Source: an optimization exercise on an open RTL-to-GDS flow (aim: small area). Production flows keep margins and buffers that such runs may drop. RTL that was checked went through simulation tests only; none was proved equivalent to the original. Some runs may be left out. An edit can pass the tests and still lose a function that they never use. Function not checked in runs 7 and 8: the RTL went through the layout flow alone. Power figures rest on the tool's default switching activity, not on a simulated workload.

<file path="flow/run.sh">
#!/bin/bash
# synth_recipe.tcl (not shown) runs the flow's synth.tcl, then flattens the netlist and writes it again
# the make line also repeats each setting of config.mk as NAME=value (left out here)
make -C /OpenROAD-flow-scripts/flow DESIGN_CONFIG=/design/flow/config.mk WORK_HOME=/design/flow/orfs CLKGATE_MAP_FILE= SYNTH_SCRIPT=/design/flow/synth_recipe.tcl finish
</file>
<file path="flow/design.v">
`timescale 1ns / 1ps
module Delay_reg #(parameter WIDTH = 32)(
	input 	clk,rst,
	input 	ena,
	input 	  [WIDTH - 1:0] dat_in,
	output reg [WIDTH - 1:0] dat_out
    );
always @(posedge clk) begin
	if(rst) 			dat_out <= {WIDTH{1'b0}};
	else if (ena) 	dat_out <= dat_in;	
end
endmodule
`timescale 1ns / 1ps
module Delay2n #(parameter WIDTH = 32, D = 64, B = 6)(
	input  clk, rst, ena,
	input  [WIDTH-1:0] dat_in,	
	output [WIDTH-1:0] dat_out
);
reg [WIDTH-1:0] dat_ram [D-1:0];
reg [B-1:0]  adr_cnt;
reg 			 dat_val;
assign 	  dat_out  = (dat_val)? dat_ram[adr_cnt]: {WIDTH{1'b0}};
always@ (posedge clk)begin
	if(rst) begin
			adr_cnt <= 0;
		end
	else if (ena) begin
			dat_ram[adr_cnt]	<= dat_in;
			adr_cnt 				<= adr_cnt +1'b1;
		end		
end
always@ (posedge clk)begin
	if(rst) 								dat_val <= 1'b0;
	else if (ena & (adr_cnt == {B{1'b1}})) dat_val <= 1'b1;
end
endmodule
`timescale 1ns / 1ps
module ML_tap #(parameter WIDTH =17)(
   input 	 	[WIDTH-1:0] ML_value1, ML_value2,	
	input			[ 1:0] known_coeff,
	output reg 	[WIDTH-1:0] ML_out
    );
always @(*) begin
	case (known_coeff)
		2'b00:	ML_out = 0;					
		2'b01: 	ML_out = ML_value1;			 
		2'b10: 	ML_out = ML_value2;			 
		default: ML_out = 0;								
	endcase	
end
endmodule
`timescale 1ns / 1ps
module Multiplierless_Correlator #(parameter FBIT =7)	 
(
	input 	clk,rst,
	input 	ena,
	input 	[15:0] CR_in,				 
	output reg  [4+FBIT:0] CR_out		 
   );
localparam [255:0] SYNCH_KNOWN_COEFF = 256'h1101110211010022111102110012221020112012121110120112110110201121;
wire [3:0] Synch_known_coeff 	 [63:0];
genvar ci;
generate
   for (ci=0; ci < 64; ci = ci + 1)
   begin: coeff_rom
			assign Synch_known_coeff[ci] = SYNCH_KNOWN_COEFF[4*ci+3:4*ci];
   end
endgenerate
reg [FBIT:0]	iCR_in;		 
reg 			iena;
always @(posedge clk)
begin
	if (rst) begin
		iCR_in <= 8'd0;
		iena	 <= 1'b0;
		end
	else if(ena)	begin
		iCR_in <= CR_in[15:15-FBIT];
		iena	 <= 1'b1;
		end
	else iena	 <= 1'b0;
end
wire 	[FBIT:0] iCR_in_d64;  
Delay2n #(.WIDTH(1+FBIT), .D(64), .B(6)) RX_delay64(
	.clk(clk), 
	.rst(rst), 
	.ena(iena),
	.dat_in(iCR_in),	
	.dat_out(iCR_in_d64)
);
wire [1+FBIT:0] fir_in = iCR_in + iCR_in_d64;  
wire [1+FBIT:0] ML_value1, ML_value2;
assign ML_value1 =  fir_in >> 1;
assign ML_value2 =  fir_in;
wire [1+FBIT:0] ML_tap_out 	 [63:0];		 
genvar ML_cnt;
generate
   for (ML_cnt=0; ML_cnt < 64; ML_cnt = ML_cnt + 1) 
   begin: ML_assign
			ML_tap #(.WIDTH(2+FBIT)) ML_tap_ins(
				.ML_value1(ML_value1), 	.ML_value2(ML_value2),				 
				.known_coeff(Synch_known_coeff[ML_cnt][1:0]),				 
				.ML_out(ML_tap_out[ML_cnt])										 
				);				
   end
endgenerate	
wire [5+FBIT:0] add_out 	 [63:0];		 
assign 		add_out[0] = {{4{1'b0}},ML_tap_out[0]};
wire [4+FBIT:0] reg_out [62:0];		 
genvar cnt;
generate
   for (cnt=0; cnt < 63; cnt = cnt + 1) 
   begin: AddCmpReg_ins				
			Delay_reg #(.WIDTH(5+FBIT)) CRpc_Re_D(
					.clk(clk), 							.rst(rst),						.ena(iena),
					.dat_in( add_out[cnt][4+FBIT:0]),    		
					.dat_out(reg_out[cnt][4+FBIT:0])
					);			
			assign add_out[cnt+1] = reg_out[cnt] + {{3{1'b0}},ML_tap_out[cnt+1]};
   end
endgenerate	
always @(posedge clk)
begin
	if (rst) 		CR_out <= {(5+FBIT){1'b0}};
	else if(iena)	CR_out <= add_out[63][4+FBIT:0];
end
endmodule
</file>
<file path="flow/constraint.sdc">
create_clock -name core_clock -period 10.0 [get_ports {clk}]
set_input_delay 2.0000 -clock core_clock [delete_from_list [all_inputs] [get_ports {clk}]]
set_output_delay 2.0000 -clock core_clock [all_outputs]
set_load 0.01 [all_outputs]
</file>
<file path="flow/config.mk">
export PLATFORM = sky130hd
export DESIGN_NAME = Multiplierless_Correlator
export DESIGN_NICKNAME = Multiplierless_Correlator
export VERILOG_FILES = /design/flow/design.v
export SDC_FILE = /design/flow/constraint.sdc
export NUM_CORES = 4
export LEC_CHECK = 0
export CAP_MARGIN = 20
export CORE_MARGIN = 2
export CORE_UTILIZATION = 40
export SLEW_MARGIN = 20
</file>
==> out/qor.txt, run 1 <==
=================================================================================================
CTS sink count                                                                               1295
Final antenna-violating net count                                                               0
Crit-path max cell delay                                                                  0.75 ns
Core ar.                                                                                0.164 mm2
Most used flip-flop cell after synthesis                                             sky130_fd_sc_hd__dfxtp_1
Number of setup buffers added after CTS                                                         0
Final min period                                                                          7.21 ns
Outcome                                                          no timing/DRC/antenna violations
DRC viols                                                                                       0
Number of global-route vias before repair                                                   46100
GRT overflow                                                                                    0
Max capacitance violation total                                                                 0
Htree depth                                                                                     4
Fin crit share                                                                              0.721
Routability congestion estimate                                                             0.869
Normalized max-slew margin                                                                  0.284
Starting DRT DRC Count                                                                       3538
CP arrival                                                                                7.86 ns
Source-to-sink clock delay at the later pin of the worst-skew pair                        0.78 ns
Flop and latch count out of synthesis                                                        1295
Yosys warnings                                                                                  4
Total power density per cell area                                                      166 mW/mm2
Global-route usage over all layers                                                          0.186
Element type at the critical path start                                                  register
Maximum number of pins on one net before global-route repair                                  178
Number of antenna violations at the first check in global routing                               1
Detailed-route vias per instance                                                             5.64
Final setup violating endpoints                                                                 0
Kind of cell adding the most delay to the critical path                              compound AO/OA/AOI/OAI gates
Static Leak                                                                               27.9 nW
Depth of the critical timing path with buffers and inverters included                          17
Setup TNS                                                                                    0 ns
Worst hold margin                                                                        0.453 ns
Share of final-layout standard cells stronger than drive strength 1                        0.0802
IR Drop Worst-Case VDD                                                                 0.000175 V
Final Power                                                                               12.2 mW
Worst min-delay path category                                                        register to register
Gate count of the mapped netlist                                                             6212
Final #Nets                                                                                  6637
Terminating pin of the worst hold path                                               AddCmpReg_ins[25].CRpc_Re_D.dat_out[8]
Number of clock buffers inserted by TritonCTS                                                 143
Global-route wire length before repair                                                  254000 um
R2R setup slack                                                                           2.79 ns
Layout overhead on the synthesized area                                                     11.2%
HPWL after DPL                                                                           97100 um
TritonCTS clock tree                                                                         done
Post-synthesis async set-or-reset flop share                                                    0
Master of the slowest instance on the critical path                                  sky130_fd_sc_hd__dfxtp_4
Post-cts hold buffer count                                                                      0
Maximum frequency from static timing analysis                                             139 MHz
CP max FO                                                                                      43
Capturing instance or port of the critical path                                      AddCmpReg_ins[14].CRpc_Re_D.dat_out[8]
Initial Util                                                                                0.401
Count of cells along the worst hold path                                                        2
Worst-case reg-to-reg path depth                                                               17
Routed WL per cell                                                                        18.7 um
Count of flip-flops with a built-in enable after synthesis                                    512
Mean cell area of the mapped netlist                                                     10.6 um2
Total count of max-transition violations in the final report                                    0
Die area                                                                                0.168 mm2
Crit-path cells                                                                      buf_4, mux4_2, a22oi_1, a31oi_1, o21ai_0, nand2_1, ha_1, fa_4, xnor2_1, inv_4, buf_4, fa_1, a21o_1, a211o_1, a2111oi_2, o21ai_0, a32o_1
Most used cells in the layout excluding fill and tap cells                           sky130_fd_sc_hd__nor2_1, sky130_fd_sc_hd__dfxtp_1, sky130_fd_sc_hd__edfxtp_1, sky130_fd_sc_hd__ha_1, sky130_fd_sc_hd__mux2i_1
Maximum count of clock buffers along a single path                                              3
Layout Utilization                                                                          0.446
Aggregate routed wire length                                                            158000 um
Number of buffers and inverters on the critical path                                            3
Destination of the worst register-to-register timing path                            AddCmpReg_ins[14].CRpc_Re_D.dat_out[8]
Maximum clock skew at final layout                                                      0.0432 ns
Required @ worst endpoint                                                                10.65 ns
Register clock-pin slew on the reported worst setup and hold paths                        0.06 ns
Hold Fails Final Rpt                                                                            0
Number of gates resized after CTS                                                               0
Critical setup path kind                                                             register to register
Count of pins on the block boundary                                                            31
Root Driver                                                                          sky130_fd_sc_hd__clkbuf_16
Transition time at the pin with the least slew margin                                     1.07 ns
Endpoint type of the worst setup path                                                    register
Part of the Yosys area used for sequential elements                                         0.471
Number of distinct library cell variants in the gate-level netlist after synthesis             78
Netlist area before placement                                                          0.0659 mm2
Critical hold path startpoint                                                        AddCmpReg_ins[25].CRpc_Re_D.dat_out[8]
Total number of placement rows                                                                149
RSZ-0062 raised after global routing                                                        false
Drt pass-1 iters                                                                                5
=================================================================================================
## run 1: area by class of cell
class | instances | area, um2
Clock buffer | 194 | 4060
Timing Repair Buffer | 75 | 711
Sequential cell | 1295 | 31100
Inverter | 48 | 190
Clock inverter | 69 | 1020
Antenna cell | 1 | 2.50
Multi-Input combinational cell | 4578 | 33500
Tap cell | 2189 | 2740
Fill cell | 15300 | 91100
## run 1: metal layers
metal | track usage | share of wire | up-vias
li1 | - | - | 23400
met1 | 0.256 | 0.47 | 23100
met2 | 0.304 | 0.46 | 967
met3 | 0.0297 | 0.049 | 238
met4 | 0.0501 | 0.022 | 0
met5 | 0 | 0 | -
## run 1: cells by family after synthesis
kind of cell / Yosys count / synth area share
AND/OR/NAND/NOR: 1862 / 0.129
AO/OA/AOI/OAI: 1546 / 0.157
flip-flops: 1295 / 0.471
multiplexers: 508 / 0.101
adder cells (fa/ha/maj): 477 / 0.0960
buffers and inverters: 339 / 0.0221
XOR/XNOR: 185 / 0.0246
## run 1: cell usage after synthesis, drive strengths merged (46+ instances only)
library cell,n,share of area
nor2,808,0.046
dfxtp,783,0.24
edfxtp,512,0.23
ha,429,0.081
mux2i,379,0.058
nand2,375,0.021
a21oi,309,0.023
o21ai,301,0.023
nand3,238,0.018
a211oi,184,0.021
clkbuf,176,0.010
a21o,165,0.019
mux4,123,0.042
buf,115,0.0093
nor3,114,0.0087
xor2,101,0.013
o21bai,88,0.010
xnor2,84,0.011
o22ai,81,0.0078
o211ai,71,0.0087
nor4,63,0.0060
a31oi,62,0.0059
a32o,58,0.0088
fa,48,0.015
inv,48,0.0027
and3,46,0.0044
## run 1: flip-flops by register name, indices dropped and copies added, names as in the netlist, named ones only
register	count
iCR_in	8
RX_delay64.adr_cnt	6
iena	1
AddCmpReg_ins.CRpc_Re_D.dat_out	749
RX_delay64.dat_ram	512
CR_out	12
RX_delay64.dat_val	1
## run 1: stage by stage
step,cell area (um2),setup slack (ns),std cells
global placement,68200,2.76,8185
CTS,73300,2.71,8448
global route,73300,2.20,8448
finish,73300,2.79,8449
detailed placement,68200,2.74,8185
floorplan,65900,2.58,6212
## run 1: power by group
group / total [mW] / internal (mW) / switching [mW]
registers: 5.63 / 5.56 / 0.0661
clock network: 5.63 / 3.37 / 2.26
logic: 0.906 / 0.337 / 0.569
run_1/io_placement.png
Pins as bars across the die edge, other pins in gray.
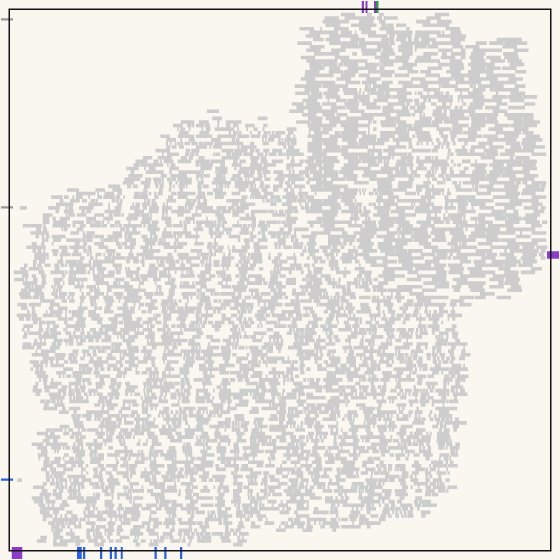
color	port	pins	direction	edge
purple	`CR_in`	16	input	8 south, 4 north, 4 east
green	`ena`	1	input	north
blue	`CR_out`	12	output	11 south, 1 west
all pins by edge	19 south, 5 north, 4 east, 3 west
buffers added on ports: 22
horizontal die dimension: 410 um

run_1/logic_types.png
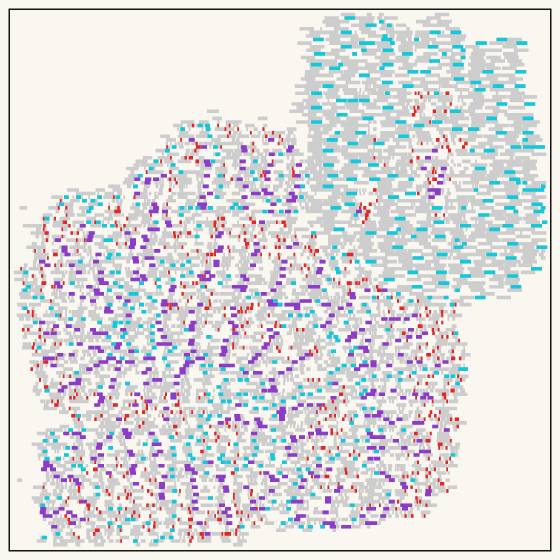
color	family	cells
cyan	multiplexers	508
purple	adder and majority cells	477
red	NAND gates	650
share of cell area taken by multi-input logic gates: 0.457
non-filler cells in the finished layout: 8449
most common cell after layout, fill and taps aside: sky130_fd_sc_hd__nor2_1

run_1/routing.png
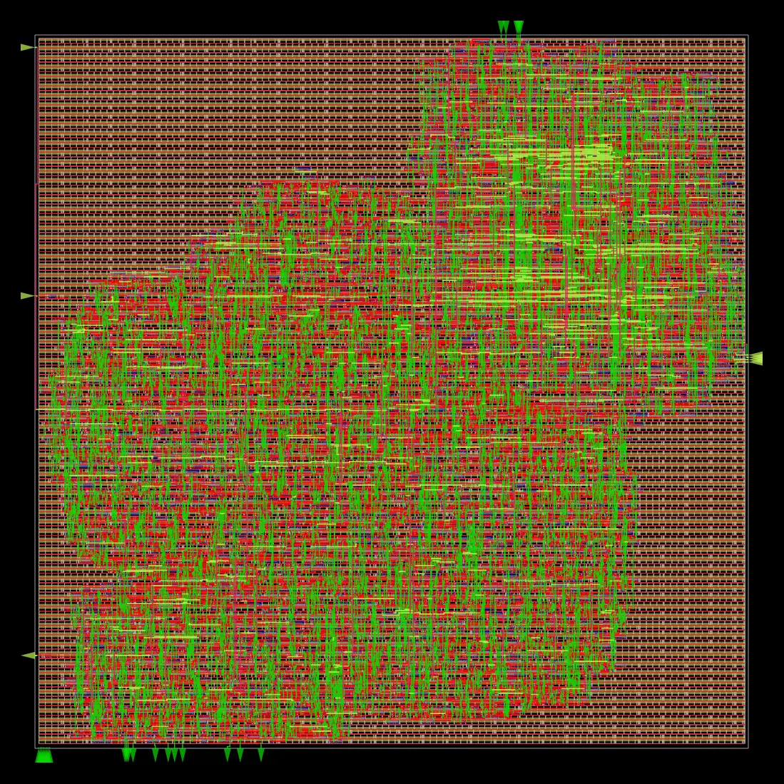
metal2 WL: 73100 um
detailed-routing wirelength on met1: 74000 um
Met3 Wirelength: 7700 um
top routing layer in use: met4
routed via count: 47600

--- run 2: outline of the changes from run 1 ---
flow/design.v: 127 -> 1041 lines; modules unchanged: 2
  ML_fa: new, 7 lines
  Multiplierless_Correlator: edited, 75 -> 998 lines
  removed: ML_tap
==> module ML_fa as of run 2 <==
module ML_fa (
	input a, b, c,
	output s, co
);
assign s = a ^ b ^ c;
assign co = (a & b) | (a & c) | (b & c);
endmodule
--- a/flow/config.mk
+++ b/flow/config.mk
@@ -9,3 +9,6 @@
 export CORE_MARGIN = 2
 export CORE_UTILIZATION = 40
+export CTS_BUF_LIST = sky130_fd_sc_hd__clkbuf_2 sky130_fd_sc_hd__clkbuf_4
+export CTS_CLUSTER_SIZE = 30
 export SLEW_MARGIN = 20
+export SYNTH_HIERARCHICAL = 1
run_2/logic_types.png
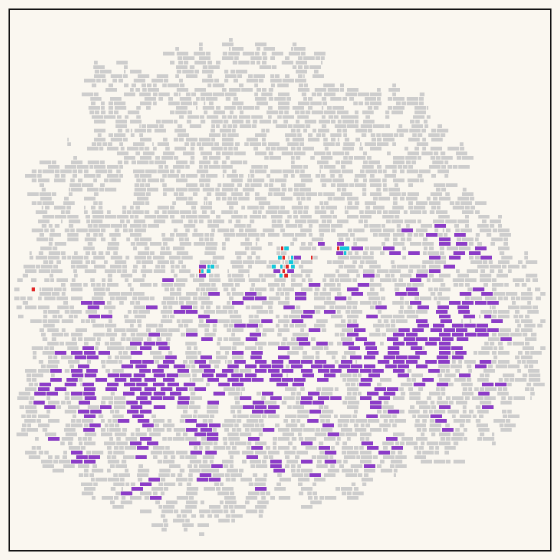
color	family	cells
red	NAND gates	9
purple	adder and majority cells	406
cyan	inverting AOI/OAI gates	14

run_2/placement_by_type.png
Fill, decap, tap and diode cells in gray.
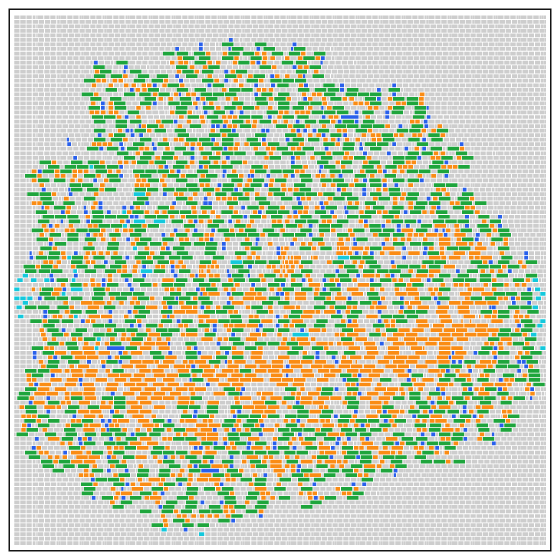
color	class	cells	share of their area
orange	combinational and other logic	1535	41%
cyan	other buffers and delay cells	41	1.1%
blue	clock drivers and dummy loads	468	7.8%
green	flops	1100	50%
Layout Utilization: 0.448
total number of placement rows: 117
Core ar.: 0.102 mm2
post-route cell area: 0.0455 mm2
flip-flop and latch share of the layout cell area: 0.484

==> run 2 against run 1 <==
Power down 32%. Synthesized area decreased by 38%. Global-route usage fell by 3.6 points. Combinational power shrank 76%. Clock-buffer cell count grew 219. Sequential share of layout area rose by 6.0 points. First-iteration DRC count is 57% lower. Non-clock buffer count fell by 34. Die area down 38%. Final cell count shrank 47%. Critical endpoint is now CR_out[11]. Largest cell class is now registers. Highest routed layer unchanged.
==> out/qor.txt, run 2 <==
=================================================================================================
Hold Fails Final Rpt                                                                            0   unchanged
Switching power as a share of total power                                                   0.228   was 0.238
CP arrival                                                                                9.31 ns   was 7.86 ns
Normalized max-slew margin                                                                  0.256   was 0.284
CP max FO                                                                                       4   was 43
Portion of total power attributed to the clock network                                      0.443   was 0.463
Transition time at the pin with the least slew margin                                     1.12 ns   was 1.07 ns
Top cells by area in the synthesized netlist                                         sky130_fd_sc_hd__dfxtp_1, sky130_fd_sc_hd__a22o_1, sky130_fd_sc_hd__fa_1   was sky130_fd_sc_hd__dfxtp_1, sky130_fd_sc_hd__edfxtp_1, sky130_fd_sc_hd__ha_1
Non-filler cells in the finished layout                                                      4518   was 8449
Aggregate routed wire length                                                             76400 um   was 158000 um
Total count of max-transition violations in the final report                                    0   unchanged
Final Power                                                                               8.29 mW   was 12.2 mW
Horizontal die dimension                                                                   324 um   was 410 um
Source-to-sink clock delay at the later pin of the worst-skew pair                        1.12 ns   was 0.78 ns
Final #Nets                                                                                  3397   was 6637
Power dissipated by switching net loads                                                   1.89 mW   was 2.89 mW
Layout overhead on the synthesized area                                                     11.1%   was 11.2%
Maximum count of clock buffers along a single path                                              4   was 3
Global-route wire length before repair                                                  129000 um   was 254000 um
Yosys warnings                                                                                  7   was 4
TritonCTS clock tree                                                                         done   unchanged
Part of the Yosys area used for sequential elements                                         0.538   was 0.471
Element type at the critical path start                                                  register   unchanged
Number of distinct library cell variants in the gate-level netlist after synthesis             33   was 78
Final setup margin                                                                        1.67 ns   was 2.79 ns
Int Pwr                                                                                   6.40 mW   was 9.27 mW
Final antenna-violating net count                                                               0   unchanged
Post-synthesis async set-or-reset flop share                                                    0   unchanged
Post-Place Setup Slack                                                                    1.58 ns   was 2.74 ns
Number of global-route vias before repair                                                   25000   was 46100
GRT overflow                                                                                    0   unchanged
Most used flip-flop cell after synthesis                                             sky130_fd_sc_hd__dfxtp_1   unchanged
Share of final-layout standard cells stronger than drive strength 1                         0.143   was 0.0802
RSZ-0062 raised after global routing                                                        false   unchanged
Share of total power in combinational logic                                                 0.026   was 0.074
Most common cell after layout, fill and taps aside                                   sky130_fd_sc_hd__dfxtp_1   was sky130_fd_sc_hd__nor2_1
Kind of cell adding the most delay to the critical path                               adder cells   was compound AO/OA/AOI/OAI gates
Leading cell type by number of instances after synthesis                             sky130_fd_sc_hd__dfxtp_1   was sky130_fd_sc_hd__nor2_1
Number of flip-flops under the largest register name                                           12   was 749
HPWL after DPL                                                                           47200 um   was 97100 um
Endpoint type of the worst setup path                                                    register   unchanged
Number of buffers and inverters on the critical path                                            0   was 3
Master of the slowest instance on the critical path                                  sky130_fd_sc_hd__dfxtp_1   was sky130_fd_sc_hd__dfxtp_4
Total power density per cell area                                                      182 mW/mm2   was 166 mW/mm2
Leading area contributor after synthesis                                             sky130_fd_sc_hd__dfxtp_1   unchanged
Number of setup buffers added after CTS                                                         0   unchanged
Register clock-pin slew on the reported worst setup and hold paths                        0.06 ns   about the same
Max capacitance violation total                                                                 0   unchanged
Initial Util                                                                                0.403   was 0.401
Detailed-route vias per instance                                                             5.25   was 5.64
Global-route usage over all layers                                                          0.150   was 0.186
Fin crit share                                                                              0.833   was 0.721
Post-cts hold buffer count                                                                      0   unchanged
Required @ worst endpoint                                                                10.97 ns   was 10.65 ns
Drt pass-1 iters                                                                                5   unchanged
Mean cell area of the mapped netlist                                                     14.2 um2   was 10.6 um2
Buffers added on ports                                                                         22   unchanged
Routed via count                                                                            23700   was 47600
DRC viols                                                                                       0   unchanged
Static Leak                                                                               19.4 nW   was 27.9 nW
Portion of total power attributed to sequential cells                                       0.531   was 0.463
Die area                                                                                0.105 mm2   was 0.168 mm2
IR Drop Worst-Case VDD                                                                0.0000833 V   was 0.000175 V
Routability congestion estimate                                                             0.860   was 0.869
Crit-path max cell delay                                                                  0.54 ns   was 0.75 ns
Number of gates resized after CTS                                                               0   unchanged
Netlist area before placement                                                          0.0409 mm2   was 0.0659 mm2
Maximum frequency from static timing analysis                                             120 MHz   was 139 MHz
Critical setup path kind                                                             register to register   unchanged
Outcome                                                          no timing/DRC/antenna violations   unchanged
Routed WL per cell                                                                        16.9 um   was 18.7 um
=================================================================================================
run 2: cell count changes after synthesis, moves of 305 or more:
cell                       before   now
sky130_fd_sc_hd__a21oi_1      309     4
sky130_fd_sc_hd__a22o_1         4  1087
sky130_fd_sc_hd__ha_1         429     9
sky130_fd_sc_hd__mux2i_1      379     0
sky130_fd_sc_hd__fa_1          48   397
sky130_fd_sc_hd__dfxtp_1      783  1100
sky130_fd_sc_hd__nor2_1       808     1
sky130_fd_sc_hd__nand2_1      375     2
sky130_fd_sc_hd__edfxtp_1     512     0
run 2: logic make-up (layout without fill, tap and decap cells):
| family | Yosys count | in the layout | share of synthesized area |
|---|---|---|---|
| AO/OA/AOI/OAI | 1103 | 1103 | 0.236 |
| XOR/XNOR | 4 | 4 | 0.000856 |
| adder cells (fa/ha/maj) | 406 | 406 | 0.197 |
| buffers and inverters | 246 | 512 | 0.0270 |
| flip-flops | 1100 | 1100 | 0.538 |
| other | 1 | 11 | 0.0000916 |
| AND/OR/NAND/NOR | 14 | 14 | 0.00189 |
run 2: area by class of cell:
type,instances,area [um2]
tap,1368,1710
fill,9128,56100
inverter,3,11.3
clock inverter,55,297
timing repair buffer,41,470
sequential,1100,22000
clock buffer,413,3100
multi-input combinational,1532,17800
antenna,6,15.0
run 2: modules after synthesis (local to each module, per instance):
| module | cells | flops+latches |
|---|---|---|
| Multiplierless_Correlator | 2478 | 1100 |
| ML_fa | 1 | 0 |
run 2: worst paths after layout:
path                     end  slack, ns  cells past startpoint  startpoint
hold / removal        f19[0]       0.37                      1      f18[0]
setup reg to reg  CR_out[11]       1.67                     18   iCR_in[1]
hold reg to reg       f19[0]       0.37                      1      f18[0]
setup / recovery  CR_out[11]       1.67                     18   iCR_in[1]
run 2: power groups by stage:
stage | logic, mW | registers (mW) | clock network (mW)
after global placement | 0.209 | 4.50 | 0
after detailed placement | 0.215 | 4.50 | 0
final | 0.217 | 4.40 | 3.67
after CTS | 0.216 | 4.40 | 3.83
after floorplan | 0.164 | 4.50 | 0
after global routing | 0.240 | 4.40 | 4.07
run 2: layer usage:
layer  global-route usage  wire length (um)  up-vias
met3               0.0432              3750      162
met4               0.0650              1860        0
met1                0.204             36400    12000
met5                    0                 0        -
met2                0.223             34400      443
li1                     -                 -    11100
run_2/routing.png
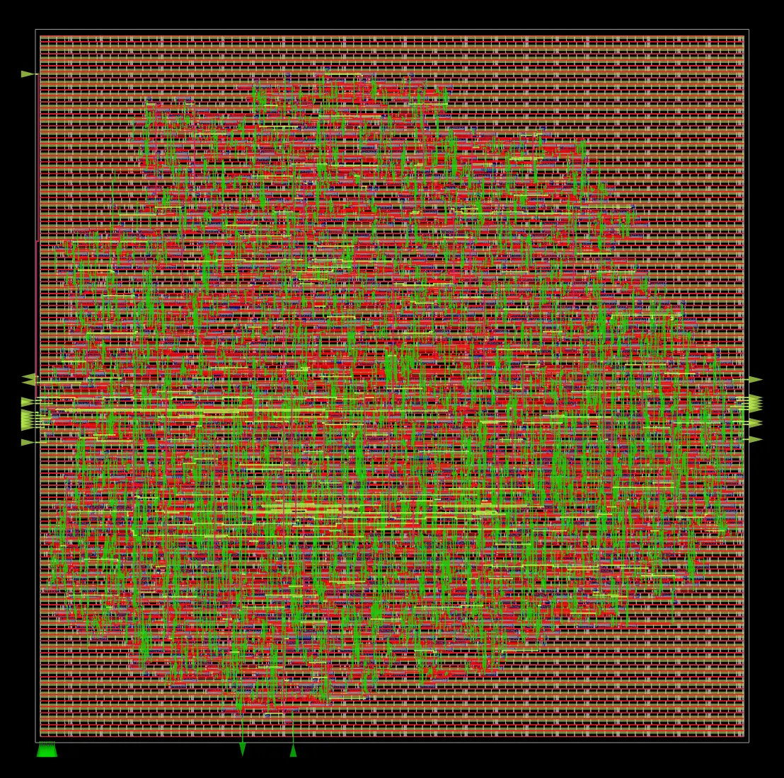

==> inputs of run 3 (changes only) <==
--- a/flow/config.mk
+++ b/flow/config.mk
@@ -8,7 +8,5 @@
 export CAP_MARGIN = 20
 export CORE_MARGIN = 2
 export CORE_UTILIZATION = 40
-export CTS_BUF_LIST = sky130_fd_sc_hd__clkbuf_2 sky130_fd_sc_hd__clkbuf_4
-export CTS_CLUSTER_SIZE = 30
 export SLEW_MARGIN = 20
 export SYNTH_HIERARCHICAL = 1
run_3/routing.png
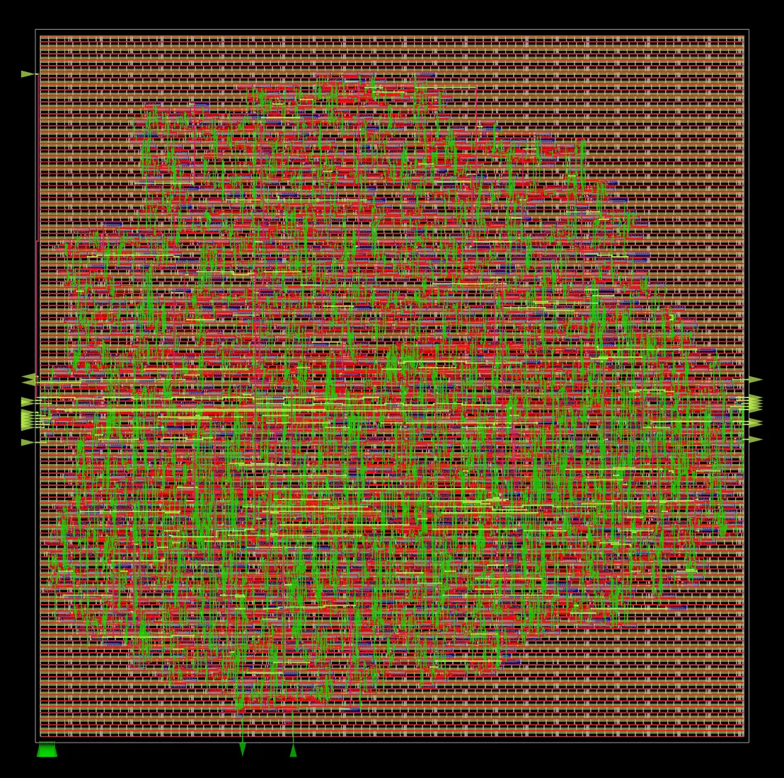
global-route usage over all layers: 0.146
aggregate routed wire length: 74800 um
metal2 WL: 33800 um

run_3/sizes.png
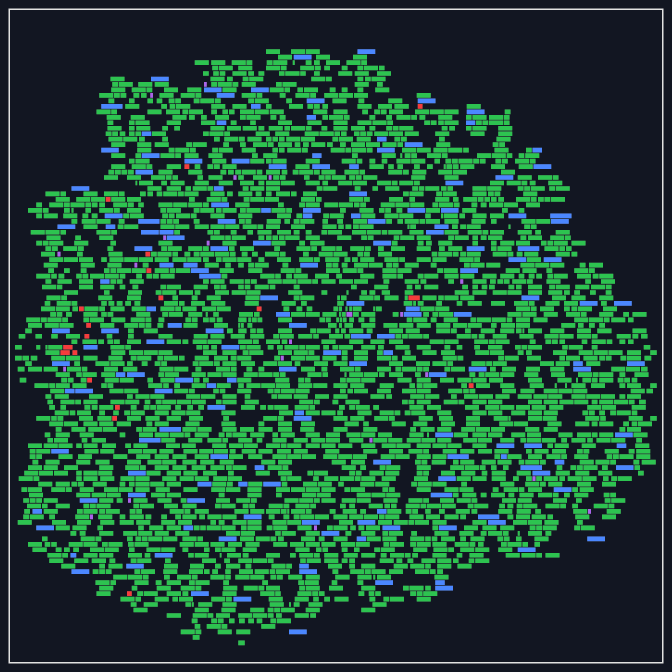
color	size	cells	share
blue	_6 and larger	166	5.8%
green	_0 and _1 cells	2671	93%
purple	_2 cells	21	0.73%
red	_3 and _4 cells	19	0.66%
layout overhead on the synthesized area: 12.0%
final setup margin: 1.62 ns
post-route cell area: 0.0459 mm2

==> run 3 against run 2 <==
Critical endpoint unchanged. Critical path depth is the same. Sequential power is essentially flat. Still clean on timing, DRC and antenna. Non-clock buffer count is the same. Final area grew 0.85%. Utilization grew 0.38 points. Clock power grew 14%. Clock-buffer cell count shrank 252.
==> out/qor.txt, run 3 <==
=================================================================================================
Maximum number of pins on one net before global-route repair                                  259   unchanged
Most Crowded Layer GR                                                                        met2   unchanged
Most flop-heavy register                                                                   CR_out   unchanged
HPWL after DPL                                                                           47200 um   unchanged
Number of antenna violations at the first check in global routing                               0   was 2
Fin crit share                                                                              0.838   was 0.833
Area fraction of the dominant cell type after synthesis                                     0.538   unchanged
Initial Util                                                                                0.403   unchanged
Post-synthesis async set-or-reset flop share                                                    0   unchanged
RSZ-0062 raised after global routing                                                        false   unchanged
Maximum clock skew at final layout                                                      0.0630 ns   was 0.101 ns
Y dimension of the die                                                                     324 um   unchanged
Detailed-route vias per instance                                                             5.35   was 5.25
Static Leak                                                                               19.2 nW   was 19.4 nW
Number of global-route vias before repair                                                   23300   was 25000
Buffers added on ports                                                                         22   unchanged
Master of the slowest instance on the critical path                                  sky130_fd_sc_hd__dfxtp_1   unchanged
Endpoint type of the worst setup path                                                    register   unchanged
Routability congestion estimate                                                             0.860   unchanged
Flop and latch count out of synthesis                                                        1100   unchanged
TritonCTS clock tree                                                                         done   unchanged
Leading area contributor after synthesis                                             sky130_fd_sc_hd__dfxtp_1   unchanged
Gate count of the mapped netlist                                                             2874   unchanged
Horizontal die dimension                                                                   324 um   unchanged
Most common cell after layout, fill and taps aside                                   sky130_fd_sc_hd__dfxtp_1   unchanged
Number of clock buffers inserted by TritonCTS                                                 110   was 294
Worst hold margin                                                                        0.418 ns   was 0.372 ns
Count of flip-flops with a built-in enable after synthesis                                      0   unchanged
Routed WL per cell                                                                        17.6 um   was 16.9 um
Normalized max-slew margin                                                                  0.132   was 0.256
Top cells by area in the synthesized netlist                                         sky130_fd_sc_hd__dfxtp_1, sky130_fd_sc_hd__a22o_1, sky130_fd_sc_hd__fa_1   unchanged
Root Driver                                                                          sky130_fd_sc_hd__clkbuf_16   was sky130_fd_sc_hd__clkbuf_4
Starting DRT DRC Count                                                                       1634   was 1519
IR Drop Worst-Case VDD                                                                 0.000139 V   was 0.0000833 V
Yosys warnings                                                                                  7   unchanged
Final min period                                                                          8.38 ns   was 8.33 ns
Number of setup buffers added after CTS                                                         0   unchanged
Final setup violating endpoints                                                                 0   unchanged
Total power density per cell area                                                      192 mW/mm2   was 182 mW/mm2
Required @ worst endpoint                                                                10.58 ns   was 10.97 ns
Post-cts hold buffer count                                                                      0   unchanged
Met3 usage in global routing                                                               0.0312   was 0.0432
Transition time at the pin with the least slew margin                                     1.30 ns   was 1.12 ns
Number of flip-flops under the largest register name                                           12   unchanged
Die area                                                                                0.105 mm2   unchanged
Top cell by count, worst path                                                        sky130_fd_sc_hd__fa_1   unchanged
Post-synth top cells                                                                 sky130_fd_sc_hd__dfxtp_1, sky130_fd_sc_hd__a22o_1, sky130_fd_sc_hd__fa_1   unchanged
Crit-path max cell delay                                                                  0.54 ns   about the same
GRT overflow                                                                                    0   unchanged
Element type at the critical path start                                                  register   unchanged
CP max FO                                                                                       4   unchanged
CP arrival                                                                                8.96 ns   was 9.31 ns
Max capacitance violation total                                                                 0   unchanged
Total number of placement rows                                                                117   unchanged
Count of pins on the block boundary                                                            31   unchanged
Layout Utilization                                                                          0.451   was 0.448
Share of final-layout standard cells stronger than drive strength 1                        0.0716   was 0.143
Drt pass-1 iters                                                                                5   unchanged
Final #Nets                                                                                  3213   was 3397
ANT cells                                                                                       0   was 6
Core ar.                                                                                0.102 mm2   unchanged
Source-to-sink clock delay at the later pin of the worst-skew pair                        0.71 ns   was 1.12 ns
Most used cells in the layout excluding fill and tap cells                           sky130_fd_sc_hd__dfxtp_1, sky130_fd_sc_hd__a22o_1, sky130_fd_sc_hd__fa_1, sky130_fd_sc_hd__clkbuf_16, sky130_fd_sc_hd__clkbuf_8   was sky130_fd_sc_hd__dfxtp_1, sky130_fd_sc_hd__a22o_1, sky130_fd_sc_hd__clkbuf_4, sky130_fd_sc_hd__fa_1, sky130_fd_sc_hd__clkinv_1
Hold Fails Final Rpt                                                                            0   unchanged
Setup TNS                                                                                    0 ns   unchanged
Critical setup path kind                                                             register to register   unchanged
Maximum count of clock buffers along a single path                                              3   was 4
Part of the Yosys area used for sequential elements                                         0.538   unchanged
Total count of max-transition violations in the final report                                    0   unchanged
Netlist area before placement                                                          0.0409 mm2   unchanged
Final antenna-violating net count                                                               0   unchanged
Outcome                                                          no timing/DRC/antenna violations   unchanged
Most used flip-flop cell after synthesis                                             sky130_fd_sc_hd__dfxtp_1   unchanged
Crit-path cells                                                                      fa_1, fa_1, fa_1, fa_1, fa_1, fa_1, fa_1, fa_1, fa_1, fa_1, fa_1, fa_1, fa_1, fa_1, fa_1, fa_1, fa_1, a22o_1   unchanged
Maximum frequency from static timing analysis                                             119 MHz   was 120 MHz
Register clock-pin slew on the reported worst setup and hold paths                        0.06 ns   about the same
Global-route wire length before repair                                                  125000 um   was 129000 um
Met2 Usage GRT                                                                              0.222   was 0.223
Routed via count                                                                            22700   was 23700
Htree depth                                                                                     3   was 5
Number of distinct library cell variants in the gate-level netlist after synthesis             33   unchanged
Leading cell type by number of instances after synthesis                             sky130_fd_sc_hd__dfxtp_1   unchanged
CTS sink count                                                                               1100   unchanged
Worst min-delay path category                                                        register to register   unchanged
Number of gates resized after CTS                                                               0   unchanged
Grt met1 use                                                                                0.208   was 0.204
Mean cell area of the mapped netlist                                                     14.2 um2   unchanged
DRC viols                                                                                       0   unchanged
=================================================================================================
==> run 3: worst paths after layout <==
path	startpoint	end	slack (ns)	cells past startpoint
setup / recovery	iCR_in[1]	CR_out[11]	1.62	18
hold / removal	f2[2]	f3[2]	0.42	1
setup reg to reg	iCR_in[1]	CR_out[11]	1.62	18
hold reg to reg	f2[2]	f3[2]	0.42	1
==> run 3: final cells by class <==
class,instances,area (um2)
Fill cell,8913,55700
Sequential cell,1100,22000
Multi-Input combinational cell,1532,17800
Clock buffer,161,3270
Tap cell,1368,1710
Clock inverter,40,526
Timing Repair Buffer,41,470
Inverter,3,11.3
==> run 3: cells by family after synthesis <==
family | Yosys count | share of synthesized area
compound gates | 1103 | 0.236
xor+xnor | 4 | 0.000856
fa+ha+maj | 406 | 0.197
buf+inv | 246 | 0.0270
flops | 1100 | 0.538
other cells | 1 | 0.0000916
simple gates | 14 | 0.00189
==> run 3: Yosys stat by module, one instance, submodules excluded <==
module,times used,area (um2),flip-flops and latches,cells inside
Multiplierless_Correlator,1,33000,1100,2478
ML_fa,396,20.0,0,1
==> run 3: report_power, final <==
group          switching [mW]  internal (mW)
Combinational           0.167         0.0500
Sequential             0.0113           4.39
Clock                    1.74           2.44
==> run 3: routing by layer <==
metal	vias to the layer above	wire, um	part of all wire
met5	-	0	0
met4	0	1570	0.021
met3	100	3390	0.045
met2	379	33800	0.45
met1	11600	36100	0.48
li1	10600	-	-
==> run 3: through the flow <==
step / area [um2] / cells / power [mW] / worst slack [ns]
after floorplan: 41000 / 2878 / 4.66 / 2.16
after global placement: 42000 / 4043 / 4.71 / 1.69
after detailed placement: 42000 / 4043 / 4.72 / 1.58
after CTS: 45800 / 4244 / 8.92 / 1.56
after global routing: 45900 / 4245 / 9.12 / 1.38
final: 45900 / 4245 / 8.81 / 1.62
==> run 3: worst max-delay path: cells and delay by family (launching register included) <==
kind	cells	cell delay [ns]
adders and majority gates	17	7.53
AOI/OAI and AO/OA	1	0.20
DFF	1	0.54
==> inputs of run 4 (changes only) <==
--- a/flow/config.mk
+++ b/flow/config.mk
@@ -8,5 +8,7 @@
 export CAP_MARGIN = 20
 export CORE_MARGIN = 2
 export CORE_UTILIZATION = 40
+export CTS_BUF_LIST = sky130_fd_sc_hd__clkbuf_4
+export CTS_CLUSTER_SIZE = 20
 export SLEW_MARGIN = 20
 export SYNTH_HIERARCHICAL = 1
run_4/routing.png
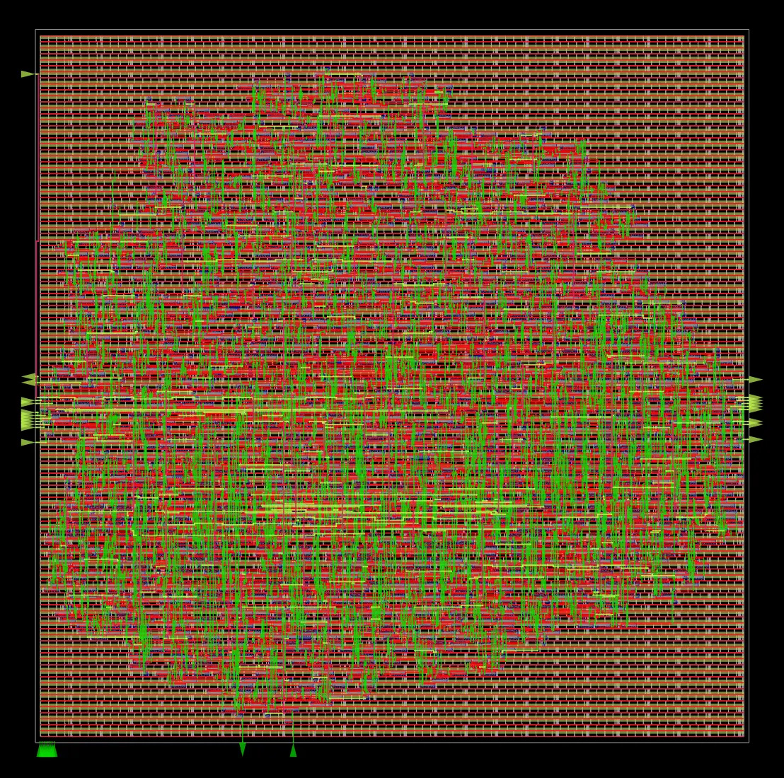
detailed-routing wirelength on met1: 36300 um
Routed WL per cell: 16.9 um
metal2 WL: 34500 um
global-route usage over all layers: 0.150

==> run 4 against run 3 <==
Still clean. Hold slack worse by 0.035 ns. Die area unchanged. Wire length is 2.0% higher. Sequential cell count unchanged. Combinational power barely moved. Final area fell by 0.85%. Clock skew grew 0.026 ns. Critical endpoint unchanged.
==> out/qor.txt, run 4 <==
=================================================================================================
Outcome                                                          no timing/DRC/antenna violations   unchanged
Final antenna-violating net count                                                               0   unchanged
Switching power as a share of total power                                                   0.227   was 0.218
Total count of max-transition violations in the final report                                    0   unchanged
Non-filler cells in the finished layout                                                      4518   was 4245
Mean cell area of the mapped netlist                                                     14.2 um2   unchanged
Power group with the largest share                                                      registers   unchanged
Most used cells in the layout excluding fill and tap cells                           sky130_fd_sc_hd__dfxtp_1, sky130_fd_sc_hd__a22o_1, sky130_fd_sc_hd__clkbuf_4, sky130_fd_sc_hd__fa_1, sky130_fd_sc_hd__clkinv_1   was sky130_fd_sc_hd__dfxtp_1, sky130_fd_sc_hd__a22o_1, sky130_fd_sc_hd__fa_1, sky130_fd_sc_hd__clkbuf_16, sky130_fd_sc_hd__clkbuf_8
Yosys warnings                                                                                  7   unchanged
Global-route wire length before repair                                                  129000 um   was 125000 um
Count of flip-flops with a built-in enable after synthesis                                      0   unchanged
CTS sink count                                                                               1100   unchanged
Register clock-pin slew on the reported worst setup and hold paths                        0.06 ns   about the same
CP max FO                                                                                       4   unchanged
Drt pass-1 iters                                                                                5   unchanged
Int Pwr                                                                                   6.40 mW   was 6.88 mW
Power dissipated by switching net loads                                                   1.88 mW   was 1.92 mW
Placed cell area                                                                       0.0420 mm2   unchanged
Number of setup buffers added after CTS                                                         0   unchanged
Normalized max-slew margin                                                                  0.283   was 0.132
Number of distinct library cell variants in the gate-level netlist after synthesis             33   unchanged
Final setup margin                                                                        1.67 ns   was 1.62 ns
Horizontal die dimension                                                                   324 um   unchanged
Layout overhead on the synthesized area                                                     11.1%   was 12.0%
Crit-path cells                                                                      fa_1, fa_1, fa_1, fa_1, fa_1, fa_1, fa_1, fa_1, fa_1, fa_1, fa_1, fa_1, fa_1, fa_1, fa_1, fa_1, fa_1, a22o_1   unchanged
Depth of the critical timing path with buffers and inverters included                          18   unchanged
Endpoint type of the worst setup path                                                    register   unchanged
Y dimension of the die                                                                     324 um   unchanged
Count of pins on the block boundary                                                            31   unchanged
Routed via count                                                                            23700   was 22700
Total power density per cell area                                                      182 mW/mm2   was 192 mW/mm2
IR Drop Worst-Case VDD                                                                0.0000839 V   was 0.000139 V
Post-cts hold buffer count                                                                      0   unchanged
Crit-path max cell delay                                                                  0.54 ns   about the same
Initial Util                                                                                0.403   unchanged
Final #Nets                                                                                  3397   was 3213
Met3 Wirelength                                                                           3690 um   was 3390 um
Master of the slowest instance on the critical path                                  sky130_fd_sc_hd__dfxtp_1   unchanged
DRC viols                                                                                       0   unchanged
Maximum frequency from static timing analysis                                             120 MHz   was 119 MHz
Post-synth top cells                                                                 sky130_fd_sc_hd__dfxtp_1, sky130_fd_sc_hd__a22o_1, sky130_fd_sc_hd__fa_1   unchanged
Worst-case reg-to-reg path depth                                                               18   unchanged
Met3 usage in global routing                                                               0.0432   was 0.0312
Kind of cell adding the most delay to the critical path                               adder cells   unchanged
HPWL after DPL                                                                           47200 um   unchanged
Most flop-heavy register                                                                   CR_out   unchanged
Worst min-delay path category                                                        register to register   unchanged
GRT overflow                                                                                    0   unchanged
Max capacitance violation total                                                                 0   unchanged
Core ar.                                                                                0.102 mm2   unchanged
Final min period                                                                          8.33 ns   was 8.38 ns
Flop and latch count out of synthesis                                                        1100   unchanged
Netlist area before placement                                                          0.0409 mm2   unchanged
Top routing layer in use                                                                     met4   unchanged
Flop+latch power                                                                          4.40 mW   about the same
Portion of total power attributed to sequential cells                                       0.531   was 0.500
Post-Place Setup Slack                                                                    1.58 ns   unchanged
Number of global-route vias before repair                                                   25000   was 23300
Count of cells along the worst hold path                                                        1   unchanged
Most Crowded Layer GR                                                                        met2   unchanged
Htree depth                                                                                     5   was 3
Maximum clock skew at final layout                                                      0.0891 ns   was 0.0630 ns
Starting DRT DRC Count                                                                       1551   was 1634
Most used flip-flop cell after synthesis                                             sky130_fd_sc_hd__dfxtp_1   unchanged
TritonCTS clock tree                                                                         done   unchanged
Aggregate routed wire length                                                             76300 um   was 74800 um
Share of total power in combinational logic                                                 0.026   was 0.025
Element type at the critical path start                                                  register   unchanged
Post-route cell area                                                                   0.0455 mm2   was 0.0459 mm2
Static Leak                                                                               19.4 nW   was 19.2 nW
Fin crit share                                                                              0.833   was 0.838
CP arrival                                                                                9.31 ns   was 8.96 ns
Top cell by count, worst path                                                        sky130_fd_sc_hd__fa_1   unchanged
Routability congestion estimate                                                             0.860   unchanged
Leading area contributor after synthesis                                             sky130_fd_sc_hd__dfxtp_1   unchanged
Source-to-sink clock delay at the later pin of the worst-skew pair                        1.11 ns   was 0.71 ns
Leading cell type by number of instances after synthesis                             sky130_fd_sc_hd__dfxtp_1   unchanged
Most common cell after layout, fill and taps aside                                   sky130_fd_sc_hd__dfxtp_1   unchanged
Post-synthesis async set-or-reset flop share                                                    0   unchanged
Post-Place Cells                                                                             4043   unchanged
Share of final-layout standard cells stronger than drive strength 1                         0.143   was 0.0716
Number of flip-flops under the largest register name                                           12   unchanged
=================================================================================================
run_4/sizes.png
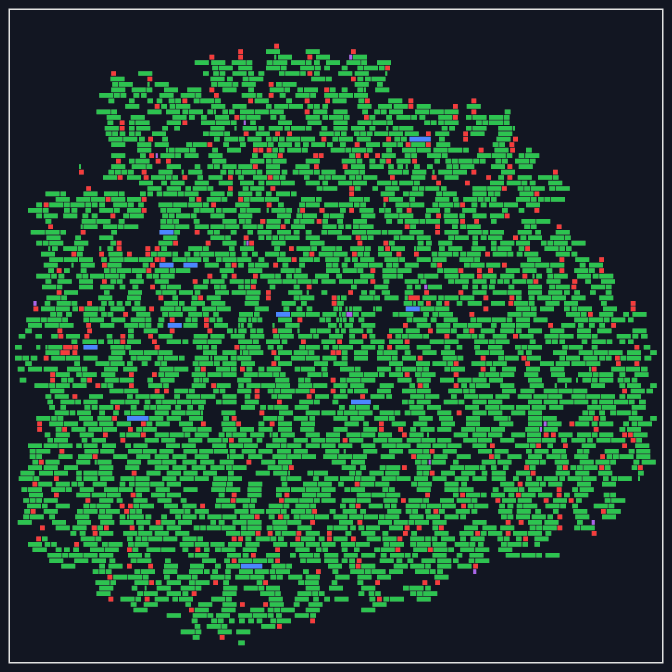
color	size	cells	share
purple	_2 cells	12	0.38%
red	_3 and _4 cells	428	14%
blue	_6 and larger	11	0.35%
green	_0 and _1 cells	2693	86%

==> run 4: cell counts after synthesis <==
Identical to the previous run, type by type.
==> run 4: worst reg2reg max path, cell delays in order (launching register included) <==
cell	delay, ns
sky130_fd_sc_hd__dfxtp_1	0.54
sky130_fd_sc_hd__fa_1	0.51
sky130_fd_sc_hd__fa_1	0.46
sky130_fd_sc_hd__fa_1	0.42
sky130_fd_sc_hd__fa_1	0.45
sky130_fd_sc_hd__fa_1	0.52
sky130_fd_sc_hd__fa_1	0.44
sky130_fd_sc_hd__fa_1	0.40
sky130_fd_sc_hd__fa_1	0.50
sky130_fd_sc_hd__fa_1	0.44
sky130_fd_sc_hd__fa_1	0.43
sky130_fd_sc_hd__fa_1	0.42
sky130_fd_sc_hd__fa_1	0.40
sky130_fd_sc_hd__fa_1	0.39
sky130_fd_sc_hd__fa_1	0.49
sky130_fd_sc_hd__fa_1	0.43
sky130_fd_sc_hd__fa_1	0.39
sky130_fd_sc_hd__fa_1	0.44
sky130_fd_sc_hd__a22o_1	0.20
==> run 4: path summary, 6_finish.rpt <==
kind / to / slack [ns] / startpoint
worst max register to register: CR_out[11] / 1.67 / iCR_in[1]
worst min-delay path: f19[0] / 0.38 / f18[0]
worst min register to register: f19[0] / 0.38 / f18[0]
worst max-delay path: CR_out[11] / 1.67 / iCR_in[1]
==> run 4: cell type report <==
class | count | area (um2)
clock inverters | 55 | 297
diodes | 6 | 15.0
well taps | 1368 | 1710
multi-input cells | 1532 | 17800
clock buffers | 413 | 3100
flip-flops and latches | 1100 | 22000
fillers | 9128 | 56100
inverters | 3 | 11.3
repair buffers | 41 | 470
==> run 4: stage by stage <==
step	hold WS [ns]	power, mW
floorplan	0.443	4.66
global placement	0.452	4.71
detailed placement	0.451	4.72
CTS	0.347	8.44
global route	0.385	8.71
finish	0.383	8.28
==> run 4: modules after synthesis (local to each module, per instance) <==
| module | copies in the design | cells inside |
|---|---|---|
| ML_fa | 396 | 1 |
| Multiplierless_Correlator | 1 | 2478 |
==> run 4: kinds of logic after synthesis <==
kind of cell             Yosys count  synth area share
XOR/XNOR                           4          0.000856
flip-flops                      1100             0.538
buffers and inverters            246            0.0270
AND/OR/NAND/NOR                   14           0.00189
AO/OA/AOI/OAI                   1103             0.236
adder cells (fa/ha/maj)          406             0.197
other                              1         0.0000916
==> inputs of run 5 (changes only) <==
--- a/flow/config.mk
+++ b/flow/config.mk
@@ -8,7 +8,8 @@
 export CAP_MARGIN = 20
 export CORE_MARGIN = 2
 export CORE_UTILIZATION = 40
-export CTS_BUF_LIST = sky130_fd_sc_hd__clkbuf_4
-export CTS_CLUSTER_SIZE = 20
+export CTS_BUF_LIST = sky130_fd_sc_hd__clkbuf_16
+export CTS_CLUSTER_DIAMETER = 100
+export CTS_CLUSTER_SIZE = 25
 export SLEW_MARGIN = 20
 export SYNTH_HIERARCHICAL = 1
run_5/routing.png
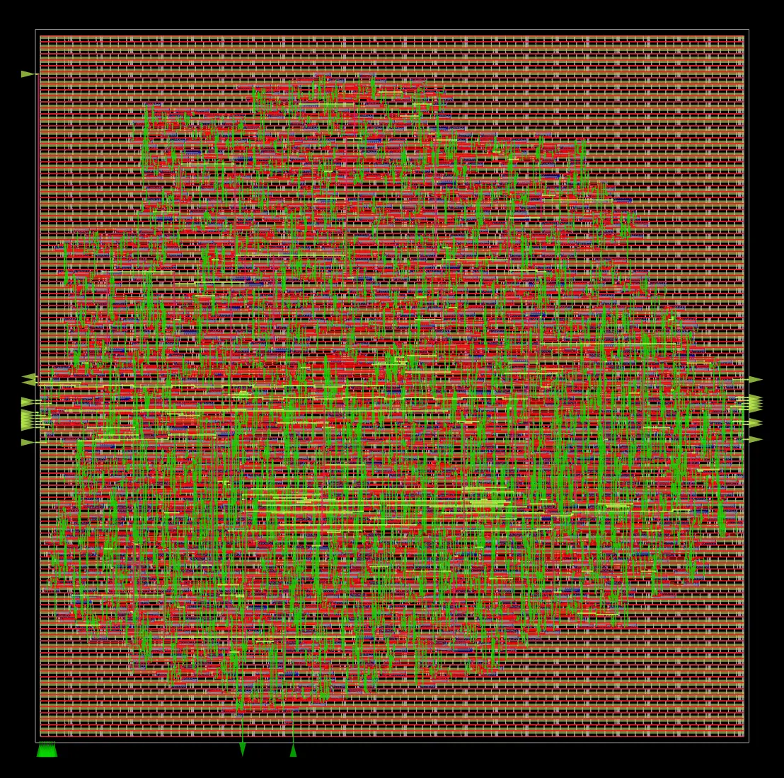
global-route usage over all layers: 0.141
detailed-routing wirelength on met1: 35700 um
Met3 Wirelength: 2750 um
metal2 WL: 33100 um

run_5/io_placement.png
Pins as bars across the die edge, other pins in gray.
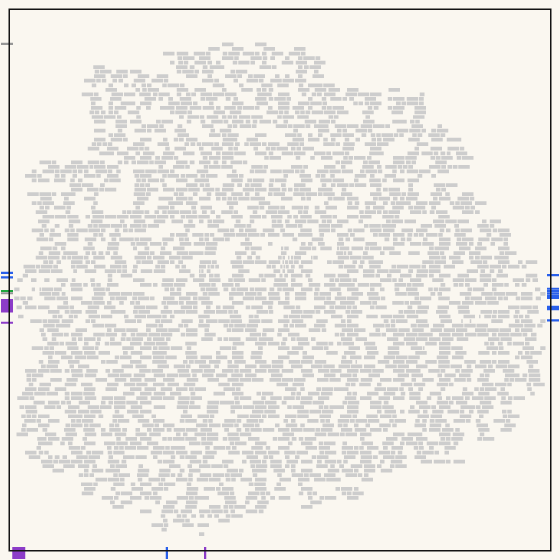
color	port	pins	direction	edge
green	`ena`	1	input	west
purple	`CR_in`	16	input	9 south, 7 west
blue	`CR_out`	12	output	9 east, 2 west, 1 south
all pins by edge	12 west, 10 south, 9 east

==> run 5 against run 4 <==
Still clean. Sequential cell count unchanged. Synthesized cell count unchanged. Worst setup slack worse by 0.058 ns. Clock power is 39% lower. Critical path type unchanged. Critical endpoint unchanged. Highest routed layer unchanged.
==> out/qor.txt, run 5 <==
=================================================================================================
Outcome                                                          no timing/DRC/antenna violations   unchanged
Total power density per cell area                                                      158 mW/mm2   was 182 mW/mm2
Endpoint type of the worst setup path                                                    register   unchanged
Layout Utilization                                                                          0.427   was 0.448
R2R setup slack                                                                           1.61 ns   was 1.67 ns
IR Drop Worst-Case VDD                                                                 0.000124 V   was 0.0000839 V
Number of buffers and inverters on the critical path                                            0   unchanged
Depth of the critical timing path with buffers and inverters included                          18   unchanged
Portion of total power attributed to sequential cells                                       0.640   was 0.531
Maximum frequency from static timing analysis                                             119 MHz   was 120 MHz
Count of flip-flops with a built-in enable after synthesis                                      0   unchanged
Placed cell area                                                                       0.0420 mm2   unchanged
Part of the Yosys area used for sequential elements                                         0.538   unchanged
Fin crit share                                                                              0.839   was 0.833
Most flop-heavy register                                                                   CR_out   unchanged
DRC viols                                                                                       0   unchanged
Critical hold path startpoint                                                              x24[6]   was f18[0]
Final antenna-violating net count                                                               0   unchanged
Y dimension of the die                                                                     324 um   unchanged
Transition time at the pin with the least slew margin                                     1.22 ns   was 1.08 ns
Post-synth top cells                                                                 sky130_fd_sc_hd__dfxtp_1, sky130_fd_sc_hd__a22o_1, sky130_fd_sc_hd__fa_1   unchanged
Final #Nets                                                                                  3153   was 3397
Mean cell area of the mapped netlist                                                     14.2 um2   unchanged
Yosys warnings                                                                                  7   unchanged
Terminating pin of the worst hold path                                                     x25[6]   was f19[0]
Power dissipated by switching net loads                                                   1.51 mW   was 1.88 mW
Share of total power in combinational logic                                                 0.032   was 0.026
Number of antenna violations at the first check in global routing                               1   was 2
Aggregate routed wire length                                                             72800 um   was 76300 um
Maximum clock skew at final layout                                                      0.0310 ns   was 0.0891 ns
Count of cells along the worst hold path                                                        1   unchanged
Most common cell after layout, fill and taps aside                                   sky130_fd_sc_hd__dfxtp_1   unchanged
Routability congestion estimate                                                             0.860   unchanged
Normalized max-slew margin                                                                  0.189   was 0.283
Destination of the worst register-to-register timing path                              CR_out[11]   unchanged
Post-route cell area                                                                   0.0434 mm2   was 0.0455 mm2
Top cell by count, worst path                                                        sky130_fd_sc_hd__fa_1   unchanged
Post-cts hold buffer count                                                                      0   unchanged
R2r startpoint                                                                          iCR_in[1]   unchanged
Maximum count of clock buffers along a single path                                              3   was 4
Netlist area before placement                                                          0.0409 mm2   unchanged
Die area                                                                                0.105 mm2   unchanged
Routed WL per cell                                                                        17.8 um   was 16.9 um
Buffers added on ports                                                                         22   unchanged
Starting DRT DRC Count                                                                       1568   was 1551
CTS sink count                                                                               1100   unchanged
Capturing instance or port of the critical path                                        CR_out[11]   unchanged
Kind of cell adding the most delay to the critical path                               adder cells   unchanged
Critical Path Start                                                                     iCR_in[1]   unchanged
Most used cells in the layout excluding fill and tap cells                           sky130_fd_sc_hd__dfxtp_1, sky130_fd_sc_hd__a22o_1, sky130_fd_sc_hd__fa_1, sky130_fd_sc_hd__clkbuf_16, sky130_fd_sc_hd__clkdlybuf4s50_1   was sky130_fd_sc_hd__dfxtp_1, sky130_fd_sc_hd__a22o_1, sky130_fd_sc_hd__clkbuf_4, sky130_fd_sc_hd__fa_1, sky130_fd_sc_hd__clkinv_1
GRT overflow                                                                                    0   unchanged
Static Leak                                                                               18.0 nW   was 19.4 nW
Post-synthesis async set-or-reset flop share                                                    0   unchanged
Horizontal die dimension                                                                   324 um   unchanged
Worst-case reg-to-reg path depth                                                               18   unchanged
Element type at the critical path start                                                  register   unchanged
Number of gates resized after CTS                                                               0   unchanged
Global-route wire length before repair                                                  122000 um   was 129000 um
Total number of placement rows                                                                117   unchanged
CP max FO                                                                                       4   unchanged
Count of pins on the block boundary                                                            31   unchanged
CP arrival                                                                                8.95 ns   was 9.31 ns
Flop and latch count out of synthesis                                                        1100   unchanged
Number of clock buffers inserted by TritonCTS                                                  50   was 294
Worst min-delay path category                                                        register to register   unchanged
Hold Fails Final Rpt                                                                            0   unchanged
Top cells by area in the synthesized netlist                                         sky130_fd_sc_hd__dfxtp_1, sky130_fd_sc_hd__a22o_1, sky130_fd_sc_hd__fa_1   unchanged
Htree depth                                                                                     2   was 5
Final Power                                                                               6.87 mW   was 8.28 mW
Number of global-route vias before repair                                                   22600   was 25000
Leading area contributor after synthesis                                             sky130_fd_sc_hd__dfxtp_1   unchanged
Setup TNS                                                                                    0 ns   unchanged
Share of final-layout standard cells stronger than drive strength 1                        0.0289   was 0.143
Number of distinct library cell variants in the gate-level netlist after synthesis             33   unchanged
Total count of max-transition violations in the final report                                    0   unchanged
Register clock-pin slew on the reported worst setup and hold paths                        0.10 ns   was 0.06 ns
Area fraction of the dominant cell type after synthesis                                     0.538   unchanged
Final setup violating endpoints                                                                 0   unchanged
Number of setup buffers added after CTS                                                         0   unchanged
Layout overhead on the synthesized area                                                     6.00%   was 11.1%
Most used flip-flop cell after synthesis                                             sky130_fd_sc_hd__dfxtp_1   unchanged
TritonCTS clock tree                                                                         done   unchanged
Number of flip-flops under the largest register name                                           12   unchanged
Max capacitance violation total                                                                 0   unchanged
Int Pwr                                                                                   5.36 mW   was 6.40 mW
Master of the slowest instance on the critical path                                  sky130_fd_sc_hd__dfxtp_1   unchanged
Worst hold margin                                                                        0.471 ns   was 0.383 ns
RSZ-0062 raised after global routing                                                        false   unchanged
Portion of total power attributed to the clock network                                      0.328   was 0.443
Source-to-sink clock delay at the later pin of the worst-skew pair                        0.65 ns   was 1.11 ns
Crit-path cells                                                                      fa_1, fa_1, fa_1, fa_1, fa_1, fa_1, fa_1, fa_1, fa_1, fa_1, fa_1, fa_1, fa_1, fa_1, fa_1, fa_1, fa_1, a22o_1   unchanged
Leading cell type by number of instances after synthesis                             sky130_fd_sc_hd__dfxtp_1   unchanged
Drt pass-1 iters                                                                                5   unchanged
Gate count of the mapped netlist                                                             2874   unchanged
Detailed-route vias per instance                                                             5.42   was 5.25
Crit-path max cell delay                                                                  0.56 ns   was 0.54 ns
Switching power as a share of total power                                                   0.219   was 0.227
Final min period                                                                          8.39 ns   was 8.33 ns
ANT cells                                                                                       0   was 6
Critical setup path kind                                                             register to register   unchanged
Core ar.                                                                                0.102 mm2   unchanged
Root Driver                                                                          sky130_fd_sc_hd__clkbuf_16   was sky130_fd_sc_hd__clkbuf_4
Maximum number of pins on one net before global-route repair                                  259   unchanged
Initial Util                                                                                0.403   unchanged
HPWL after DPL                                                                           47200 um   unchanged
Required @ worst endpoint                                                                10.55 ns   was 10.98 ns
Routed via count                                                                            22200   was 23700
=================================================================================================
run 5: cell types whose count changed in the layout (fill, tap and decap cells not counted):
cell	before	now
sky130_fd_sc_hd__clkbuf_4	413	0
sky130_fd_sc_hd__clkinv_1	40	0
sky130_fd_sc_hd__diode_2	6	0
sky130_fd_sc_hd__bufinv_16	3	0
sky130_fd_sc_hd__clkbuf_16	0	51
sky130_fd_sc_hd__inv_8	0	1
sky130_fd_sc_hd__clkinv_2	6	0
sky130_fd_sc_hd__inv_2	5	0
sky130_fd_sc_hd__clkinv_8	0	1
sky130_fd_sc_hd__inv_16	0	1
sky130_fd_sc_hd__inv_6	0	1
run 5: cell type report:
| cell class | count | area, um2 |
|---|---|---|
| flip-flops and latches | 1100 | 22000 |
| clock buffers | 51 | 1280 |
| inverters | 3 | 11.3 |
| clock inverters | 5 | 63.8 |
| repair buffers | 41 | 470 |
| well taps | 1368 | 1710 |
| multi-input cells | 1532 | 17800 |
| fillers | 9114 | 58200 |
run 5: kinds of logic (layout without fill, tap and decap cells):
logic type / Yosys count / in the layout / synth area share
xor gates and xnor gates: 4 / 4 / 0.000856
and+or+nand+nor: 14 / 14 / 0.00189
buffers and inverters: 246 / 100 / 0.0270
AOI/OAI and AO/OA: 1103 / 1103 / 0.236
other: 1 / 5 / 0.0000916
adders and majority gates: 406 / 406 / 0.197
DFF: 1100 / 1100 / 0.538
run 5: per-layer routing:
layer / GRT usage / part of all wire / wire (um)
met1: 0.207 / 0.49 / 35700
met2: 0.218 / 0.45 / 33100
met3: 0.0227 / 0.038 / 2750
met4: 0.0333 / 0.019 / 1370
met5: 0 / 0 / 0
run 5: worst register-to-register path: cells and delay by family, from the launching register on:
family / cells / cell delay [ns]
flip-flops: 1 / 0.56
adder cells (fa/ha/maj): 17 / 7.56
AO/OA/AOI/OAI: 1 / 0.21
run 5: per-stage QoR:
| step | worst slack (ns) | cells |
|---|---|---|
| final | 1.61 | 4100 |
| after global routing | 1.44 | 4100 |
| after global placement | 1.69 | 4043 |
| after CTS | 1.60 | 4099 |
| after floorplan | 2.16 | 2878 |
| after detailed placement | 1.58 | 4043 |
run 5: power by group through the flow:
stage	clock, mW	combinational, mW	sequential [mW]
2_1_floorplan	0	0.164	4.50
3_3_place_gp	0	0.209	4.50
3_5_place_dp	0	0.215	4.50
4_1_cts	2.35	0.216	4.40
5_1_grt	2.49	0.240	4.40
6_report	2.25	0.217	4.40
==> inputs of run 6 (changes only) <==
--- a/flow/config.mk
+++ b/flow/config.mk
@@ -9,7 +9,7 @@
 export CORE_MARGIN = 2
 export CORE_UTILIZATION = 40
 export CTS_BUF_LIST = sky130_fd_sc_hd__clkbuf_16
-export CTS_CLUSTER_DIAMETER = 100
-export CTS_CLUSTER_SIZE = 25
+export CTS_CLUSTER_DIAMETER = 60
+export CTS_CLUSTER_SIZE = 30
 export SLEW_MARGIN = 20
 export SYNTH_HIERARCHICAL = 1
==> run 6 against run 5 <==
Wire length increased by 0.84%. Global-route usage increased by 0.20 points. Sequential share of layout area decreased by 1.5 points. First-iteration DRC count decreased by 0.77%. Sequential power about the same. Largest power group unchanged. Highest routed layer unchanged.
==> out/qor.txt, run 6 <==
=================================================================================================
Layout overhead on the synthesized area                                                     9.23%   was 6.00%
Grt met1 use                                                                                0.210   was 0.207
Critical setup path kind                                                             register to register   unchanged
Int Pwr                                                                                   6.00 mW   was 5.36 mW
Number of clock buffers inserted by TritonCTS                                                  72   was 50
Final antenna-violating net count                                                               0   unchanged
Most flop-heavy register                                                                   CR_out   unchanged
Post-synthesis async set-or-reset flop share                                                    0   unchanged
Master of the slowest instance on the critical path                                  sky130_fd_sc_hd__dfxtp_1   unchanged
Top cells by area in the synthesized netlist                                         sky130_fd_sc_hd__dfxtp_1, sky130_fd_sc_hd__a22o_1, sky130_fd_sc_hd__fa_1   unchanged
Die area                                                                                0.105 mm2   unchanged
CTS sink count                                                                               1100   unchanged
Power dissipated by switching net loads                                                   1.92 mW   was 1.51 mW
Number of global-route vias before repair                                                   22800   was 22600
Aggregate routed wire length                                                             73500 um   was 72800 um
Leading area contributor after synthesis                                             sky130_fd_sc_hd__dfxtp_1   unchanged
Buffers added on ports                                                                         22   unchanged
Met3 Wirelength                                                                           2870 um   was 2750 um
ANT cells                                                                                       0   unchanged
Outcome                                                          no timing/DRC/antenna violations   unchanged
Number of flip-flops under the largest register name                                           12   unchanged
Final setup violating endpoints                                                                 0   unchanged
Netlist area before placement                                                          0.0409 mm2   unchanged
Crit-path max cell delay                                                                  0.55 ns   was 0.56 ns
Routed WL per cell                                                                        17.6 um   was 17.8 um
Crit-path cells                                                                      fa_1, fa_1, fa_1, fa_1, fa_1, fa_1, fa_1, fa_1, fa_1, fa_1, fa_1, fa_1, fa_1, fa_1, fa_1, fa_1, fa_1, a22o_1   unchanged
Final #Nets                                                                                  3175   was 3153
Endpoint type of the worst setup path                                                    register   unchanged
Met2 Usage GRT                                                                              0.217   was 0.218
Number of distinct library cell variants in the gate-level netlist after synthesis             33   unchanged
Share of total power in combinational logic                                                 0.027   was 0.032
TritonCTS clock tree                                                                         done   unchanged
Routed via count                                                                            22500   was 22200
Leading cell type by number of instances after synthesis                             sky130_fd_sc_hd__dfxtp_1   unchanged
Part of the Yosys area used for sequential elements                                         0.538   unchanged
Gate count of the mapped netlist                                                             2874   unchanged
Yosys warnings                                                                                  7   unchanged
Most used cells in the layout excluding fill and tap cells                           sky130_fd_sc_hd__dfxtp_1, sky130_fd_sc_hd__a22o_1, sky130_fd_sc_hd__fa_1, sky130_fd_sc_hd__clkbuf_16, sky130_fd_sc_hd__clkdlybuf4s50_1   unchanged
Mean cell area of the mapped netlist                                                     14.2 um2   unchanged
Total number of placement rows                                                                117   unchanged
Top cell by count, worst path                                                        sky130_fd_sc_hd__fa_1   unchanged
Maximum number of pins on one net before global-route repair                                  259   unchanged
Transition time at the pin with the least slew margin                                     1.11 ns   was 1.22 ns
Placed cell area                                                                       0.0420 mm2   unchanged
Final min period                                                                          8.43 ns   was 8.39 ns
HPWL after DPL                                                                           47200 um   unchanged
Hold Fails Final Rpt                                                                            0   unchanged
Metal2 WL                                                                                33100 um   about the same
RSZ-0062 raised after global routing                                                        false   unchanged
Share of final-layout standard cells stronger than drive strength 1                        0.0541   was 0.0289
Detailed-routing wirelength on met1                                                      36000 um   was 35700 um
Switching power as a share of total power                                                   0.242   was 0.219
Required @ worst endpoint                                                                10.53 ns   was 10.55 ns
Post-cts hold buffer count                                                                      0   unchanged
Portion of total power attributed to sequential cells                                       0.555   was 0.640
Root Driver                                                                          sky130_fd_sc_hd__clkbuf_16   unchanged
Area fraction of the dominant cell type after synthesis                                     0.538   unchanged
Number of gates resized after CTS                                                               0   unchanged
Count of pins on the block boundary                                                            31   unchanged
CP max FO                                                                                       4   unchanged
Drt pass-1 iters                                                                                5   unchanged
Number of fill cells                                                                         9006   was 9114
Global-route wire length before repair                                                  123000 um   was 122000 um
Source-to-sink clock delay at the later pin of the worst-skew pair                        0.65 ns   about the same
Setup TNS                                                                                    0 ns   unchanged
Register clock-pin slew on the reported worst setup and hold paths                        0.09 ns   was 0.10 ns
Final Power                                                                               7.92 mW   was 6.87 mW
Max capacitance violation total                                                                 0   unchanged
Total power density per cell area                                                      177 mW/mm2   was 158 mW/mm2
Global-route usage over all layers                                                          0.143   was 0.141
Static Leak                                                                               18.7 nW   was 18.0 nW
CP arrival                                                                                8.95 ns   about the same
Top routing layer in use                                                                     met4   unchanged
Flop and latch count out of synthesis                                                        1100   unchanged
Most used flip-flop cell after synthesis                                             sky130_fd_sc_hd__dfxtp_1   unchanged
Starting DRT DRC Count                                                                       1556   was 1568
Element type at the critical path start                                                  register   unchanged
Detailed-route vias per instance                                                             5.38   was 5.42
Maximum frequency from static timing analysis                                             119 MHz   about the same
Fin crit share                                                                              0.843   was 0.839
Initial Util                                                                                0.403   unchanged
Most Crowded Layer GR                                                                        met2   unchanged
Routability congestion estimate                                                             0.860   unchanged
Most common cell after layout, fill and taps aside                                   sky130_fd_sc_hd__dfxtp_1   unchanged
Htree depth                                                                                     3   was 2
=================================================================================================
==> run 6: changes by cell type in the layout (fill, tap and decap cells not counted), moves of 4 or more <==
cell	change
sky130_fd_sc_hd__clkinv_8	+16
sky130_fd_sc_hd__inv_6	+7
sky130_fd_sc_hd__bufinv_16	+4
sky130_fd_sc_hd__inv_8	+4
sky130_fd_sc_hd__inv_12	+9
sky130_fd_sc_hd__clkinv_2	+4
sky130_fd_sc_hd__clkbuf_16	+21
==> run 6: cells by family after synthesis <==
kind of cell | Yosys count | share of synthesized area
compound gates | 1103 | 0.236
xor+xnor | 4 | 0.000856
fa+ha+maj | 406 | 0.197
buf+inv | 246 | 0.0270
flops | 1100 | 0.538
other cells | 1 | 0.0000916
simple gates | 14 | 0.00189
==> run 6: metrics by stage <==
step	cells	setup WS [ns]	hold WS [ns]	utilization
global placement	4043	1.69	0.452	0.414
floorplan	2878	2.16	0.443	-
global route	4176	1.41	0.474	0.440
finish	4176	1.57	0.454	0.440
detailed placement	4043	1.58	0.451	0.414
CTS	4175	1.55	0.455	0.440
==> run 6: layout make-up <==
type | instances | area, um2 | area share
timing repair buffer | 41 | 470 | 0.0105
clock inverter | 60 | 861 | 0.0192
clock buffer | 72 | 1800 | 0.0403
sequential | 1100 | 22000 | 0.492
tap | 1368 | 1710 | 0.0383
inverter | 3 | 11.3 | 0.000252
multi-input combinational | 1532 | 17800 | 0.399
==> run 6: critical path: cells and delay by family (launching register included) <==
| family | cells | cell delay, ns |
|---|---|---|
| fa+ha+maj | 17 | 7.54 |
| flops | 1 | 0.55 |
| compound gates | 1 | 0.20 |
==> run 6: path summary, 6_finish.rpt <==
| check | to | slack [ns] | from | cells past startpoint |
|---|---|---|---|---|
| worst max-delay path | CR_out[11] | 1.57 | iCR_in[1] | 18 |
| worst min-delay path | x53[0] | 0.45 | x52[0] | 1 |
| worst max register to register | CR_out[11] | 1.57 | iCR_in[1] | 18 |
| worst min register to register | x53[0] | 0.45 | x52[0] | 1 |
==> run 6: power by group through the flow <==
stage | Combinational [mW] | Clock [mW] | Sequential [mW]
2_1_floorplan | 0.164 | 0 | 4.50
5_1_grt | 0.240 | 3.57 | 4.40
6_report | 0.217 | 3.31 | 4.40
3_5_place_dp | 0.215 | 0 | 4.50
3_3_place_gp | 0.209 | 0 | 4.50
4_1_cts | 0.216 | 3.40 | 4.40
run_6/io_placement.png
Pins as bars across the die edge, other pins in gray.
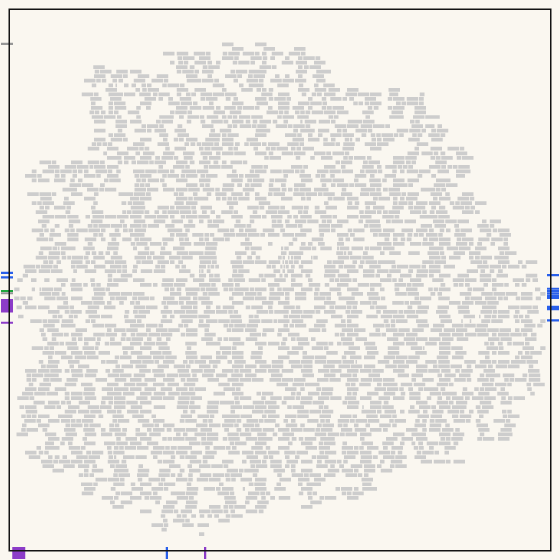
color	port	pins	direction	edge
purple	`CR_in`	16	input	9 south, 7 west
green	`ena`	1	input	west
blue	`CR_out`	12	output	9 east, 2 west, 1 south
horizontal die dimension: 324 um
y dimension of the die: 324 um

run_6/placement_by_type.png
Fill, decap, tap and diode cells in gray.
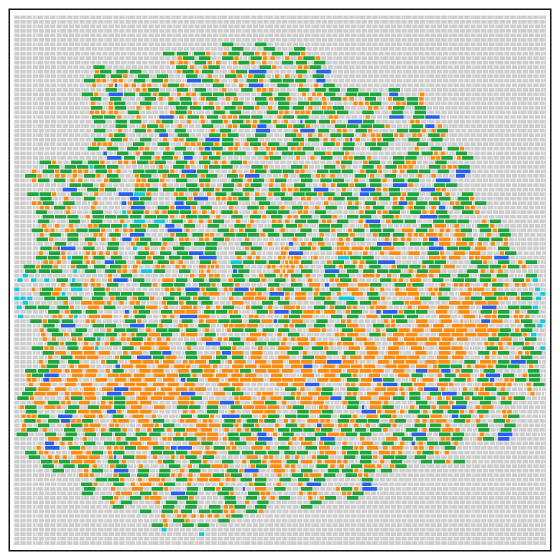
color	class	cells	share of their area
green	flops	1100	51%
blue	clock drivers and dummy loads	132	6.2%
orange	combinational and other logic	1535	42%
cyan	other buffers and delay cells	41	1.1%
post-route cell area: 0.0447 mm2
flip-flop and latch share of the layout cell area: 0.492
Layout Utilization: 0.440

--- run 7: outline of the changes from run 6 ---
flow/design.v: 1041 -> 1034 lines; modules unchanged: 3
  Multiplierless_Correlator: edited, 998 -> 991 lines
--- a/flow/config.mk
+++ b/flow/config.mk
@@ -10,6 +10,6 @@
 export CORE_UTILIZATION = 40
 export CTS_BUF_LIST = sky130_fd_sc_hd__clkbuf_16
-export CTS_CLUSTER_DIAMETER = 60
-export CTS_CLUSTER_SIZE = 30
+export CTS_CLUSTER_DIAMETER = 120
+export CTS_CLUSTER_SIZE = 32
 export SLEW_MARGIN = 20
 export SYNTH_HIERARCHICAL = 1
run_7/sizes.png
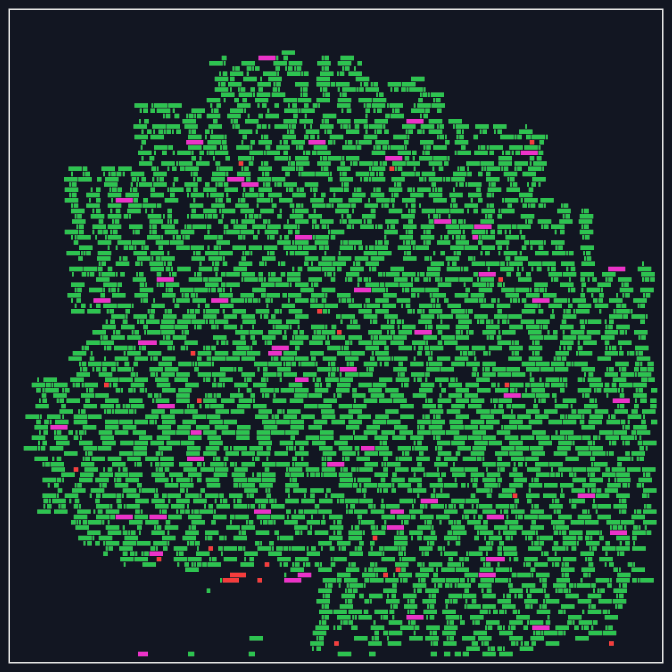
color	size	cells	share
red	_3 and _4 cells	23	0.61%
magenta	_6 and larger	51	1.3%
green	_0 and _1 cells	3705	98%

==> run 7 against run 6 <==
Largest cell class unchanged. Via count up 24%. Synthesized area grew 7.8%. Sequential power hardly changed. Non-clock buffer count increased by 9. Still clean on timing, DRC and antenna. Synthesized cell count rose by 41%. Worst setup slack got worse by 0.14 ns. Utilization decreased by 2.1 points.
==> out/qor.txt, run 7 <==
=================================================================================================
Final min period                                                                          8.57 ns   was 8.43 ns
Global-route usage over all layers                                                          0.149   was 0.143
Number of flip-flops under the largest register name                                           12   unchanged
Non-filler cells in the finished layout                                                      5255   was 4176
RSZ-0062 raised after global routing                                                        false   unchanged
Maximum number of pins on one net before global-route repair                                  253   was 259
Post-Place Cells                                                                             5209   was 4043
Detailed-route vias per instance                                                             5.28   was 5.38
Aggregate routed wire length                                                             84000 um   was 73500 um
Maximum clock skew at final layout                                                      0.0336 ns   was 0.0331 ns
Share of final-layout standard cells stronger than drive strength 1                        0.0196   was 0.0541
Number of setup buffers added after CTS                                                         0   unchanged
Critical setup path kind                                                             register to register   unchanged
Fin crit share                                                                              0.857   was 0.843
Max capacitance violation total                                                                 0   unchanged
Htree depth                                                                                     2   was 3
Initial Util                                                                                0.404   was 0.403
Post-synthesis compound-gate area fraction                                                  0.185   was 0.236
Number of fill cells                                                                        10400   was 9006
Post-synthesis async set-or-reset flop share                                                    0   unchanged
Top cell by count, worst path                                                        sky130_fd_sc_hd__fa_1   unchanged
Total count of max-transition violations in the final report                                    0   unchanged
Normalized max-slew margin                                                                  0.218   was 0.259
Most used flip-flop cell after synthesis                                             sky130_fd_sc_hd__dfxtp_1   unchanged
Total power density per cell area                                                      147 mW/mm2   was 177 mW/mm2
CP max FO                                                                                       3   was 4
Most flop-heavy register                                                                   CR_out   unchanged
Drt pass-1 iters                                                                                5   unchanged
Number of global-route vias before repair                                                   25900   was 22800
Number of distinct library cell variants in the gate-level netlist after synthesis             12   was 33
Hold Fails Final Rpt                                                                            0   unchanged
Post-synth top cells                                                                 sky130_fd_sc_hd__dfxtp_1, sky130_fd_sc_hd__a22oi_1, sky130_fd_sc_hd__nor2_1   was sky130_fd_sc_hd__dfxtp_1, sky130_fd_sc_hd__a22o_1, sky130_fd_sc_hd__fa_1
CP arrival                                                                                9.09 ns   was 8.95 ns
Crit-path cells                                                                      fa_1, fa_1, fa_1, fa_1, fa_1, fa_1, fa_1, fa_1, fa_1, fa_1, fa_1, fa_1, fa_1, fa_1, fa_1, fa_1, fa_1, a22oi_1, nor2_1   was fa_1, fa_1, fa_1, fa_1, fa_1, fa_1, fa_1, fa_1, fa_1, fa_1, fa_1, fa_1, fa_1, fa_1, fa_1, fa_1, fa_1, a22o_1
Setup TNS                                                                                    0 ns   unchanged
Die area                                                                                0.113 mm2   was 0.105 mm2
GRT overflow                                                                                    0   unchanged
Horizontal die dimension                                                                   336 um   was 324 um
Mean cell area of the mapped netlist                                                     10.9 um2   was 14.2 um2
Critical Path Start                                                                         f7[0]   was iCR_in[1]
Routed via count                                                                            27800   was 22500
Layout overhead on the synthesized area                                                     3.61%   was 9.23%
Adder-Cell Fraction of Synth Area                                                           0.180   was 0.197
Count of flip-flops with a built-in enable after synthesis                                      0   unchanged
TritonCTS clock tree                                                                         done   unchanged
Critical hold path startpoint                                                              f45[2]   was x52[0]
R2r startpoint                                                                              f7[0]   was iCR_in[1]
Endpoint type of the worst setup path                                                    register   unchanged
Share of the synthesized netlist area taken by xor and xnor gates                               0   was 0.000856
Area of the multi-input gates                                                          0.0203 mm2   was 0.0178 mm2
Leading cell type by number of instances after synthesis                             sky130_fd_sc_hd__dfxtp_1   unchanged
Source-to-sink clock delay at the later pin of the worst-skew pair                        0.66 ns   was 0.65 ns
Static Leak                                                                               17.3 nW   was 18.7 nW
Most common cell after layout, fill and taps aside                                   sky130_fd_sc_hd__dfxtp_1   unchanged
Top cells by area in the synthesized netlist                                         sky130_fd_sc_hd__dfxtp_1, sky130_fd_sc_hd__a22oi_1, sky130_fd_sc_hd__fa_1   was sky130_fd_sc_hd__dfxtp_1, sky130_fd_sc_hd__a22o_1, sky130_fd_sc_hd__fa_1
Post-cts hold buffer count                                                                      0   unchanged
Maximum count of clock buffers along a single path                                              3   unchanged
Element type at the critical path start                                                  register   unchanged
Part of the Yosys area used for sequential elements                                         0.499   was 0.538
Global-route wire length before repair                                                  140000 um   was 123000 um
Yosys warnings                                                                                  7   unchanged
Number of gates resized after CTS                                                               0   unchanged
Buffers added on ports                                                                         22   unchanged
HPWL after DPL                                                                           52400 um   was 47200 um
Register clock-pin slew on the reported worst setup and hold paths                        0.12 ns   was 0.09 ns
Netlist area before placement                                                          0.0441 mm2   was 0.0409 mm2
Number of clock buffers inserted by TritonCTS                                                  40   was 72
Transition time at the pin with the least slew margin                                     1.17 ns   was 1.11 ns
Total number of placement rows                                                                121   was 117
Final #Nets                                                                                  4194   was 3175
DRC viols                                                                                       0   unchanged
Multiplexer area fraction after synthesis                                                       0   unchanged
Crit-path max cell delay                                                                  0.55 ns   about the same
Most used cells in the layout excluding fill and tap cells                           sky130_fd_sc_hd__dfxtp_1, sky130_fd_sc_hd__a22oi_1, sky130_fd_sc_hd__nor2_1, sky130_fd_sc_hd__fa_1, sky130_fd_sc_hd__clkbuf_16   was sky130_fd_sc_hd__dfxtp_1, sky130_fd_sc_hd__a22o_1, sky130_fd_sc_hd__fa_1, sky130_fd_sc_hd__clkbuf_16, sky130_fd_sc_hd__clkdlybuf4s50_1
Outcome                                                          no timing/DRC/antenna violations   unchanged
Root Driver                                                                          sky130_fd_sc_hd__clkbuf_16   unchanged
Final setup violating endpoints                                                                 0   unchanged
Leading area contributor after synthesis                                             sky130_fd_sc_hd__dfxtp_1   unchanged
Number of antenna violations at the first check in global routing                               0   was 1
Core ar.                                                                                0.109 mm2   was 0.102 mm2
Required @ worst endpoint                                                                10.52 ns   was 10.53 ns
Final antenna-violating net count                                                               0   unchanged
Simple logic cell fraction of the synthesized area                                         0.0929   was 0.00189
Area of all sequential standard cells                                                  0.0220 mm2   about the same
Master of the slowest instance on the critical path                                  sky130_fd_sc_hd__fa_1   was sky130_fd_sc_hd__dfxtp_1
Flop and latch count out of synthesis                                                        1100   unchanged
Routability congestion estimate                                                             0.784   was 0.860
Maximum frequency from static timing analysis                                             117 MHz   was 119 MHz
Area fraction of the dominant cell type after synthesis                                     0.499   was 0.538
Routed WL per cell                                                                        16.0 um   was 17.6 um
ANT cells                                                                                       0   unchanged
CTS sink count                                                                               1100   unchanged
Gate count of the mapped netlist                                                             4044   was 2874
Count of pins on the block boundary                                                            31   unchanged
Y dimension of the die                                                                     336 um   was 324 um
Starting DRT DRC Count                                                                       2544   was 1556
Main combinational cell family by area after synthesis                               compound AO/OA/AOI/OAI gates   unchanged
IR Drop Worst-Case VDD                                                                0.0000968 V   was 0.000110 V
Worst min-delay path category                                                        register to register   unchanged
=================================================================================================
run_7/logic_types.png
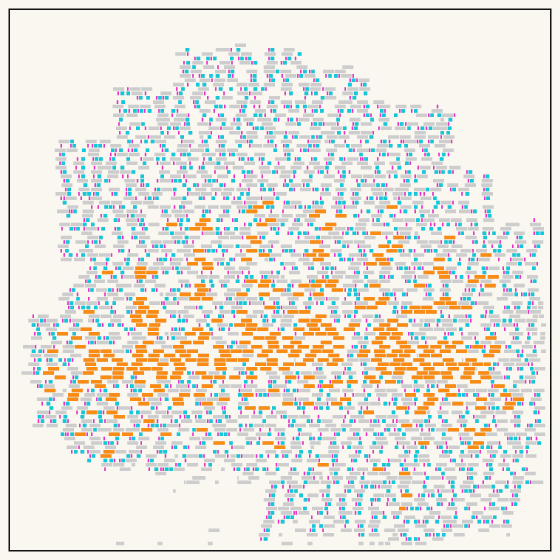
color	family	cells
cyan	inverting AOI/OAI gates	1090
magenta	NOR gates	1090
orange	adder and majority cells	398

==> run 7: modules after synthesis (local to each module, per instance) <==
module	area (um2)	flops+latches	copies in the design	cells
ML_fa	20.0	0	396	1
Multiplierless_Correlator	36200	1100	1	3648
==> run 7: cell type report <==
class                   instances  area share
inverters                       1   0.0000821
clock inverters                 4     0.00107
flip-flops and latches       1100       0.482
multi-input cells            2584       0.443
repair buffers                 50      0.0118
clock buffers                  40      0.0219
well taps                    1476      0.0404
==> run 7: worst max-delay path, delay by kind of cell, from the launching register on <==
family | cells | cell delay [ns]
flip-flops | 1 | 0.41
adder cells (fa/ha/maj) | 17 | 7.76
AO/OA/AOI/OAI | 1 | 0.20
AND/OR/NAND/NOR | 1 | 0.05
==> run 7: worst paths after layout <==
kind	slack [ns]	cells past startpoint	endpoint
max reg2reg	1.43	19	CR_out[11]
max	1.43	19	CR_out[11]
min reg2reg	0.49	2	f46[2]
min	0.49	2	f46[2]
==> run 7: cell families (layout without fill, tap and decap cells) <==
| kind of cell | Yosys count | in the layout |
|---|---|---|
| buffers and inverters | 364 | 95 |
| AND/OR/NAND/NOR | 1091 | 1091 |
| adder cells (fa/ha/maj) | 398 | 398 |
| AO/OA/AOI/OAI | 1090 | 1090 |
| flip-flops | 1100 | 1100 |
| other | 1 | 5 |
==> run 7: per-layer routing <==
| metal | global-route usage | part of all wire | vias up |
|---|---|---|---|
| met1 | 0.214 | 0.48 | 13900 |
| met5 | 0 | 0 | - |
| met3 | 0.0219 | 0.031 | 58 |
| met2 | 0.238 | 0.47 | 273 |
| li1 | - | - | 13600 |
| met4 | 0.0282 | 0.014 | 0 |
==> run 7: report_power, final <==
part,total [mW],internal (mW),switching (mW)
Combinational,0.282,0.0521,0.229
Clock,2.05,0.741,1.31
Sequential,4.40,4.39,0.0143
Total,6.74,5.18,1.56
==> run 7: metrics by stage <==
stage	total power, mW	hold slack [ns]	instance area, um2	util	worst slack, ns
2_1_floorplan	4.73	0.463	44100	-	2.07
6_report	6.74	0.487	45700	0.419	1.43
5_1_grt	7.02	0.518	45700	0.419	1.21
4_1_cts	6.85	0.479	45700	0.418	1.39
3_3_place_gp	4.78	0.467	44600	0.409	1.47
3_5_place_dp	4.78	0.479	44600	0.409	1.44
==> inputs of run 8 (changes only) <==
--- a/flow/config.mk
+++ b/flow/config.mk
@@ -9,7 +9,7 @@
 export CORE_MARGIN = 2
 export CORE_UTILIZATION = 40
 export CTS_BUF_LIST = sky130_fd_sc_hd__clkbuf_16
-export CTS_CLUSTER_DIAMETER = 120
-export CTS_CLUSTER_SIZE = 32
+export CTS_CLUSTER_DIAMETER = 100
+export CTS_CLUSTER_SIZE = 28
 export SLEW_MARGIN = 20
 export SYNTH_HIERARCHICAL = 1
run_8/logic_types.png
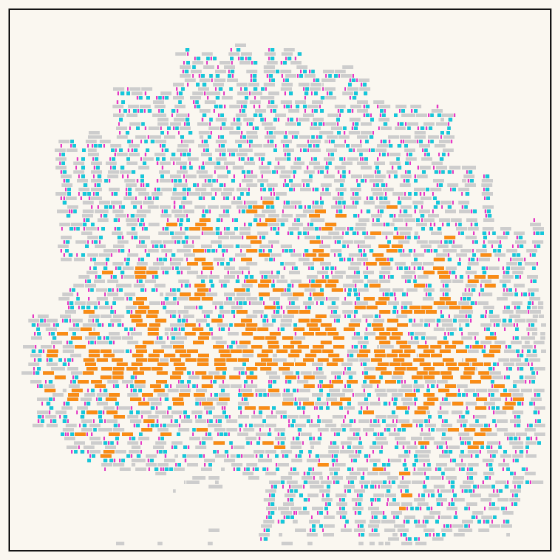
color	family	cells
magenta	NOR gates	1090
cyan	inverting AOI/OAI gates	1090
orange	adder and majority cells	398
non-filler cells in the finished layout: 5271
most common cell after layout, fill and taps aside: sky130_fd_sc_hd__dfxtp_1
share of cell area taken by multi-input logic gates: 0.440

run_8/io_placement.png
Pins as bars across the die edge, other pins in gray.
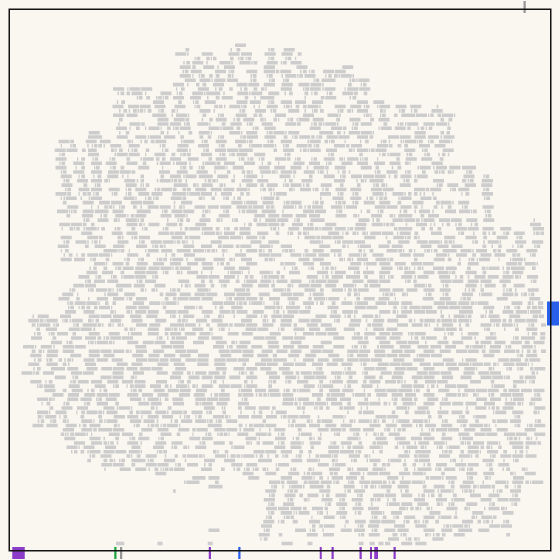
color	port	pins	direction	edge
purple	`CR_in`	16	input	south
green	`ena`	1	input	south
blue	`CR_out`	12	output	11 east, 1 south
all pins by edge	19 south, 11 east, 1 north

==> run 8 against run 7 <==
Global-route usage hardly changed. Die area stayed put. Register-to-register slack barely moved. Non-clock buffer count stayed put. Clock skew increased by 0.0033 ns. Via count grew 0.36%. Utilization grew 0.25 points. Critical path type unchanged. Highest routed layer unchanged. Maximum frequency about the same. Synthesized area did not move. Synthesized cell count unchanged. Hold slack got worse by 0.014 ns. Clock-buffer cell count grew 8. Still clean.
==> out/qor.txt, run 8 <==
=================================================================================================
Outcome                                                          no timing/DRC/antenna violations   unchanged
Yosys warnings                                                                                  7   unchanged
TritonCTS clock tree                                                                         done   unchanged
Total number of placement rows                                                                121   unchanged
Mean cell area of the mapped netlist                                                     10.9 um2   unchanged
Initial Util                                                                                0.404   unchanged
Number of flip-flops under the largest register name                                           12   unchanged
CTS sink count                                                                               1100   unchanged
Detailed-route vias per instance                                                             5.28   about the same
Critical setup path kind                                                             register to register   unchanged
Register clock-pin slew on the reported worst setup and hold paths                        0.11 ns   was 0.12 ns
Flop and latch count out of synthesis                                                        1100   unchanged
Routed WL per cell                                                                        16.0 um   about the same
R2R setup slack                                                                           1.44 ns   was 1.43 ns
Fin crit share                                                                              0.856   was 0.857
Max capacitance violation total                                                                 0   unchanged
Final Power                                                                               6.96 mW   was 6.74 mW
Top routing layer in use                                                                     met4   unchanged
Worst-case reg-to-reg path depth                                                               19   unchanged
Area of all sequential standard cells                                                  0.0220 mm2   unchanged
Buffers added on ports                                                                         22   unchanged
Critical hold path startpoint                                                               x2[5]   was f45[2]
Hold Fails Final Rpt                                                                            0   unchanged
Crit-path max cell delay                                                                  0.55 ns   about the same
Number of antenna violations at the first check in global routing                               0   unchanged
CP max FO                                                                                       3   unchanged
Htree depth                                                                                     2   unchanged
Maximum number of pins on one net before global-route repair                                  253   unchanged
Metal2 WL                                                                                40100 um   was 39800 um
Most used flip-flop cell after synthesis                                             sky130_fd_sc_hd__dfxtp_1   unchanged
Top cell by count, worst path                                                        sky130_fd_sc_hd__fa_1   unchanged
Starting DRT DRC Count                                                                       2598   was 2544
Setup TNS                                                                                    0 ns   unchanged
Aggregate routed wire length                                                             84300 um   was 84000 um
Die area                                                                                0.113 mm2   unchanged
Detailed-routing wirelength on met1                                                      40100 um   was 40400 um
Leading area contributor after synthesis                                             sky130_fd_sc_hd__dfxtp_1   unchanged
Terminating pin of the worst hold path                                                      x3[5]   was f46[2]
IR Drop Worst-Case VDD                                                                0.0000994 V   was 0.0000968 V
Final antenna-violating net count                                                               0   unchanged
Number of gates resized after CTS                                                               0   unchanged
Number of fill cells                                                                        10400   about the same
Worst min-delay path category                                                        register to register   unchanged
Total power density per cell area                                                      151 mW/mm2   was 147 mW/mm2
Required @ worst endpoint                                                                10.51 ns   was 10.52 ns
Worst hold margin                                                                        0.473 ns   was 0.487 ns
Final min period                                                                          8.56 ns   was 8.57 ns
Root Driver                                                                          sky130_fd_sc_hd__clkbuf_16   unchanged
Core ar.                                                                                0.109 mm2   unchanged
Final setup violating endpoints                                                                 0   unchanged
Number of distinct library cell variants in the gate-level netlist after synthesis             12   unchanged
Number of clock buffers inserted by TritonCTS                                                  47   was 40
DRC viols                                                                                       0   unchanged
Most flop-heavy register                                                                   CR_out   unchanged
Master of the slowest instance on the critical path                                  sky130_fd_sc_hd__fa_1   unchanged
Count of cells along the worst hold path                                                        2   unchanged
Source-to-sink clock delay at the later pin of the worst-skew pair                        0.67 ns   was 0.66 ns
Maximum clock skew at final layout                                                      0.0368 ns   was 0.0336 ns
Drt pass-1 iters                                                                                6   was 5
Maximum count of clock buffers along a single path                                              3   unchanged
Maximum frequency from static timing analysis                                             117 MHz   about the same
Transition time at the pin with the least slew margin                                     1.17 ns   about the same
Post-cts hold buffer count                                                                      0   unchanged
Destination of the worst register-to-register timing path                              CR_out[11]   unchanged
Netlist area before placement                                                          0.0441 mm2   unchanged
Count of flip-flops with a built-in enable after synthesis                                      0   unchanged
Crit-path cells                                                                      fa_1, fa_1, fa_1, fa_1, fa_1, fa_1, fa_1, fa_1, fa_1, fa_1, fa_1, fa_1, fa_1, fa_1, fa_1, fa_1, fa_1, a22oi_1, nor2_1   unchanged
RSZ-0062 raised after global routing                                                        false   unchanged
Horizontal die dimension                                                                   336 um   unchanged
Count of pins on the block boundary                                                            31   unchanged
Leading cell type by number of instances after synthesis                             sky130_fd_sc_hd__dfxtp_1   unchanged
Normalized max-slew margin                                                                  0.220   was 0.218
Global-route wire length before repair                                                  140000 um   about the same
CP arrival                                                                                9.07 ns   was 9.09 ns
Element type at the critical path start                                                  register   unchanged
Final #Nets                                                                                  4201   was 4194
Global-route usage over all layers                                                          0.149   about the same
Part of the Yosys area used for sequential elements                                         0.499   unchanged
Number of setup buffers added after CTS                                                         0   unchanged
Post-synthesis async set-or-reset flop share                                                    0   unchanged
Met3 Wirelength                                                                           2650 um   was 2640 um
R2r startpoint                                                                              f7[0]   unchanged
HPWL after DPL                                                                           52400 um   unchanged
Routability congestion estimate                                                             0.784   unchanged
Area of the multi-input gates                                                          0.0203 mm2   unchanged
Share of final-layout standard cells stronger than drive strength 1                        0.0237   was 0.0196
Y dimension of the die                                                                     336 um   unchanged
Gate count of the mapped netlist                                                             4044   unchanged
Static Leak                                                                               17.4 nW   was 17.3 nW
Area fraction of the dominant cell type after synthesis                                     0.499   unchanged
GRT overflow                                                                                    0   unchanged
Number of global-route vias before repair                                                   26000   was 25900
Post-synth top cells                                                                 sky130_fd_sc_hd__dfxtp_1, sky130_fd_sc_hd__a22oi_1, sky130_fd_sc_hd__nor2_1   unchanged
Total count of max-transition violations in the final report                                    0   unchanged
Routed via count                                                                            27900   was 27800
Most used cells in the layout excluding fill and tap cells                           sky130_fd_sc_hd__dfxtp_1, sky130_fd_sc_hd__a22oi_1, sky130_fd_sc_hd__nor2_1, sky130_fd_sc_hd__fa_1, sky130_fd_sc_hd__clkbuf_16   unchanged
Top cells by area in the synthesized netlist                                         sky130_fd_sc_hd__dfxtp_1, sky130_fd_sc_hd__a22oi_1, sky130_fd_sc_hd__fa_1   unchanged
Endpoint type of the worst setup path                                                    register   unchanged
ANT cells                                                                                       0   unchanged
Layout overhead on the synthesized area                                                     4.23%   was 3.61%
=================================================================================================
run 8: area by class of cell:
cell class / count / share of cell area
Clock inverter: 12 / 0.00272
Timing Repair Buffer: 50 / 0.0117
Tap cell: 1476 / 0.0402
Clock buffer: 48 / 0.0261
Multi-Input combinational cell: 2584 / 0.440
Sequential cell: 1100 / 0.479
Inverter: 1 / 0.0000816
run 8: kinds of logic (layout without fill, tap and decap cells):
group           after synthesis  in the layout  share of synthesized area
compound gates             1090           1090                      0.185
fa+ha+maj                   398            398                      0.180
buf+inv                     364            111                     0.0424
flops                      1100           1100                      0.499
other cells                   1              5                  0.0000850
simple gates               1091           1091                     0.0929
run 8: worst max-delay path by stage:
| stage | cells after the start | start | end | slack (ns) |
|---|---|---|---|---|
| after floorplan | 19 | f5[1] | CR_out[11] | 2.07 |
| after global placement | 19 | f7[0] | CR_out[11] | 1.47 |
| after detailed placement | 19 | f7[0] | CR_out[11] | 1.44 |
| after CTS | 19 | f7[0] | CR_out[11] | 1.40 |
| after global routing | 19 | f5[1] | CR_out[11] | 1.21 |
| final | 19 | f7[0] | CR_out[11] | 1.44 |
run 8: critical path, delay by kind of cell, from the launching register on:
family,cells,cell delay [ns]
AO/OA/AOI/OAI,1,0.20
adder cells (fa/ha/maj),17,7.75
flip-flops,1,0.41
AND/OR/NAND/NOR,1,0.05
run 8: power breakdown:
group,leakage (nW),switching [mW],internal (mW)
clock,0.654,1.38,0.891
sequential,8.86,0.0142,4.39
combinational,7.90,0.229,0.0523
total,17.4,1.63,5.33
run 8: through the flow:
step            util  instances  worst slack, ns  area, um2
2_1_floorplan      -       4048             2.07      44100
3_3_place_gp   0.409       5209             1.47      44600
3_5_place_dp   0.409       5209             1.44      44600
4_1_cts        0.421       5269             1.40      45900
5_1_grt        0.421       5271             1.21      46000
6_report       0.421       5271             1.44      46000
run 8: layer usage:
layer  vias to the layer above  GRT usage
met4                         0     0.0322
met2                       306      0.238
met3                        72     0.0197
met5                         -          0
li1                      13600          -
met1                     13900      0.215
run 8: modules after synthesis, one instance, submodules excluded:
module	flip-flops and latches	cell area, um2	times used
Multiplierless_Correlator	1100	36200	1
ML_fa	0	20.0	396
## Run 9: large edit since run 8, in outline
flow/design.v: 1034 -> 1283 lines; modules unchanged: 2
  ML_hold: new, 7 lines
  Multiplierless_Correlator: edited, 991 -> 1245 lines
  removed: Delay_reg
==> module ML_hold as of run 9 <==
module ML_hold #(parameter W = 8) (
	input ld, hd,
	input [W-1:0] a, q,
	output [W-1:0] d
);
assign d = (a & {W{ld}}) | (q & {W{hd}});
endmodule
run_9/io_placement.png
Pins as bars across the die edge, other pins in gray.
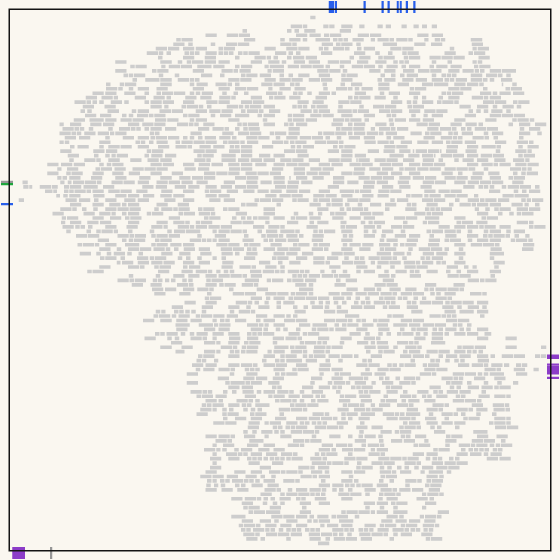
color	port	pins	direction	edge
green	`ena`	1	input	west
purple	`CR_in`	16	input	8 south, 8 east
blue	`CR_out`	12	output	11 north, 1 west
all pins by edge	11 north, 9 south, 8 east, 3 west

run_9/placement_by_type.png
Fill, decap, tap and diode cells in gray.
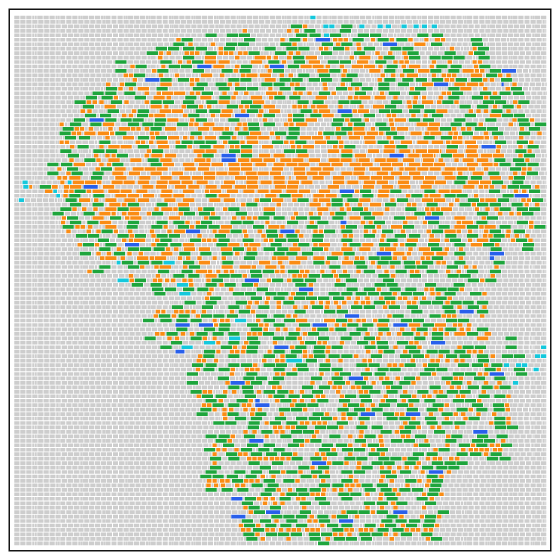
color	class	cells	share of their area
orange	combinational and other logic	1496	43%
green	flops	1099	53%
cyan	other buffers and delay cells	35	1.1%
blue	clock drivers and dummy loads	53	3.0%
total number of placement rows: 119
Core ar.: 0.105 mm2

==> run 9 against run 8 <==
Final area is 6.6% lower. Maximum frequency is 0.73% higher. Sequential share of layout area is 3.3 points higher. Non-clock buffer count is 15 lower. First-iteration DRC count is 35% lower. Synthesized area is 3.9% lower. Wire length is 15% lower. Final cell count is 23% lower. Register-to-register slack better by 0.06 ns. Power is 2.5% lower. Via count is 23% lower.
==> out/qor.txt, run 9 <==
=================================================================================================
Maximum count of clock buffers along a single path                                              3   unchanged
Master of the slowest instance on the critical path                                  sky130_fd_sc_hd__fa_1   unchanged
GRT overflow                                                                                    0   unchanged
Fin crit share                                                                              0.850   was 0.856
CP arrival                                                                                9.04 ns   was 9.07 ns
Final #Nets                                                                                  3095   was 4201
Count of flip-flops with a built-in enable after synthesis                                      0   unchanged
R2R setup slack                                                                           1.50 ns   was 1.44 ns
Area of all sequential standard cells                                                  0.0220 mm2   about the same
Number of distinct library cell variants in the gate-level netlist after synthesis              9   was 12
Routability congestion estimate                                                             0.953   was 0.784
Transition time at the pin with the least slew margin                                     1.24 ns   was 1.17 ns
Post-synthesis async set-or-reset flop share                                                    0   unchanged
Leading area contributor after synthesis                                             sky130_fd_sc_hd__dfxtp_1   unchanged
Kind of cell adding the most delay to the critical path                               adder cells   unchanged
Total count of max-transition violations in the final report                                    0   unchanged
Element type at the critical path start                                                  register   unchanged
Root Driver                                                                          sky130_fd_sc_hd__clkbuf_16   unchanged
Outcome                                                          no timing/DRC/antenna violations   unchanged
Routed via count                                                                            21600   was 27900
IR Drop Worst-Case VDD                                                                 0.000135 V   was 0.0000994 V
Area of the multi-input gates                                                          0.0176 mm2   was 0.0203 mm2
Netlist area before placement                                                          0.0424 mm2   was 0.0441 mm2
Maximum number of pins on one net before global-route repair                                  276   was 253
Global-route usage over all layers                                                          0.133   was 0.149
Static Leak                                                                               17.8 nW   was 17.4 nW
Flop and latch count out of synthesis                                                        1099   was 1100
Number of fill cells                                                                         9452   was 10400
Required @ worst endpoint                                                                10.54 ns   was 10.51 ns
Layout overhead on the synthesized area                                                     1.35%   was 4.23%
Crit-path cells                                                                      fa_1, fa_1, fa_1, fa_1, fa_1, fa_1, fa_1, fa_1, fa_1, fa_1, fa_1, fa_1, fa_1, fa_1, fa_1, fa_1, fa_1, a22o_2   was fa_1, fa_1, fa_1, fa_1, fa_1, fa_1, fa_1, fa_1, fa_1, fa_1, fa_1, fa_1, fa_1, fa_1, fa_1, fa_1, fa_1, a22oi_1, nor2_1
Aggregate routed wire length                                                             71400 um   was 84300 um
Destination of the worst register-to-register timing path                              CR_out[11]   unchanged
DRC viols                                                                                       0   unchanged
Max capacitance violation total                                                                 0   unchanged
Number of flip-flops under the largest register name                                           12   unchanged
Leading cell type by number of instances after synthesis                             sky130_fd_sc_hd__dfxtp_1   unchanged
Depth of the critical timing path with buffers and inverters included                          18   was 19
CP max FO                                                                                       3   unchanged
Post-cts hold buffer count                                                                      0   unchanged
TritonCTS clock tree                                                                         done   unchanged
Number of antenna violations at the first check in global routing                               0   unchanged
Most flop-heavy register                                                                   CR_out   unchanged
HPWL after DPL                                                                           46000 um   was 52400 um
Switching power as a share of total power                                                   0.220   was 0.234
Final Power                                                                               6.78 mW   was 6.96 mW
Gate count of the mapped netlist                                                             2847   was 4044
Final min period                                                                          8.50 ns   was 8.56 ns
Yosys warnings                                                                                  7   unchanged
Die area                                                                                0.109 mm2   was 0.113 mm2
Endpoint type of the worst setup path                                                    register   unchanged
Global-route wire length before repair                                                  120000 um   was 140000 um
CTS sink count                                                                               1099   was 1100
Final antenna-violating net count                                                               0   unchanged
Crit-path max cell delay                                                                  0.54 ns   was 0.55 ns
Source-to-sink clock delay at the later pin of the worst-skew pair                        0.64 ns   was 0.67 ns
Htree depth                                                                                     2   unchanged
Post-Place Setup Slack                                                                    1.46 ns   was 1.44 ns
Share of final-layout standard cells stronger than drive strength 1                        0.0257   was 0.0237
Total power density per cell area                                                      158 mW/mm2   was 151 mW/mm2
Setup TNS                                                                                    0 ns   unchanged
Buffers added on ports                                                                         22   unchanged
Critical setup path kind                                                             register to register   unchanged
Final setup margin                                                                        1.50 ns   was 1.44 ns
Top cells by area in the synthesized netlist                                         sky130_fd_sc_hd__dfxtp_1, sky130_fd_sc_hd__a22o_1, sky130_fd_sc_hd__fa_1   was sky130_fd_sc_hd__dfxtp_1, sky130_fd_sc_hd__a22oi_1, sky130_fd_sc_hd__fa_1
Final setup violating endpoints                                                                 0   unchanged
Top cell by count, worst path                                                        sky130_fd_sc_hd__fa_1   unchanged
Starting DRT DRC Count                                                                       1685   was 2598
Register clock-pin slew on the reported worst setup and hold paths                        0.10 ns   was 0.11 ns
Most used cells in the layout excluding fill and tap cells                           sky130_fd_sc_hd__dfxtp_1, sky130_fd_sc_hd__a22o_1, sky130_fd_sc_hd__fa_1, sky130_fd_sc_hd__clkbuf_16, sky130_fd_sc_hd__clkdlybuf4s50_1   was sky130_fd_sc_hd__dfxtp_1, sky130_fd_sc_hd__a22oi_1, sky130_fd_sc_hd__nor2_1, sky130_fd_sc_hd__fa_1, sky130_fd_sc_hd__clkbuf_16
Mean cell area of the mapped netlist                                                     14.9 um2   was 10.9 um2
Portion of total power attributed to the clock network                                      0.322   was 0.327
Normalized max-slew margin                                                                  0.172   was 0.220
Maximum frequency from static timing analysis                                             118 MHz   was 117 MHz
R2r startpoint                                                                              f5[1]   was f7[0]
Detailed-route vias per instance                                                             5.30   was 5.28
Hold Fails Final Rpt                                                                            0   unchanged
Capturing instance or port of the critical path                                        CR_out[11]   unchanged
Part of the Yosys area used for sequential elements                                         0.519   was 0.499
Int Pwr                                                                                   5.29 mW   was 5.33 mW
Most used flip-flop cell after synthesis                                             sky130_fd_sc_hd__dfxtp_1   unchanged
Number of clock buffers inserted by TritonCTS                                                  46   was 47
Share of total power in combinational logic                                                 0.030   was 0.040
Post-synth top cells                                                                 sky130_fd_sc_hd__dfxtp_1, sky130_fd_sc_hd__a22o_1, sky130_fd_sc_hd__fa_1   was sky130_fd_sc_hd__dfxtp_1, sky130_fd_sc_hd__a22oi_1, sky130_fd_sc_hd__nor2_1
Maximum clock skew at final layout                                                      0.0466 ns   was 0.0368 ns
Initial Util                                                                                0.403   was 0.404
Number of buffers and inverters on the critical path                                            0   unchanged
Area fraction of the dominant cell type after synthesis                                     0.519   was 0.499
Most common cell after layout, fill and taps aside                                   sky130_fd_sc_hd__dfxtp_1   unchanged
Number of global-route vias before repair                                                   22200   was 26000
Drt pass-1 iters                                                                                5   was 6
ANT cells                                                                                       0   unchanged
Power dissipated by switching net loads                                                   1.49 mW   was 1.63 mW
Portion of total power attributed to sequential cells                                       0.647   was 0.633
Critical Path Start                                                                         f5[1]   was f7[0]
Routed WL per cell                                                                        17.5 um   was 16.0 um
Worst-case reg-to-reg path depth                                                               18   was 19
Count of pins on the block boundary                                                            31   unchanged
Number of gates resized after CTS                                                               0   unchanged
Horizontal die dimension                                                                   330 um   was 336 um
Worst min-delay path category                                                        register to register   unchanged
Number of setup buffers added after CTS                                                         0   unchanged
RSZ-0062 raised after global routing                                                        false   unchanged
Y dimension of the die                                                                     330 um   was 336 um
=================================================================================================
[run 9: cell count changes after synthesis, sizes merged]
cell | previous run | this run
clkbuf | 69 | 0
inv | 1 | 0
a22o | 0 | 1090
nor2 | 1090 | 1
nor2b | 0 | 2
a22oi | 1090 | 0
nand2b | 1 | 0
buf | 294 | 256
dfxtp | 1100 | 1099
[run 9: worst min-delay path by stage]
stage,start,endpoint,cells after the start
detailed placement,x25[1],x25[1],1
global route,x43[0],x44[0],1
CTS,f59[8],f60[8],1
finish,f59[8],f60[8],1
floorplan,f10[0],f10[0],1
global placement,x34[0],x34[0],1
[run 9: final cells by class]
cell class / instances / area share
repair buffers: 35 / 0.0102
flip-flops and latches: 1099 / 0.512
clock buffers: 47 / 0.0274
clock inverters: 6 / 0.00160
multi-input cells: 1496 / 0.408
well taps: 1391 / 0.0405
[run 9: cells by family (layout without fill, tap and decap cells)]
kind of cell / after synthesis / in the layout / synth area share
compound gates: 1090 / 1090 / 0.225
fa+ha+maj: 398 / 398 / 0.188
buf+inv: 256 / 88 / 0.0680
flops: 1099 / 1099 / 0.519
other cells: 1 / 5 / 0.0000884
simple gates: 3 / 3 / 0.000383
[run 9: power by group through the flow]
stage / combinational (mW) / sequential [mW] / clock (mW)
final: 0.206 / 4.39 / 2.19
after global routing: 0.229 / 4.40 / 2.43
after floorplan: 0.268 / 4.49 / 0
after CTS: 0.209 / 4.39 / 2.29
after global placement: 0.203 / 4.49 / 0
after detailed placement: 0.208 / 4.49 / 0
[run 9: Yosys stat by module, one instance, submodules excluded, excerpt]
module                     copies in the design  flops+latches  cells inside  cell area (um2)
Multiplierless_Correlator                     1           1099          1105            22000
ML_fa                                       396              0             1             20.0
[run 9: routing by layer]
metal / track usage / wire, um
met3: 0.0182 / 1720
met5: 0 / 0
met1: 0.190 / 34500
met2: 0.214 / 33800
met4: 0.0307 / 1400
[run 9: through the flow]
stage          hold slack, ns  cell area [um2]   util  instances
2_1_floorplan           0.440            42400      -       2851
3_3_place_gp            0.453            41700  0.396       4020
3_5_place_dp            0.454            41700  0.396       4020
4_1_cts                 0.456            42900  0.408       4073
5_1_grt                 0.490            43000  0.408       4074
6_report                0.462            43000  0.408       4074
==> inputs of run 10 (changes only) <==
--- a/flow/config.mk
+++ b/flow/config.mk
@@ -7,9 +7,9 @@
 export LEC_CHECK = 0
 export CAP_MARGIN = 20
 export CORE_MARGIN = 2
-export CORE_UTILIZATION = 40
+export CORE_UTILIZATION = 70
 export CTS_BUF_LIST = sky130_fd_sc_hd__clkbuf_16
-export CTS_CLUSTER_DIAMETER = 100
-export CTS_CLUSTER_SIZE = 28
+export CTS_CLUSTER_DIAMETER = 80
+export CTS_CLUSTER_SIZE = 32
 export SLEW_MARGIN = 20
 export SYNTH_HIERARCHICAL = 1
run_10/io_placement.png
Pins as bars across the die edge, other pins in gray.
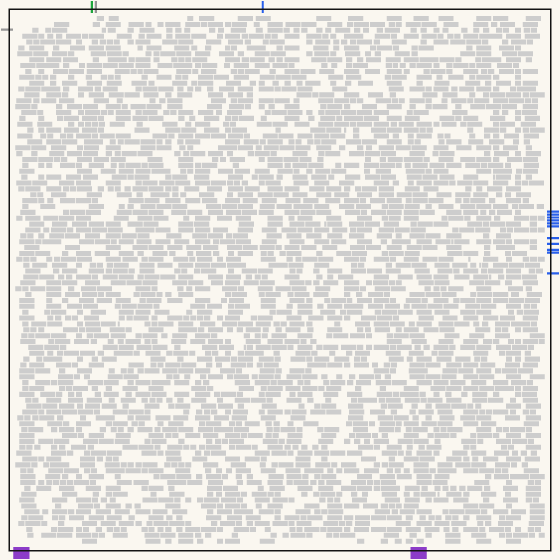
color	port	pins	direction	edge
purple	`CR_in`	16	input	south
blue	`CR_out`	12	output	11 east, 1 north
green	`ena`	1	input	north
all pins by edge	16 south, 11 east, 3 north, 1 west
horizontal die dimension: 250 um
y dimension of the die: 250 um

run_10/sizes.png
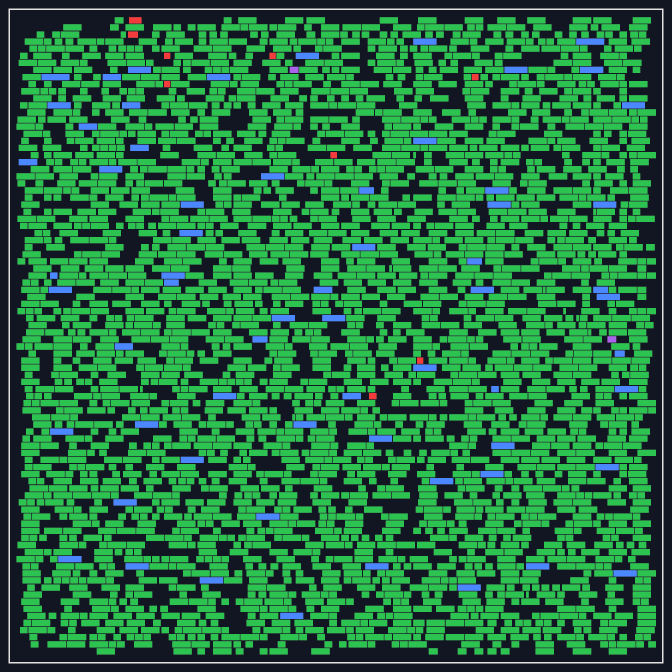
color	size	cells	share
purple	_2 cells	2	0.074%
green	_0 and _1 cells	2618	97%
blue	_6 and larger	63	2.3%
red	_3 and _4 cells	9	0.33%
final setup margin: 1.49 ns
post-route cell area: 0.0423 mm2
Non-clk bufs: 35

==> run 10 against run 9 <==
Still clean. Critical path depth is the same. Final cell count shrank 15%. Hold slack gained 0.018 ns. Combinational power shrank 4%. Highest routed layer is now met5.
==> out/qor.txt, run 10 <==
=================================================================================================
Outcome                                                          no timing/DRC/antenna violations   unchanged
Area fraction of the dominant cell type after synthesis                                     0.519   unchanged
Element type at the critical path start                                                  register   unchanged
Hold Fails Final Rpt                                                                            0   unchanged
Number of gates resized after CTS                                                               0   unchanged
Count of pins on the block boundary                                                            31   unchanged
Leading cell type by number of instances after synthesis                             sky130_fd_sc_hd__dfxtp_1   unchanged
Root Driver                                                                          sky130_fd_sc_hd__clkbuf_16   unchanged
Mean cell area of the mapped netlist                                                     14.9 um2   unchanged
Number of antenna violations at the first check in global routing                               1   was 0
Number of flip-flops under the largest register name                                           12   unchanged
Total count of max-transition violations in the final report                                    0   unchanged
Post-cts hold buffer count                                                                      0   unchanged
Htree depth                                                                                     2   unchanged
Aggregate routed wire length                                                             71100 um   was 71400 um
Die area                                                                               0.0626 mm2   was 0.109 mm2
Fin crit share                                                                              0.851   was 0.850
Final min period                                                                          8.51 ns   was 8.50 ns
Maximum count of clock buffers along a single path                                              3   unchanged
Source-to-sink clock delay at the later pin of the worst-skew pair                        0.62 ns   was 0.64 ns
Total number of placement rows                                                                 90   was 119
Static Leak                                                                               17.9 nW   was 17.8 nW
Number of setup buffers added after CTS                                                         0   unchanged
Maximum number of pins on one net before global-route repair                                  265   was 276
Final #Nets                                                                                  3092   was 3095
Placed cell area                                                                       0.0409 mm2   was 0.0417 mm2
Top cell by count, worst path                                                        sky130_fd_sc_hd__fa_1   unchanged
Final antenna-violating net count                                                               0   unchanged
TritonCTS clock tree                                                                         done   unchanged
Maximum frequency from static timing analysis                                             117 MHz   was 118 MHz
Routed via count                                                                            21700   was 21600
DRC viols                                                                                       0   unchanged
Final setup violating endpoints                                                                 0   unchanged
Routed WL per cell                                                                        20.5 um   was 17.5 um
Flop and latch count out of synthesis                                                        1099   unchanged
Global-route usage over all layers                                                          0.231   was 0.133
Number of clock buffers inserted by TritonCTS                                                  43   was 46
Drt pass-1 iters                                                                                5   unchanged
Layout Utilization                                                                          0.703   was 0.408
Leading area contributor after synthesis                                             sky130_fd_sc_hd__dfxtp_1   unchanged
Yosys warnings                                                                                  7   unchanged
Count of flip-flops with a built-in enable after synthesis                                      0   unchanged
Netlist area before placement                                                          0.0424 mm2   unchanged
Number of distinct library cell variants in the gate-level netlist after synthesis              9   unchanged
CTS sink count                                                                               1099   unchanged
Gate count of the mapped netlist                                                             2847   unchanged
Worst min-delay path category                                                        register to register   unchanged
Critical setup path kind                                                             register to register   unchanged
CP max FO                                                                                       3   unchanged
Post-synthesis async set-or-reset flop share                                                    0   unchanged
Top cells by area in the synthesized netlist                                         sky130_fd_sc_hd__dfxtp_1, sky130_fd_sc_hd__a22o_1, sky130_fd_sc_hd__fa_1   unchanged
Register clock-pin slew on the reported worst setup and hold paths                        0.11 ns   was 0.10 ns
Endpoint type of the worst setup path                                                    register   unchanged
Most flop-heavy register                                                                   CR_out   unchanged
Post-synth top cells                                                                 sky130_fd_sc_hd__dfxtp_1, sky130_fd_sc_hd__a22o_1, sky130_fd_sc_hd__fa_1   unchanged
ANT cells                                                                                       0   unchanged
Most used flip-flop cell after synthesis                                             sky130_fd_sc_hd__dfxtp_1   unchanged
Layout overhead on the synthesized area                                                   -0.295%   was 1.35%
Buffers added on ports                                                                         22   unchanged
GRT overflow                                                                                    0   unchanged
Routability congestion estimate                                                             0.829   was 0.953
Part of the Yosys area used for sequential elements                                         0.519   unchanged
CP arrival                                                                                9.03 ns   was 9.04 ns
RSZ-0062 raised after global routing                                                        false   unchanged
Maximum clock skew at final layout                                                      0.0232 ns   was 0.0466 ns
Master of the slowest instance on the critical path                                  sky130_fd_sc_hd__fa_1   unchanged
Normalized max-slew margin                                                                  0.208   was 0.172
Share of final-layout standard cells stronger than drive strength 1                        0.0275   was 0.0257
IR Drop Worst-Case VDD                                                                 0.000162 V   was 0.000135 V
Crit-path max cell delay                                                                  0.54 ns   about the same
Max capacitance violation total                                                                 0   unchanged
Crit-path cells                                                                      fa_1, fa_1, fa_1, fa_1, fa_1, fa_1, fa_1, fa_1, fa_1, fa_1, fa_1, fa_1, fa_1, fa_1, fa_1, fa_1, fa_1, a22o_2   unchanged
HPWL after DPL                                                                           47000 um   was 46000 um
Starting DRT DRC Count                                                                       1691   was 1685
Transition time at the pin with the least slew margin                                     1.19 ns   was 1.24 ns
Total power density per cell area                                                      161 mW/mm2   was 158 mW/mm2
Number of global-route vias before repair                                                   21900   was 22200
Core ar.                                                                               0.0601 mm2   was 0.105 mm2
Most common cell after layout, fill and taps aside                                   sky130_fd_sc_hd__dfxtp_1   unchanged
Global-route wire length before repair                                                  118000 um   was 120000 um
R2R setup slack                                                                           1.49 ns   was 1.50 ns
Final Power                                                                               6.80 mW   was 6.78 mW
Number of fill cells                                                                         4114   was 9452
Setup TNS                                                                                    0 ns   unchanged
Post-Place Setup Slack                                                                    1.45 ns   was 1.46 ns
Most used cells in the layout excluding fill and tap cells                           sky130_fd_sc_hd__dfxtp_1, sky130_fd_sc_hd__a22o_1, sky130_fd_sc_hd__fa_1, sky130_fd_sc_hd__clkbuf_16, sky130_fd_sc_hd__clkdlybuf4s50_1   unchanged
Required @ worst endpoint                                                                10.52 ns   was 10.54 ns
Detailed-route vias per instance                                                             6.25   was 5.30
Initial Util                                                                                0.705   was 0.403
=================================================================================================
[run 10: cell counts after synthesis]
Identical to the previous run, type by type.
[run 10: layout make-up]
| cell class | count | area (um2) | area share |
|---|---|---|---|
| clock buffer | 45 | 1130 | 0.0266 |
| clock inverter | 17 | 205 | 0.00485 |
| multi-input combinational | 1496 | 17600 | 0.415 |
| sequential | 1099 | 22000 | 0.520 |
| tap | 782 | 978 | 0.0231 |
| timing repair buffer | 35 | 418 | 0.00988 |
[run 10: worst max-delay path: cells and delay by family (launching register included)]
family | cells | cell delay [ns]
AO/OA/AOI/OAI | 1 | 0.29
adder cells (fa/ha/maj) | 17 | 7.71
flip-flops | 1 | 0.42
[run 10: routing by layer]
metal  vias up  track usage  wire [um]
li1      10200            -          -
met1     11100        0.339      33200
met2       264        0.360      33300
met3        88       0.0290       2280
met4         2       0.0766       2320
met5         -            0         17
[run 10: path summary, 6_finish.rpt]
path	start	end	cells after the start
setup / recovery	f7[0]	CR_out[11]	18
hold / removal	x51[0]	x51[0]	1
setup reg to reg	f7[0]	CR_out[11]	18
hold reg to reg	x51[0]	x51[0]	1
[run 10: logic make-up (layout without fill, tap and decap cells)]
group | count (synthesis) | in the layout | synth area share
adders and majority gates | 398 | 398 | 0.188
and+or+nand+nor | 3 | 3 | 0.000383
DFF | 1099 | 1099 | 0.519
buffers and inverters | 256 | 97 | 0.0680
AOI/OAI and AO/OA | 1090 | 1090 | 0.225
other | 1 | 5 | 0.0000884
[run 10: per-module statistics from Yosys, one instance, submodules excluded, excerpt]
module | area [um2] | times used | cells | flops+latches
Multiplierless_Correlator | 22000 | 1 | 1105 | 1099
ML_fa | 20.0 | 396 | 1 | 0
[run 10: stage by stage]
step	cells	hold WS, ns
after floorplan	2851	0.440
final	3474	0.480
after global routing	3474	0.494
after CTS	3474	0.480
after global placement	3412	0.452
after detailed placement	3412	0.454
[run 10: where the power goes]
part / switching [mW] / internal [mW] / leakage, nW
logic: 0.154 / 0.0443 / 8.37
registers: 0.00859 / 4.38 / 8.85
clock network: 1.31 / 0.898 / 0.657
total: 1.47 / 5.33 / 17.9

==> gallery <==
Placement by cell class.
Fill, decap, tap and diode cells in gray.
picture 1
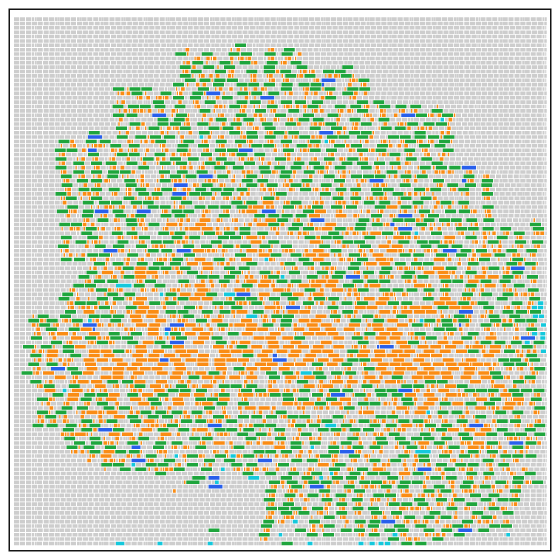
picture 2
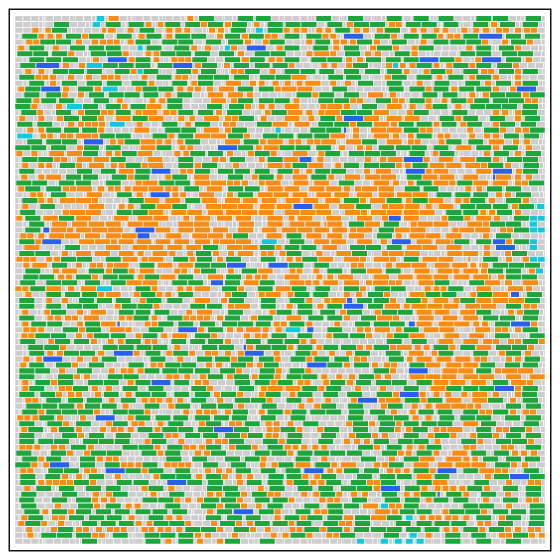
picture 3
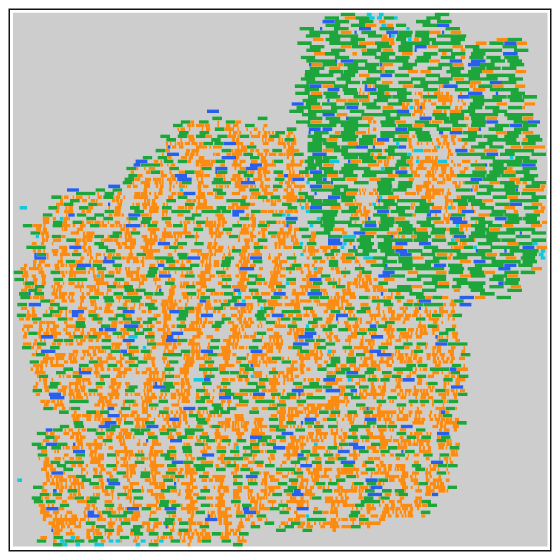
picture 4
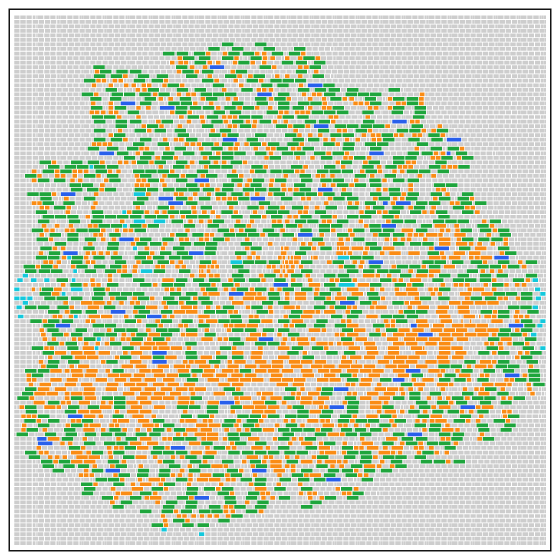
- most cells: picture 3
- highest utilization: picture 2
- picture 1 = run 8
- picture 3 = run 1
- picture 4 = run 5
- picture 2 = run 10


==> notes/layouts.md <==
Pictures saved along the way, in no particular order.

Cell sizes after repair.
image #1
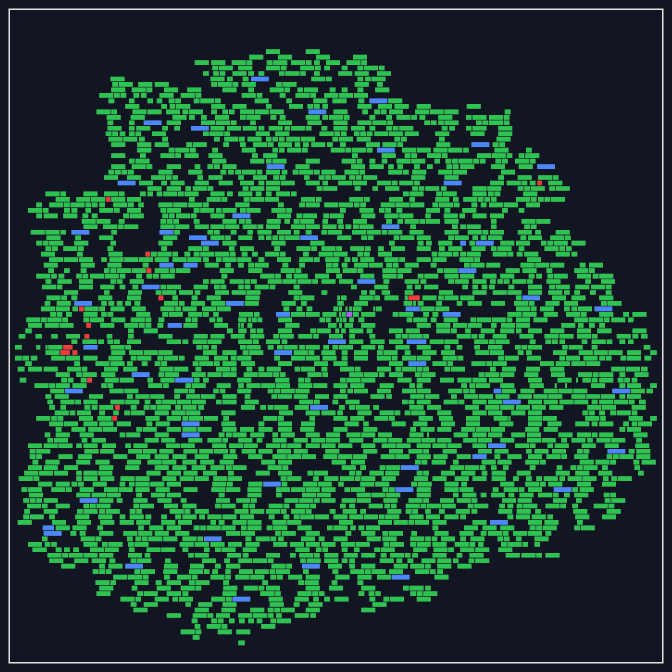
image #2
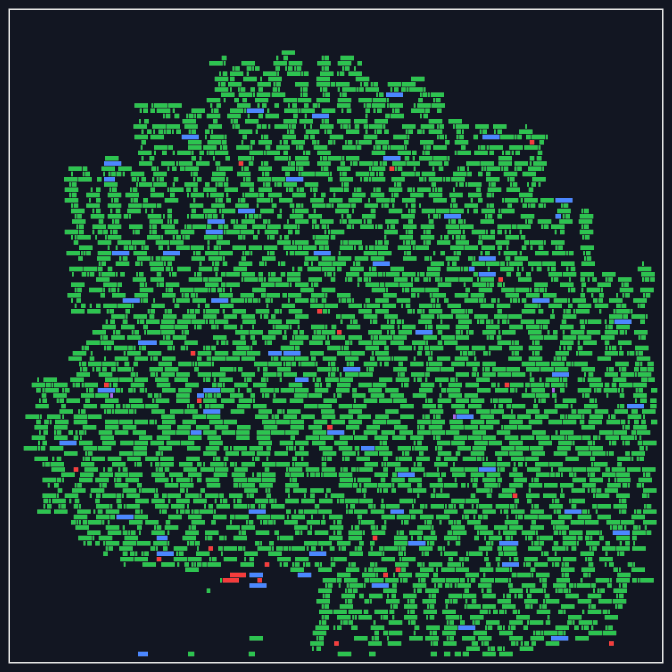
image #3
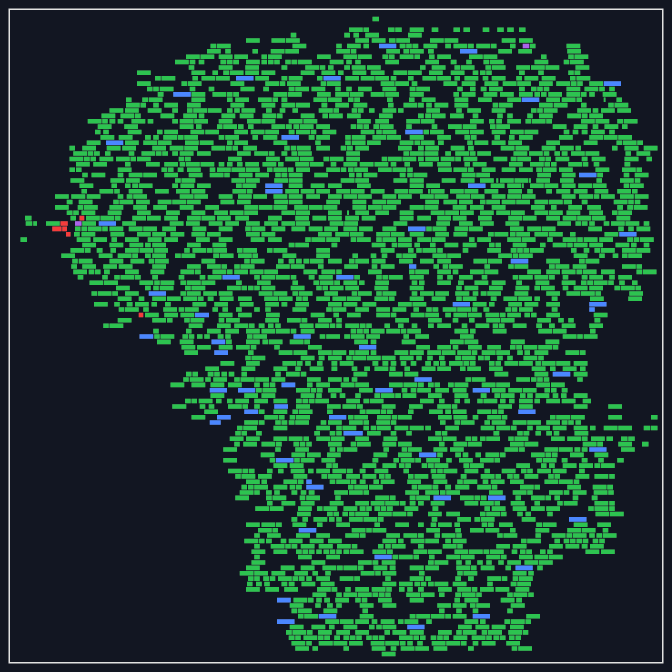
The one with the most cells is image #2.
Image #3 is run 9.
Image #2 is run 8.
Image #1 is run 5.

==> what the ideal ports hide <==
How much do the figures lean on ideal ports? The routed layouts below were timed once more, with nothing changed but the port constraints.
Step 1, drivers: a clkbuf_16 drives clk and a buf_2 each remaining input, both assumed.
Step 2, shift: input delay + t, output delay - t, t = (earliest + latest rising clock arrival at the registers) / 2. This alone moves slack from input paths to output paths.
Three values: ideal ports, drivers, drivers and shift; two values: the first two.
| run | shift t [ns] | setup slack, ns | worst setup path at the end |
|---|---|---|---|
| run 1 | 0.837 | 2.788 / 2.788 / 2.788 | register to register |
| run 2 | 1.124 | 1.667 / 1.667 / 1.667 | register to register |
| run 3 | 0.737 | 1.624 / 1.624 / 1.624 | register to register |
| run 4 | 1.121 | 1.667 / 1.667 / 1.667 | register to register |
| run 5 | 0.698 | 1.609 / 1.609 / 1.609 | register to register |
| run 6 | 0.704 | 1.571 / 1.571 / 1.571 | register to register |
| run 7 | 0.718 | 1.434 / 1.434 / 1.434 | register to register |
| run 8 | 0.714 | 1.441 / 1.442 / 1.442 | register to register |
| run 9 | 0.679 | 1.504 / 1.504 / 1.504 | register to register |
| run 10 | 0.673 | 1.489 / 1.489 / 1.489 | register to register |
After both steps setup and hold are still met in every run listed.
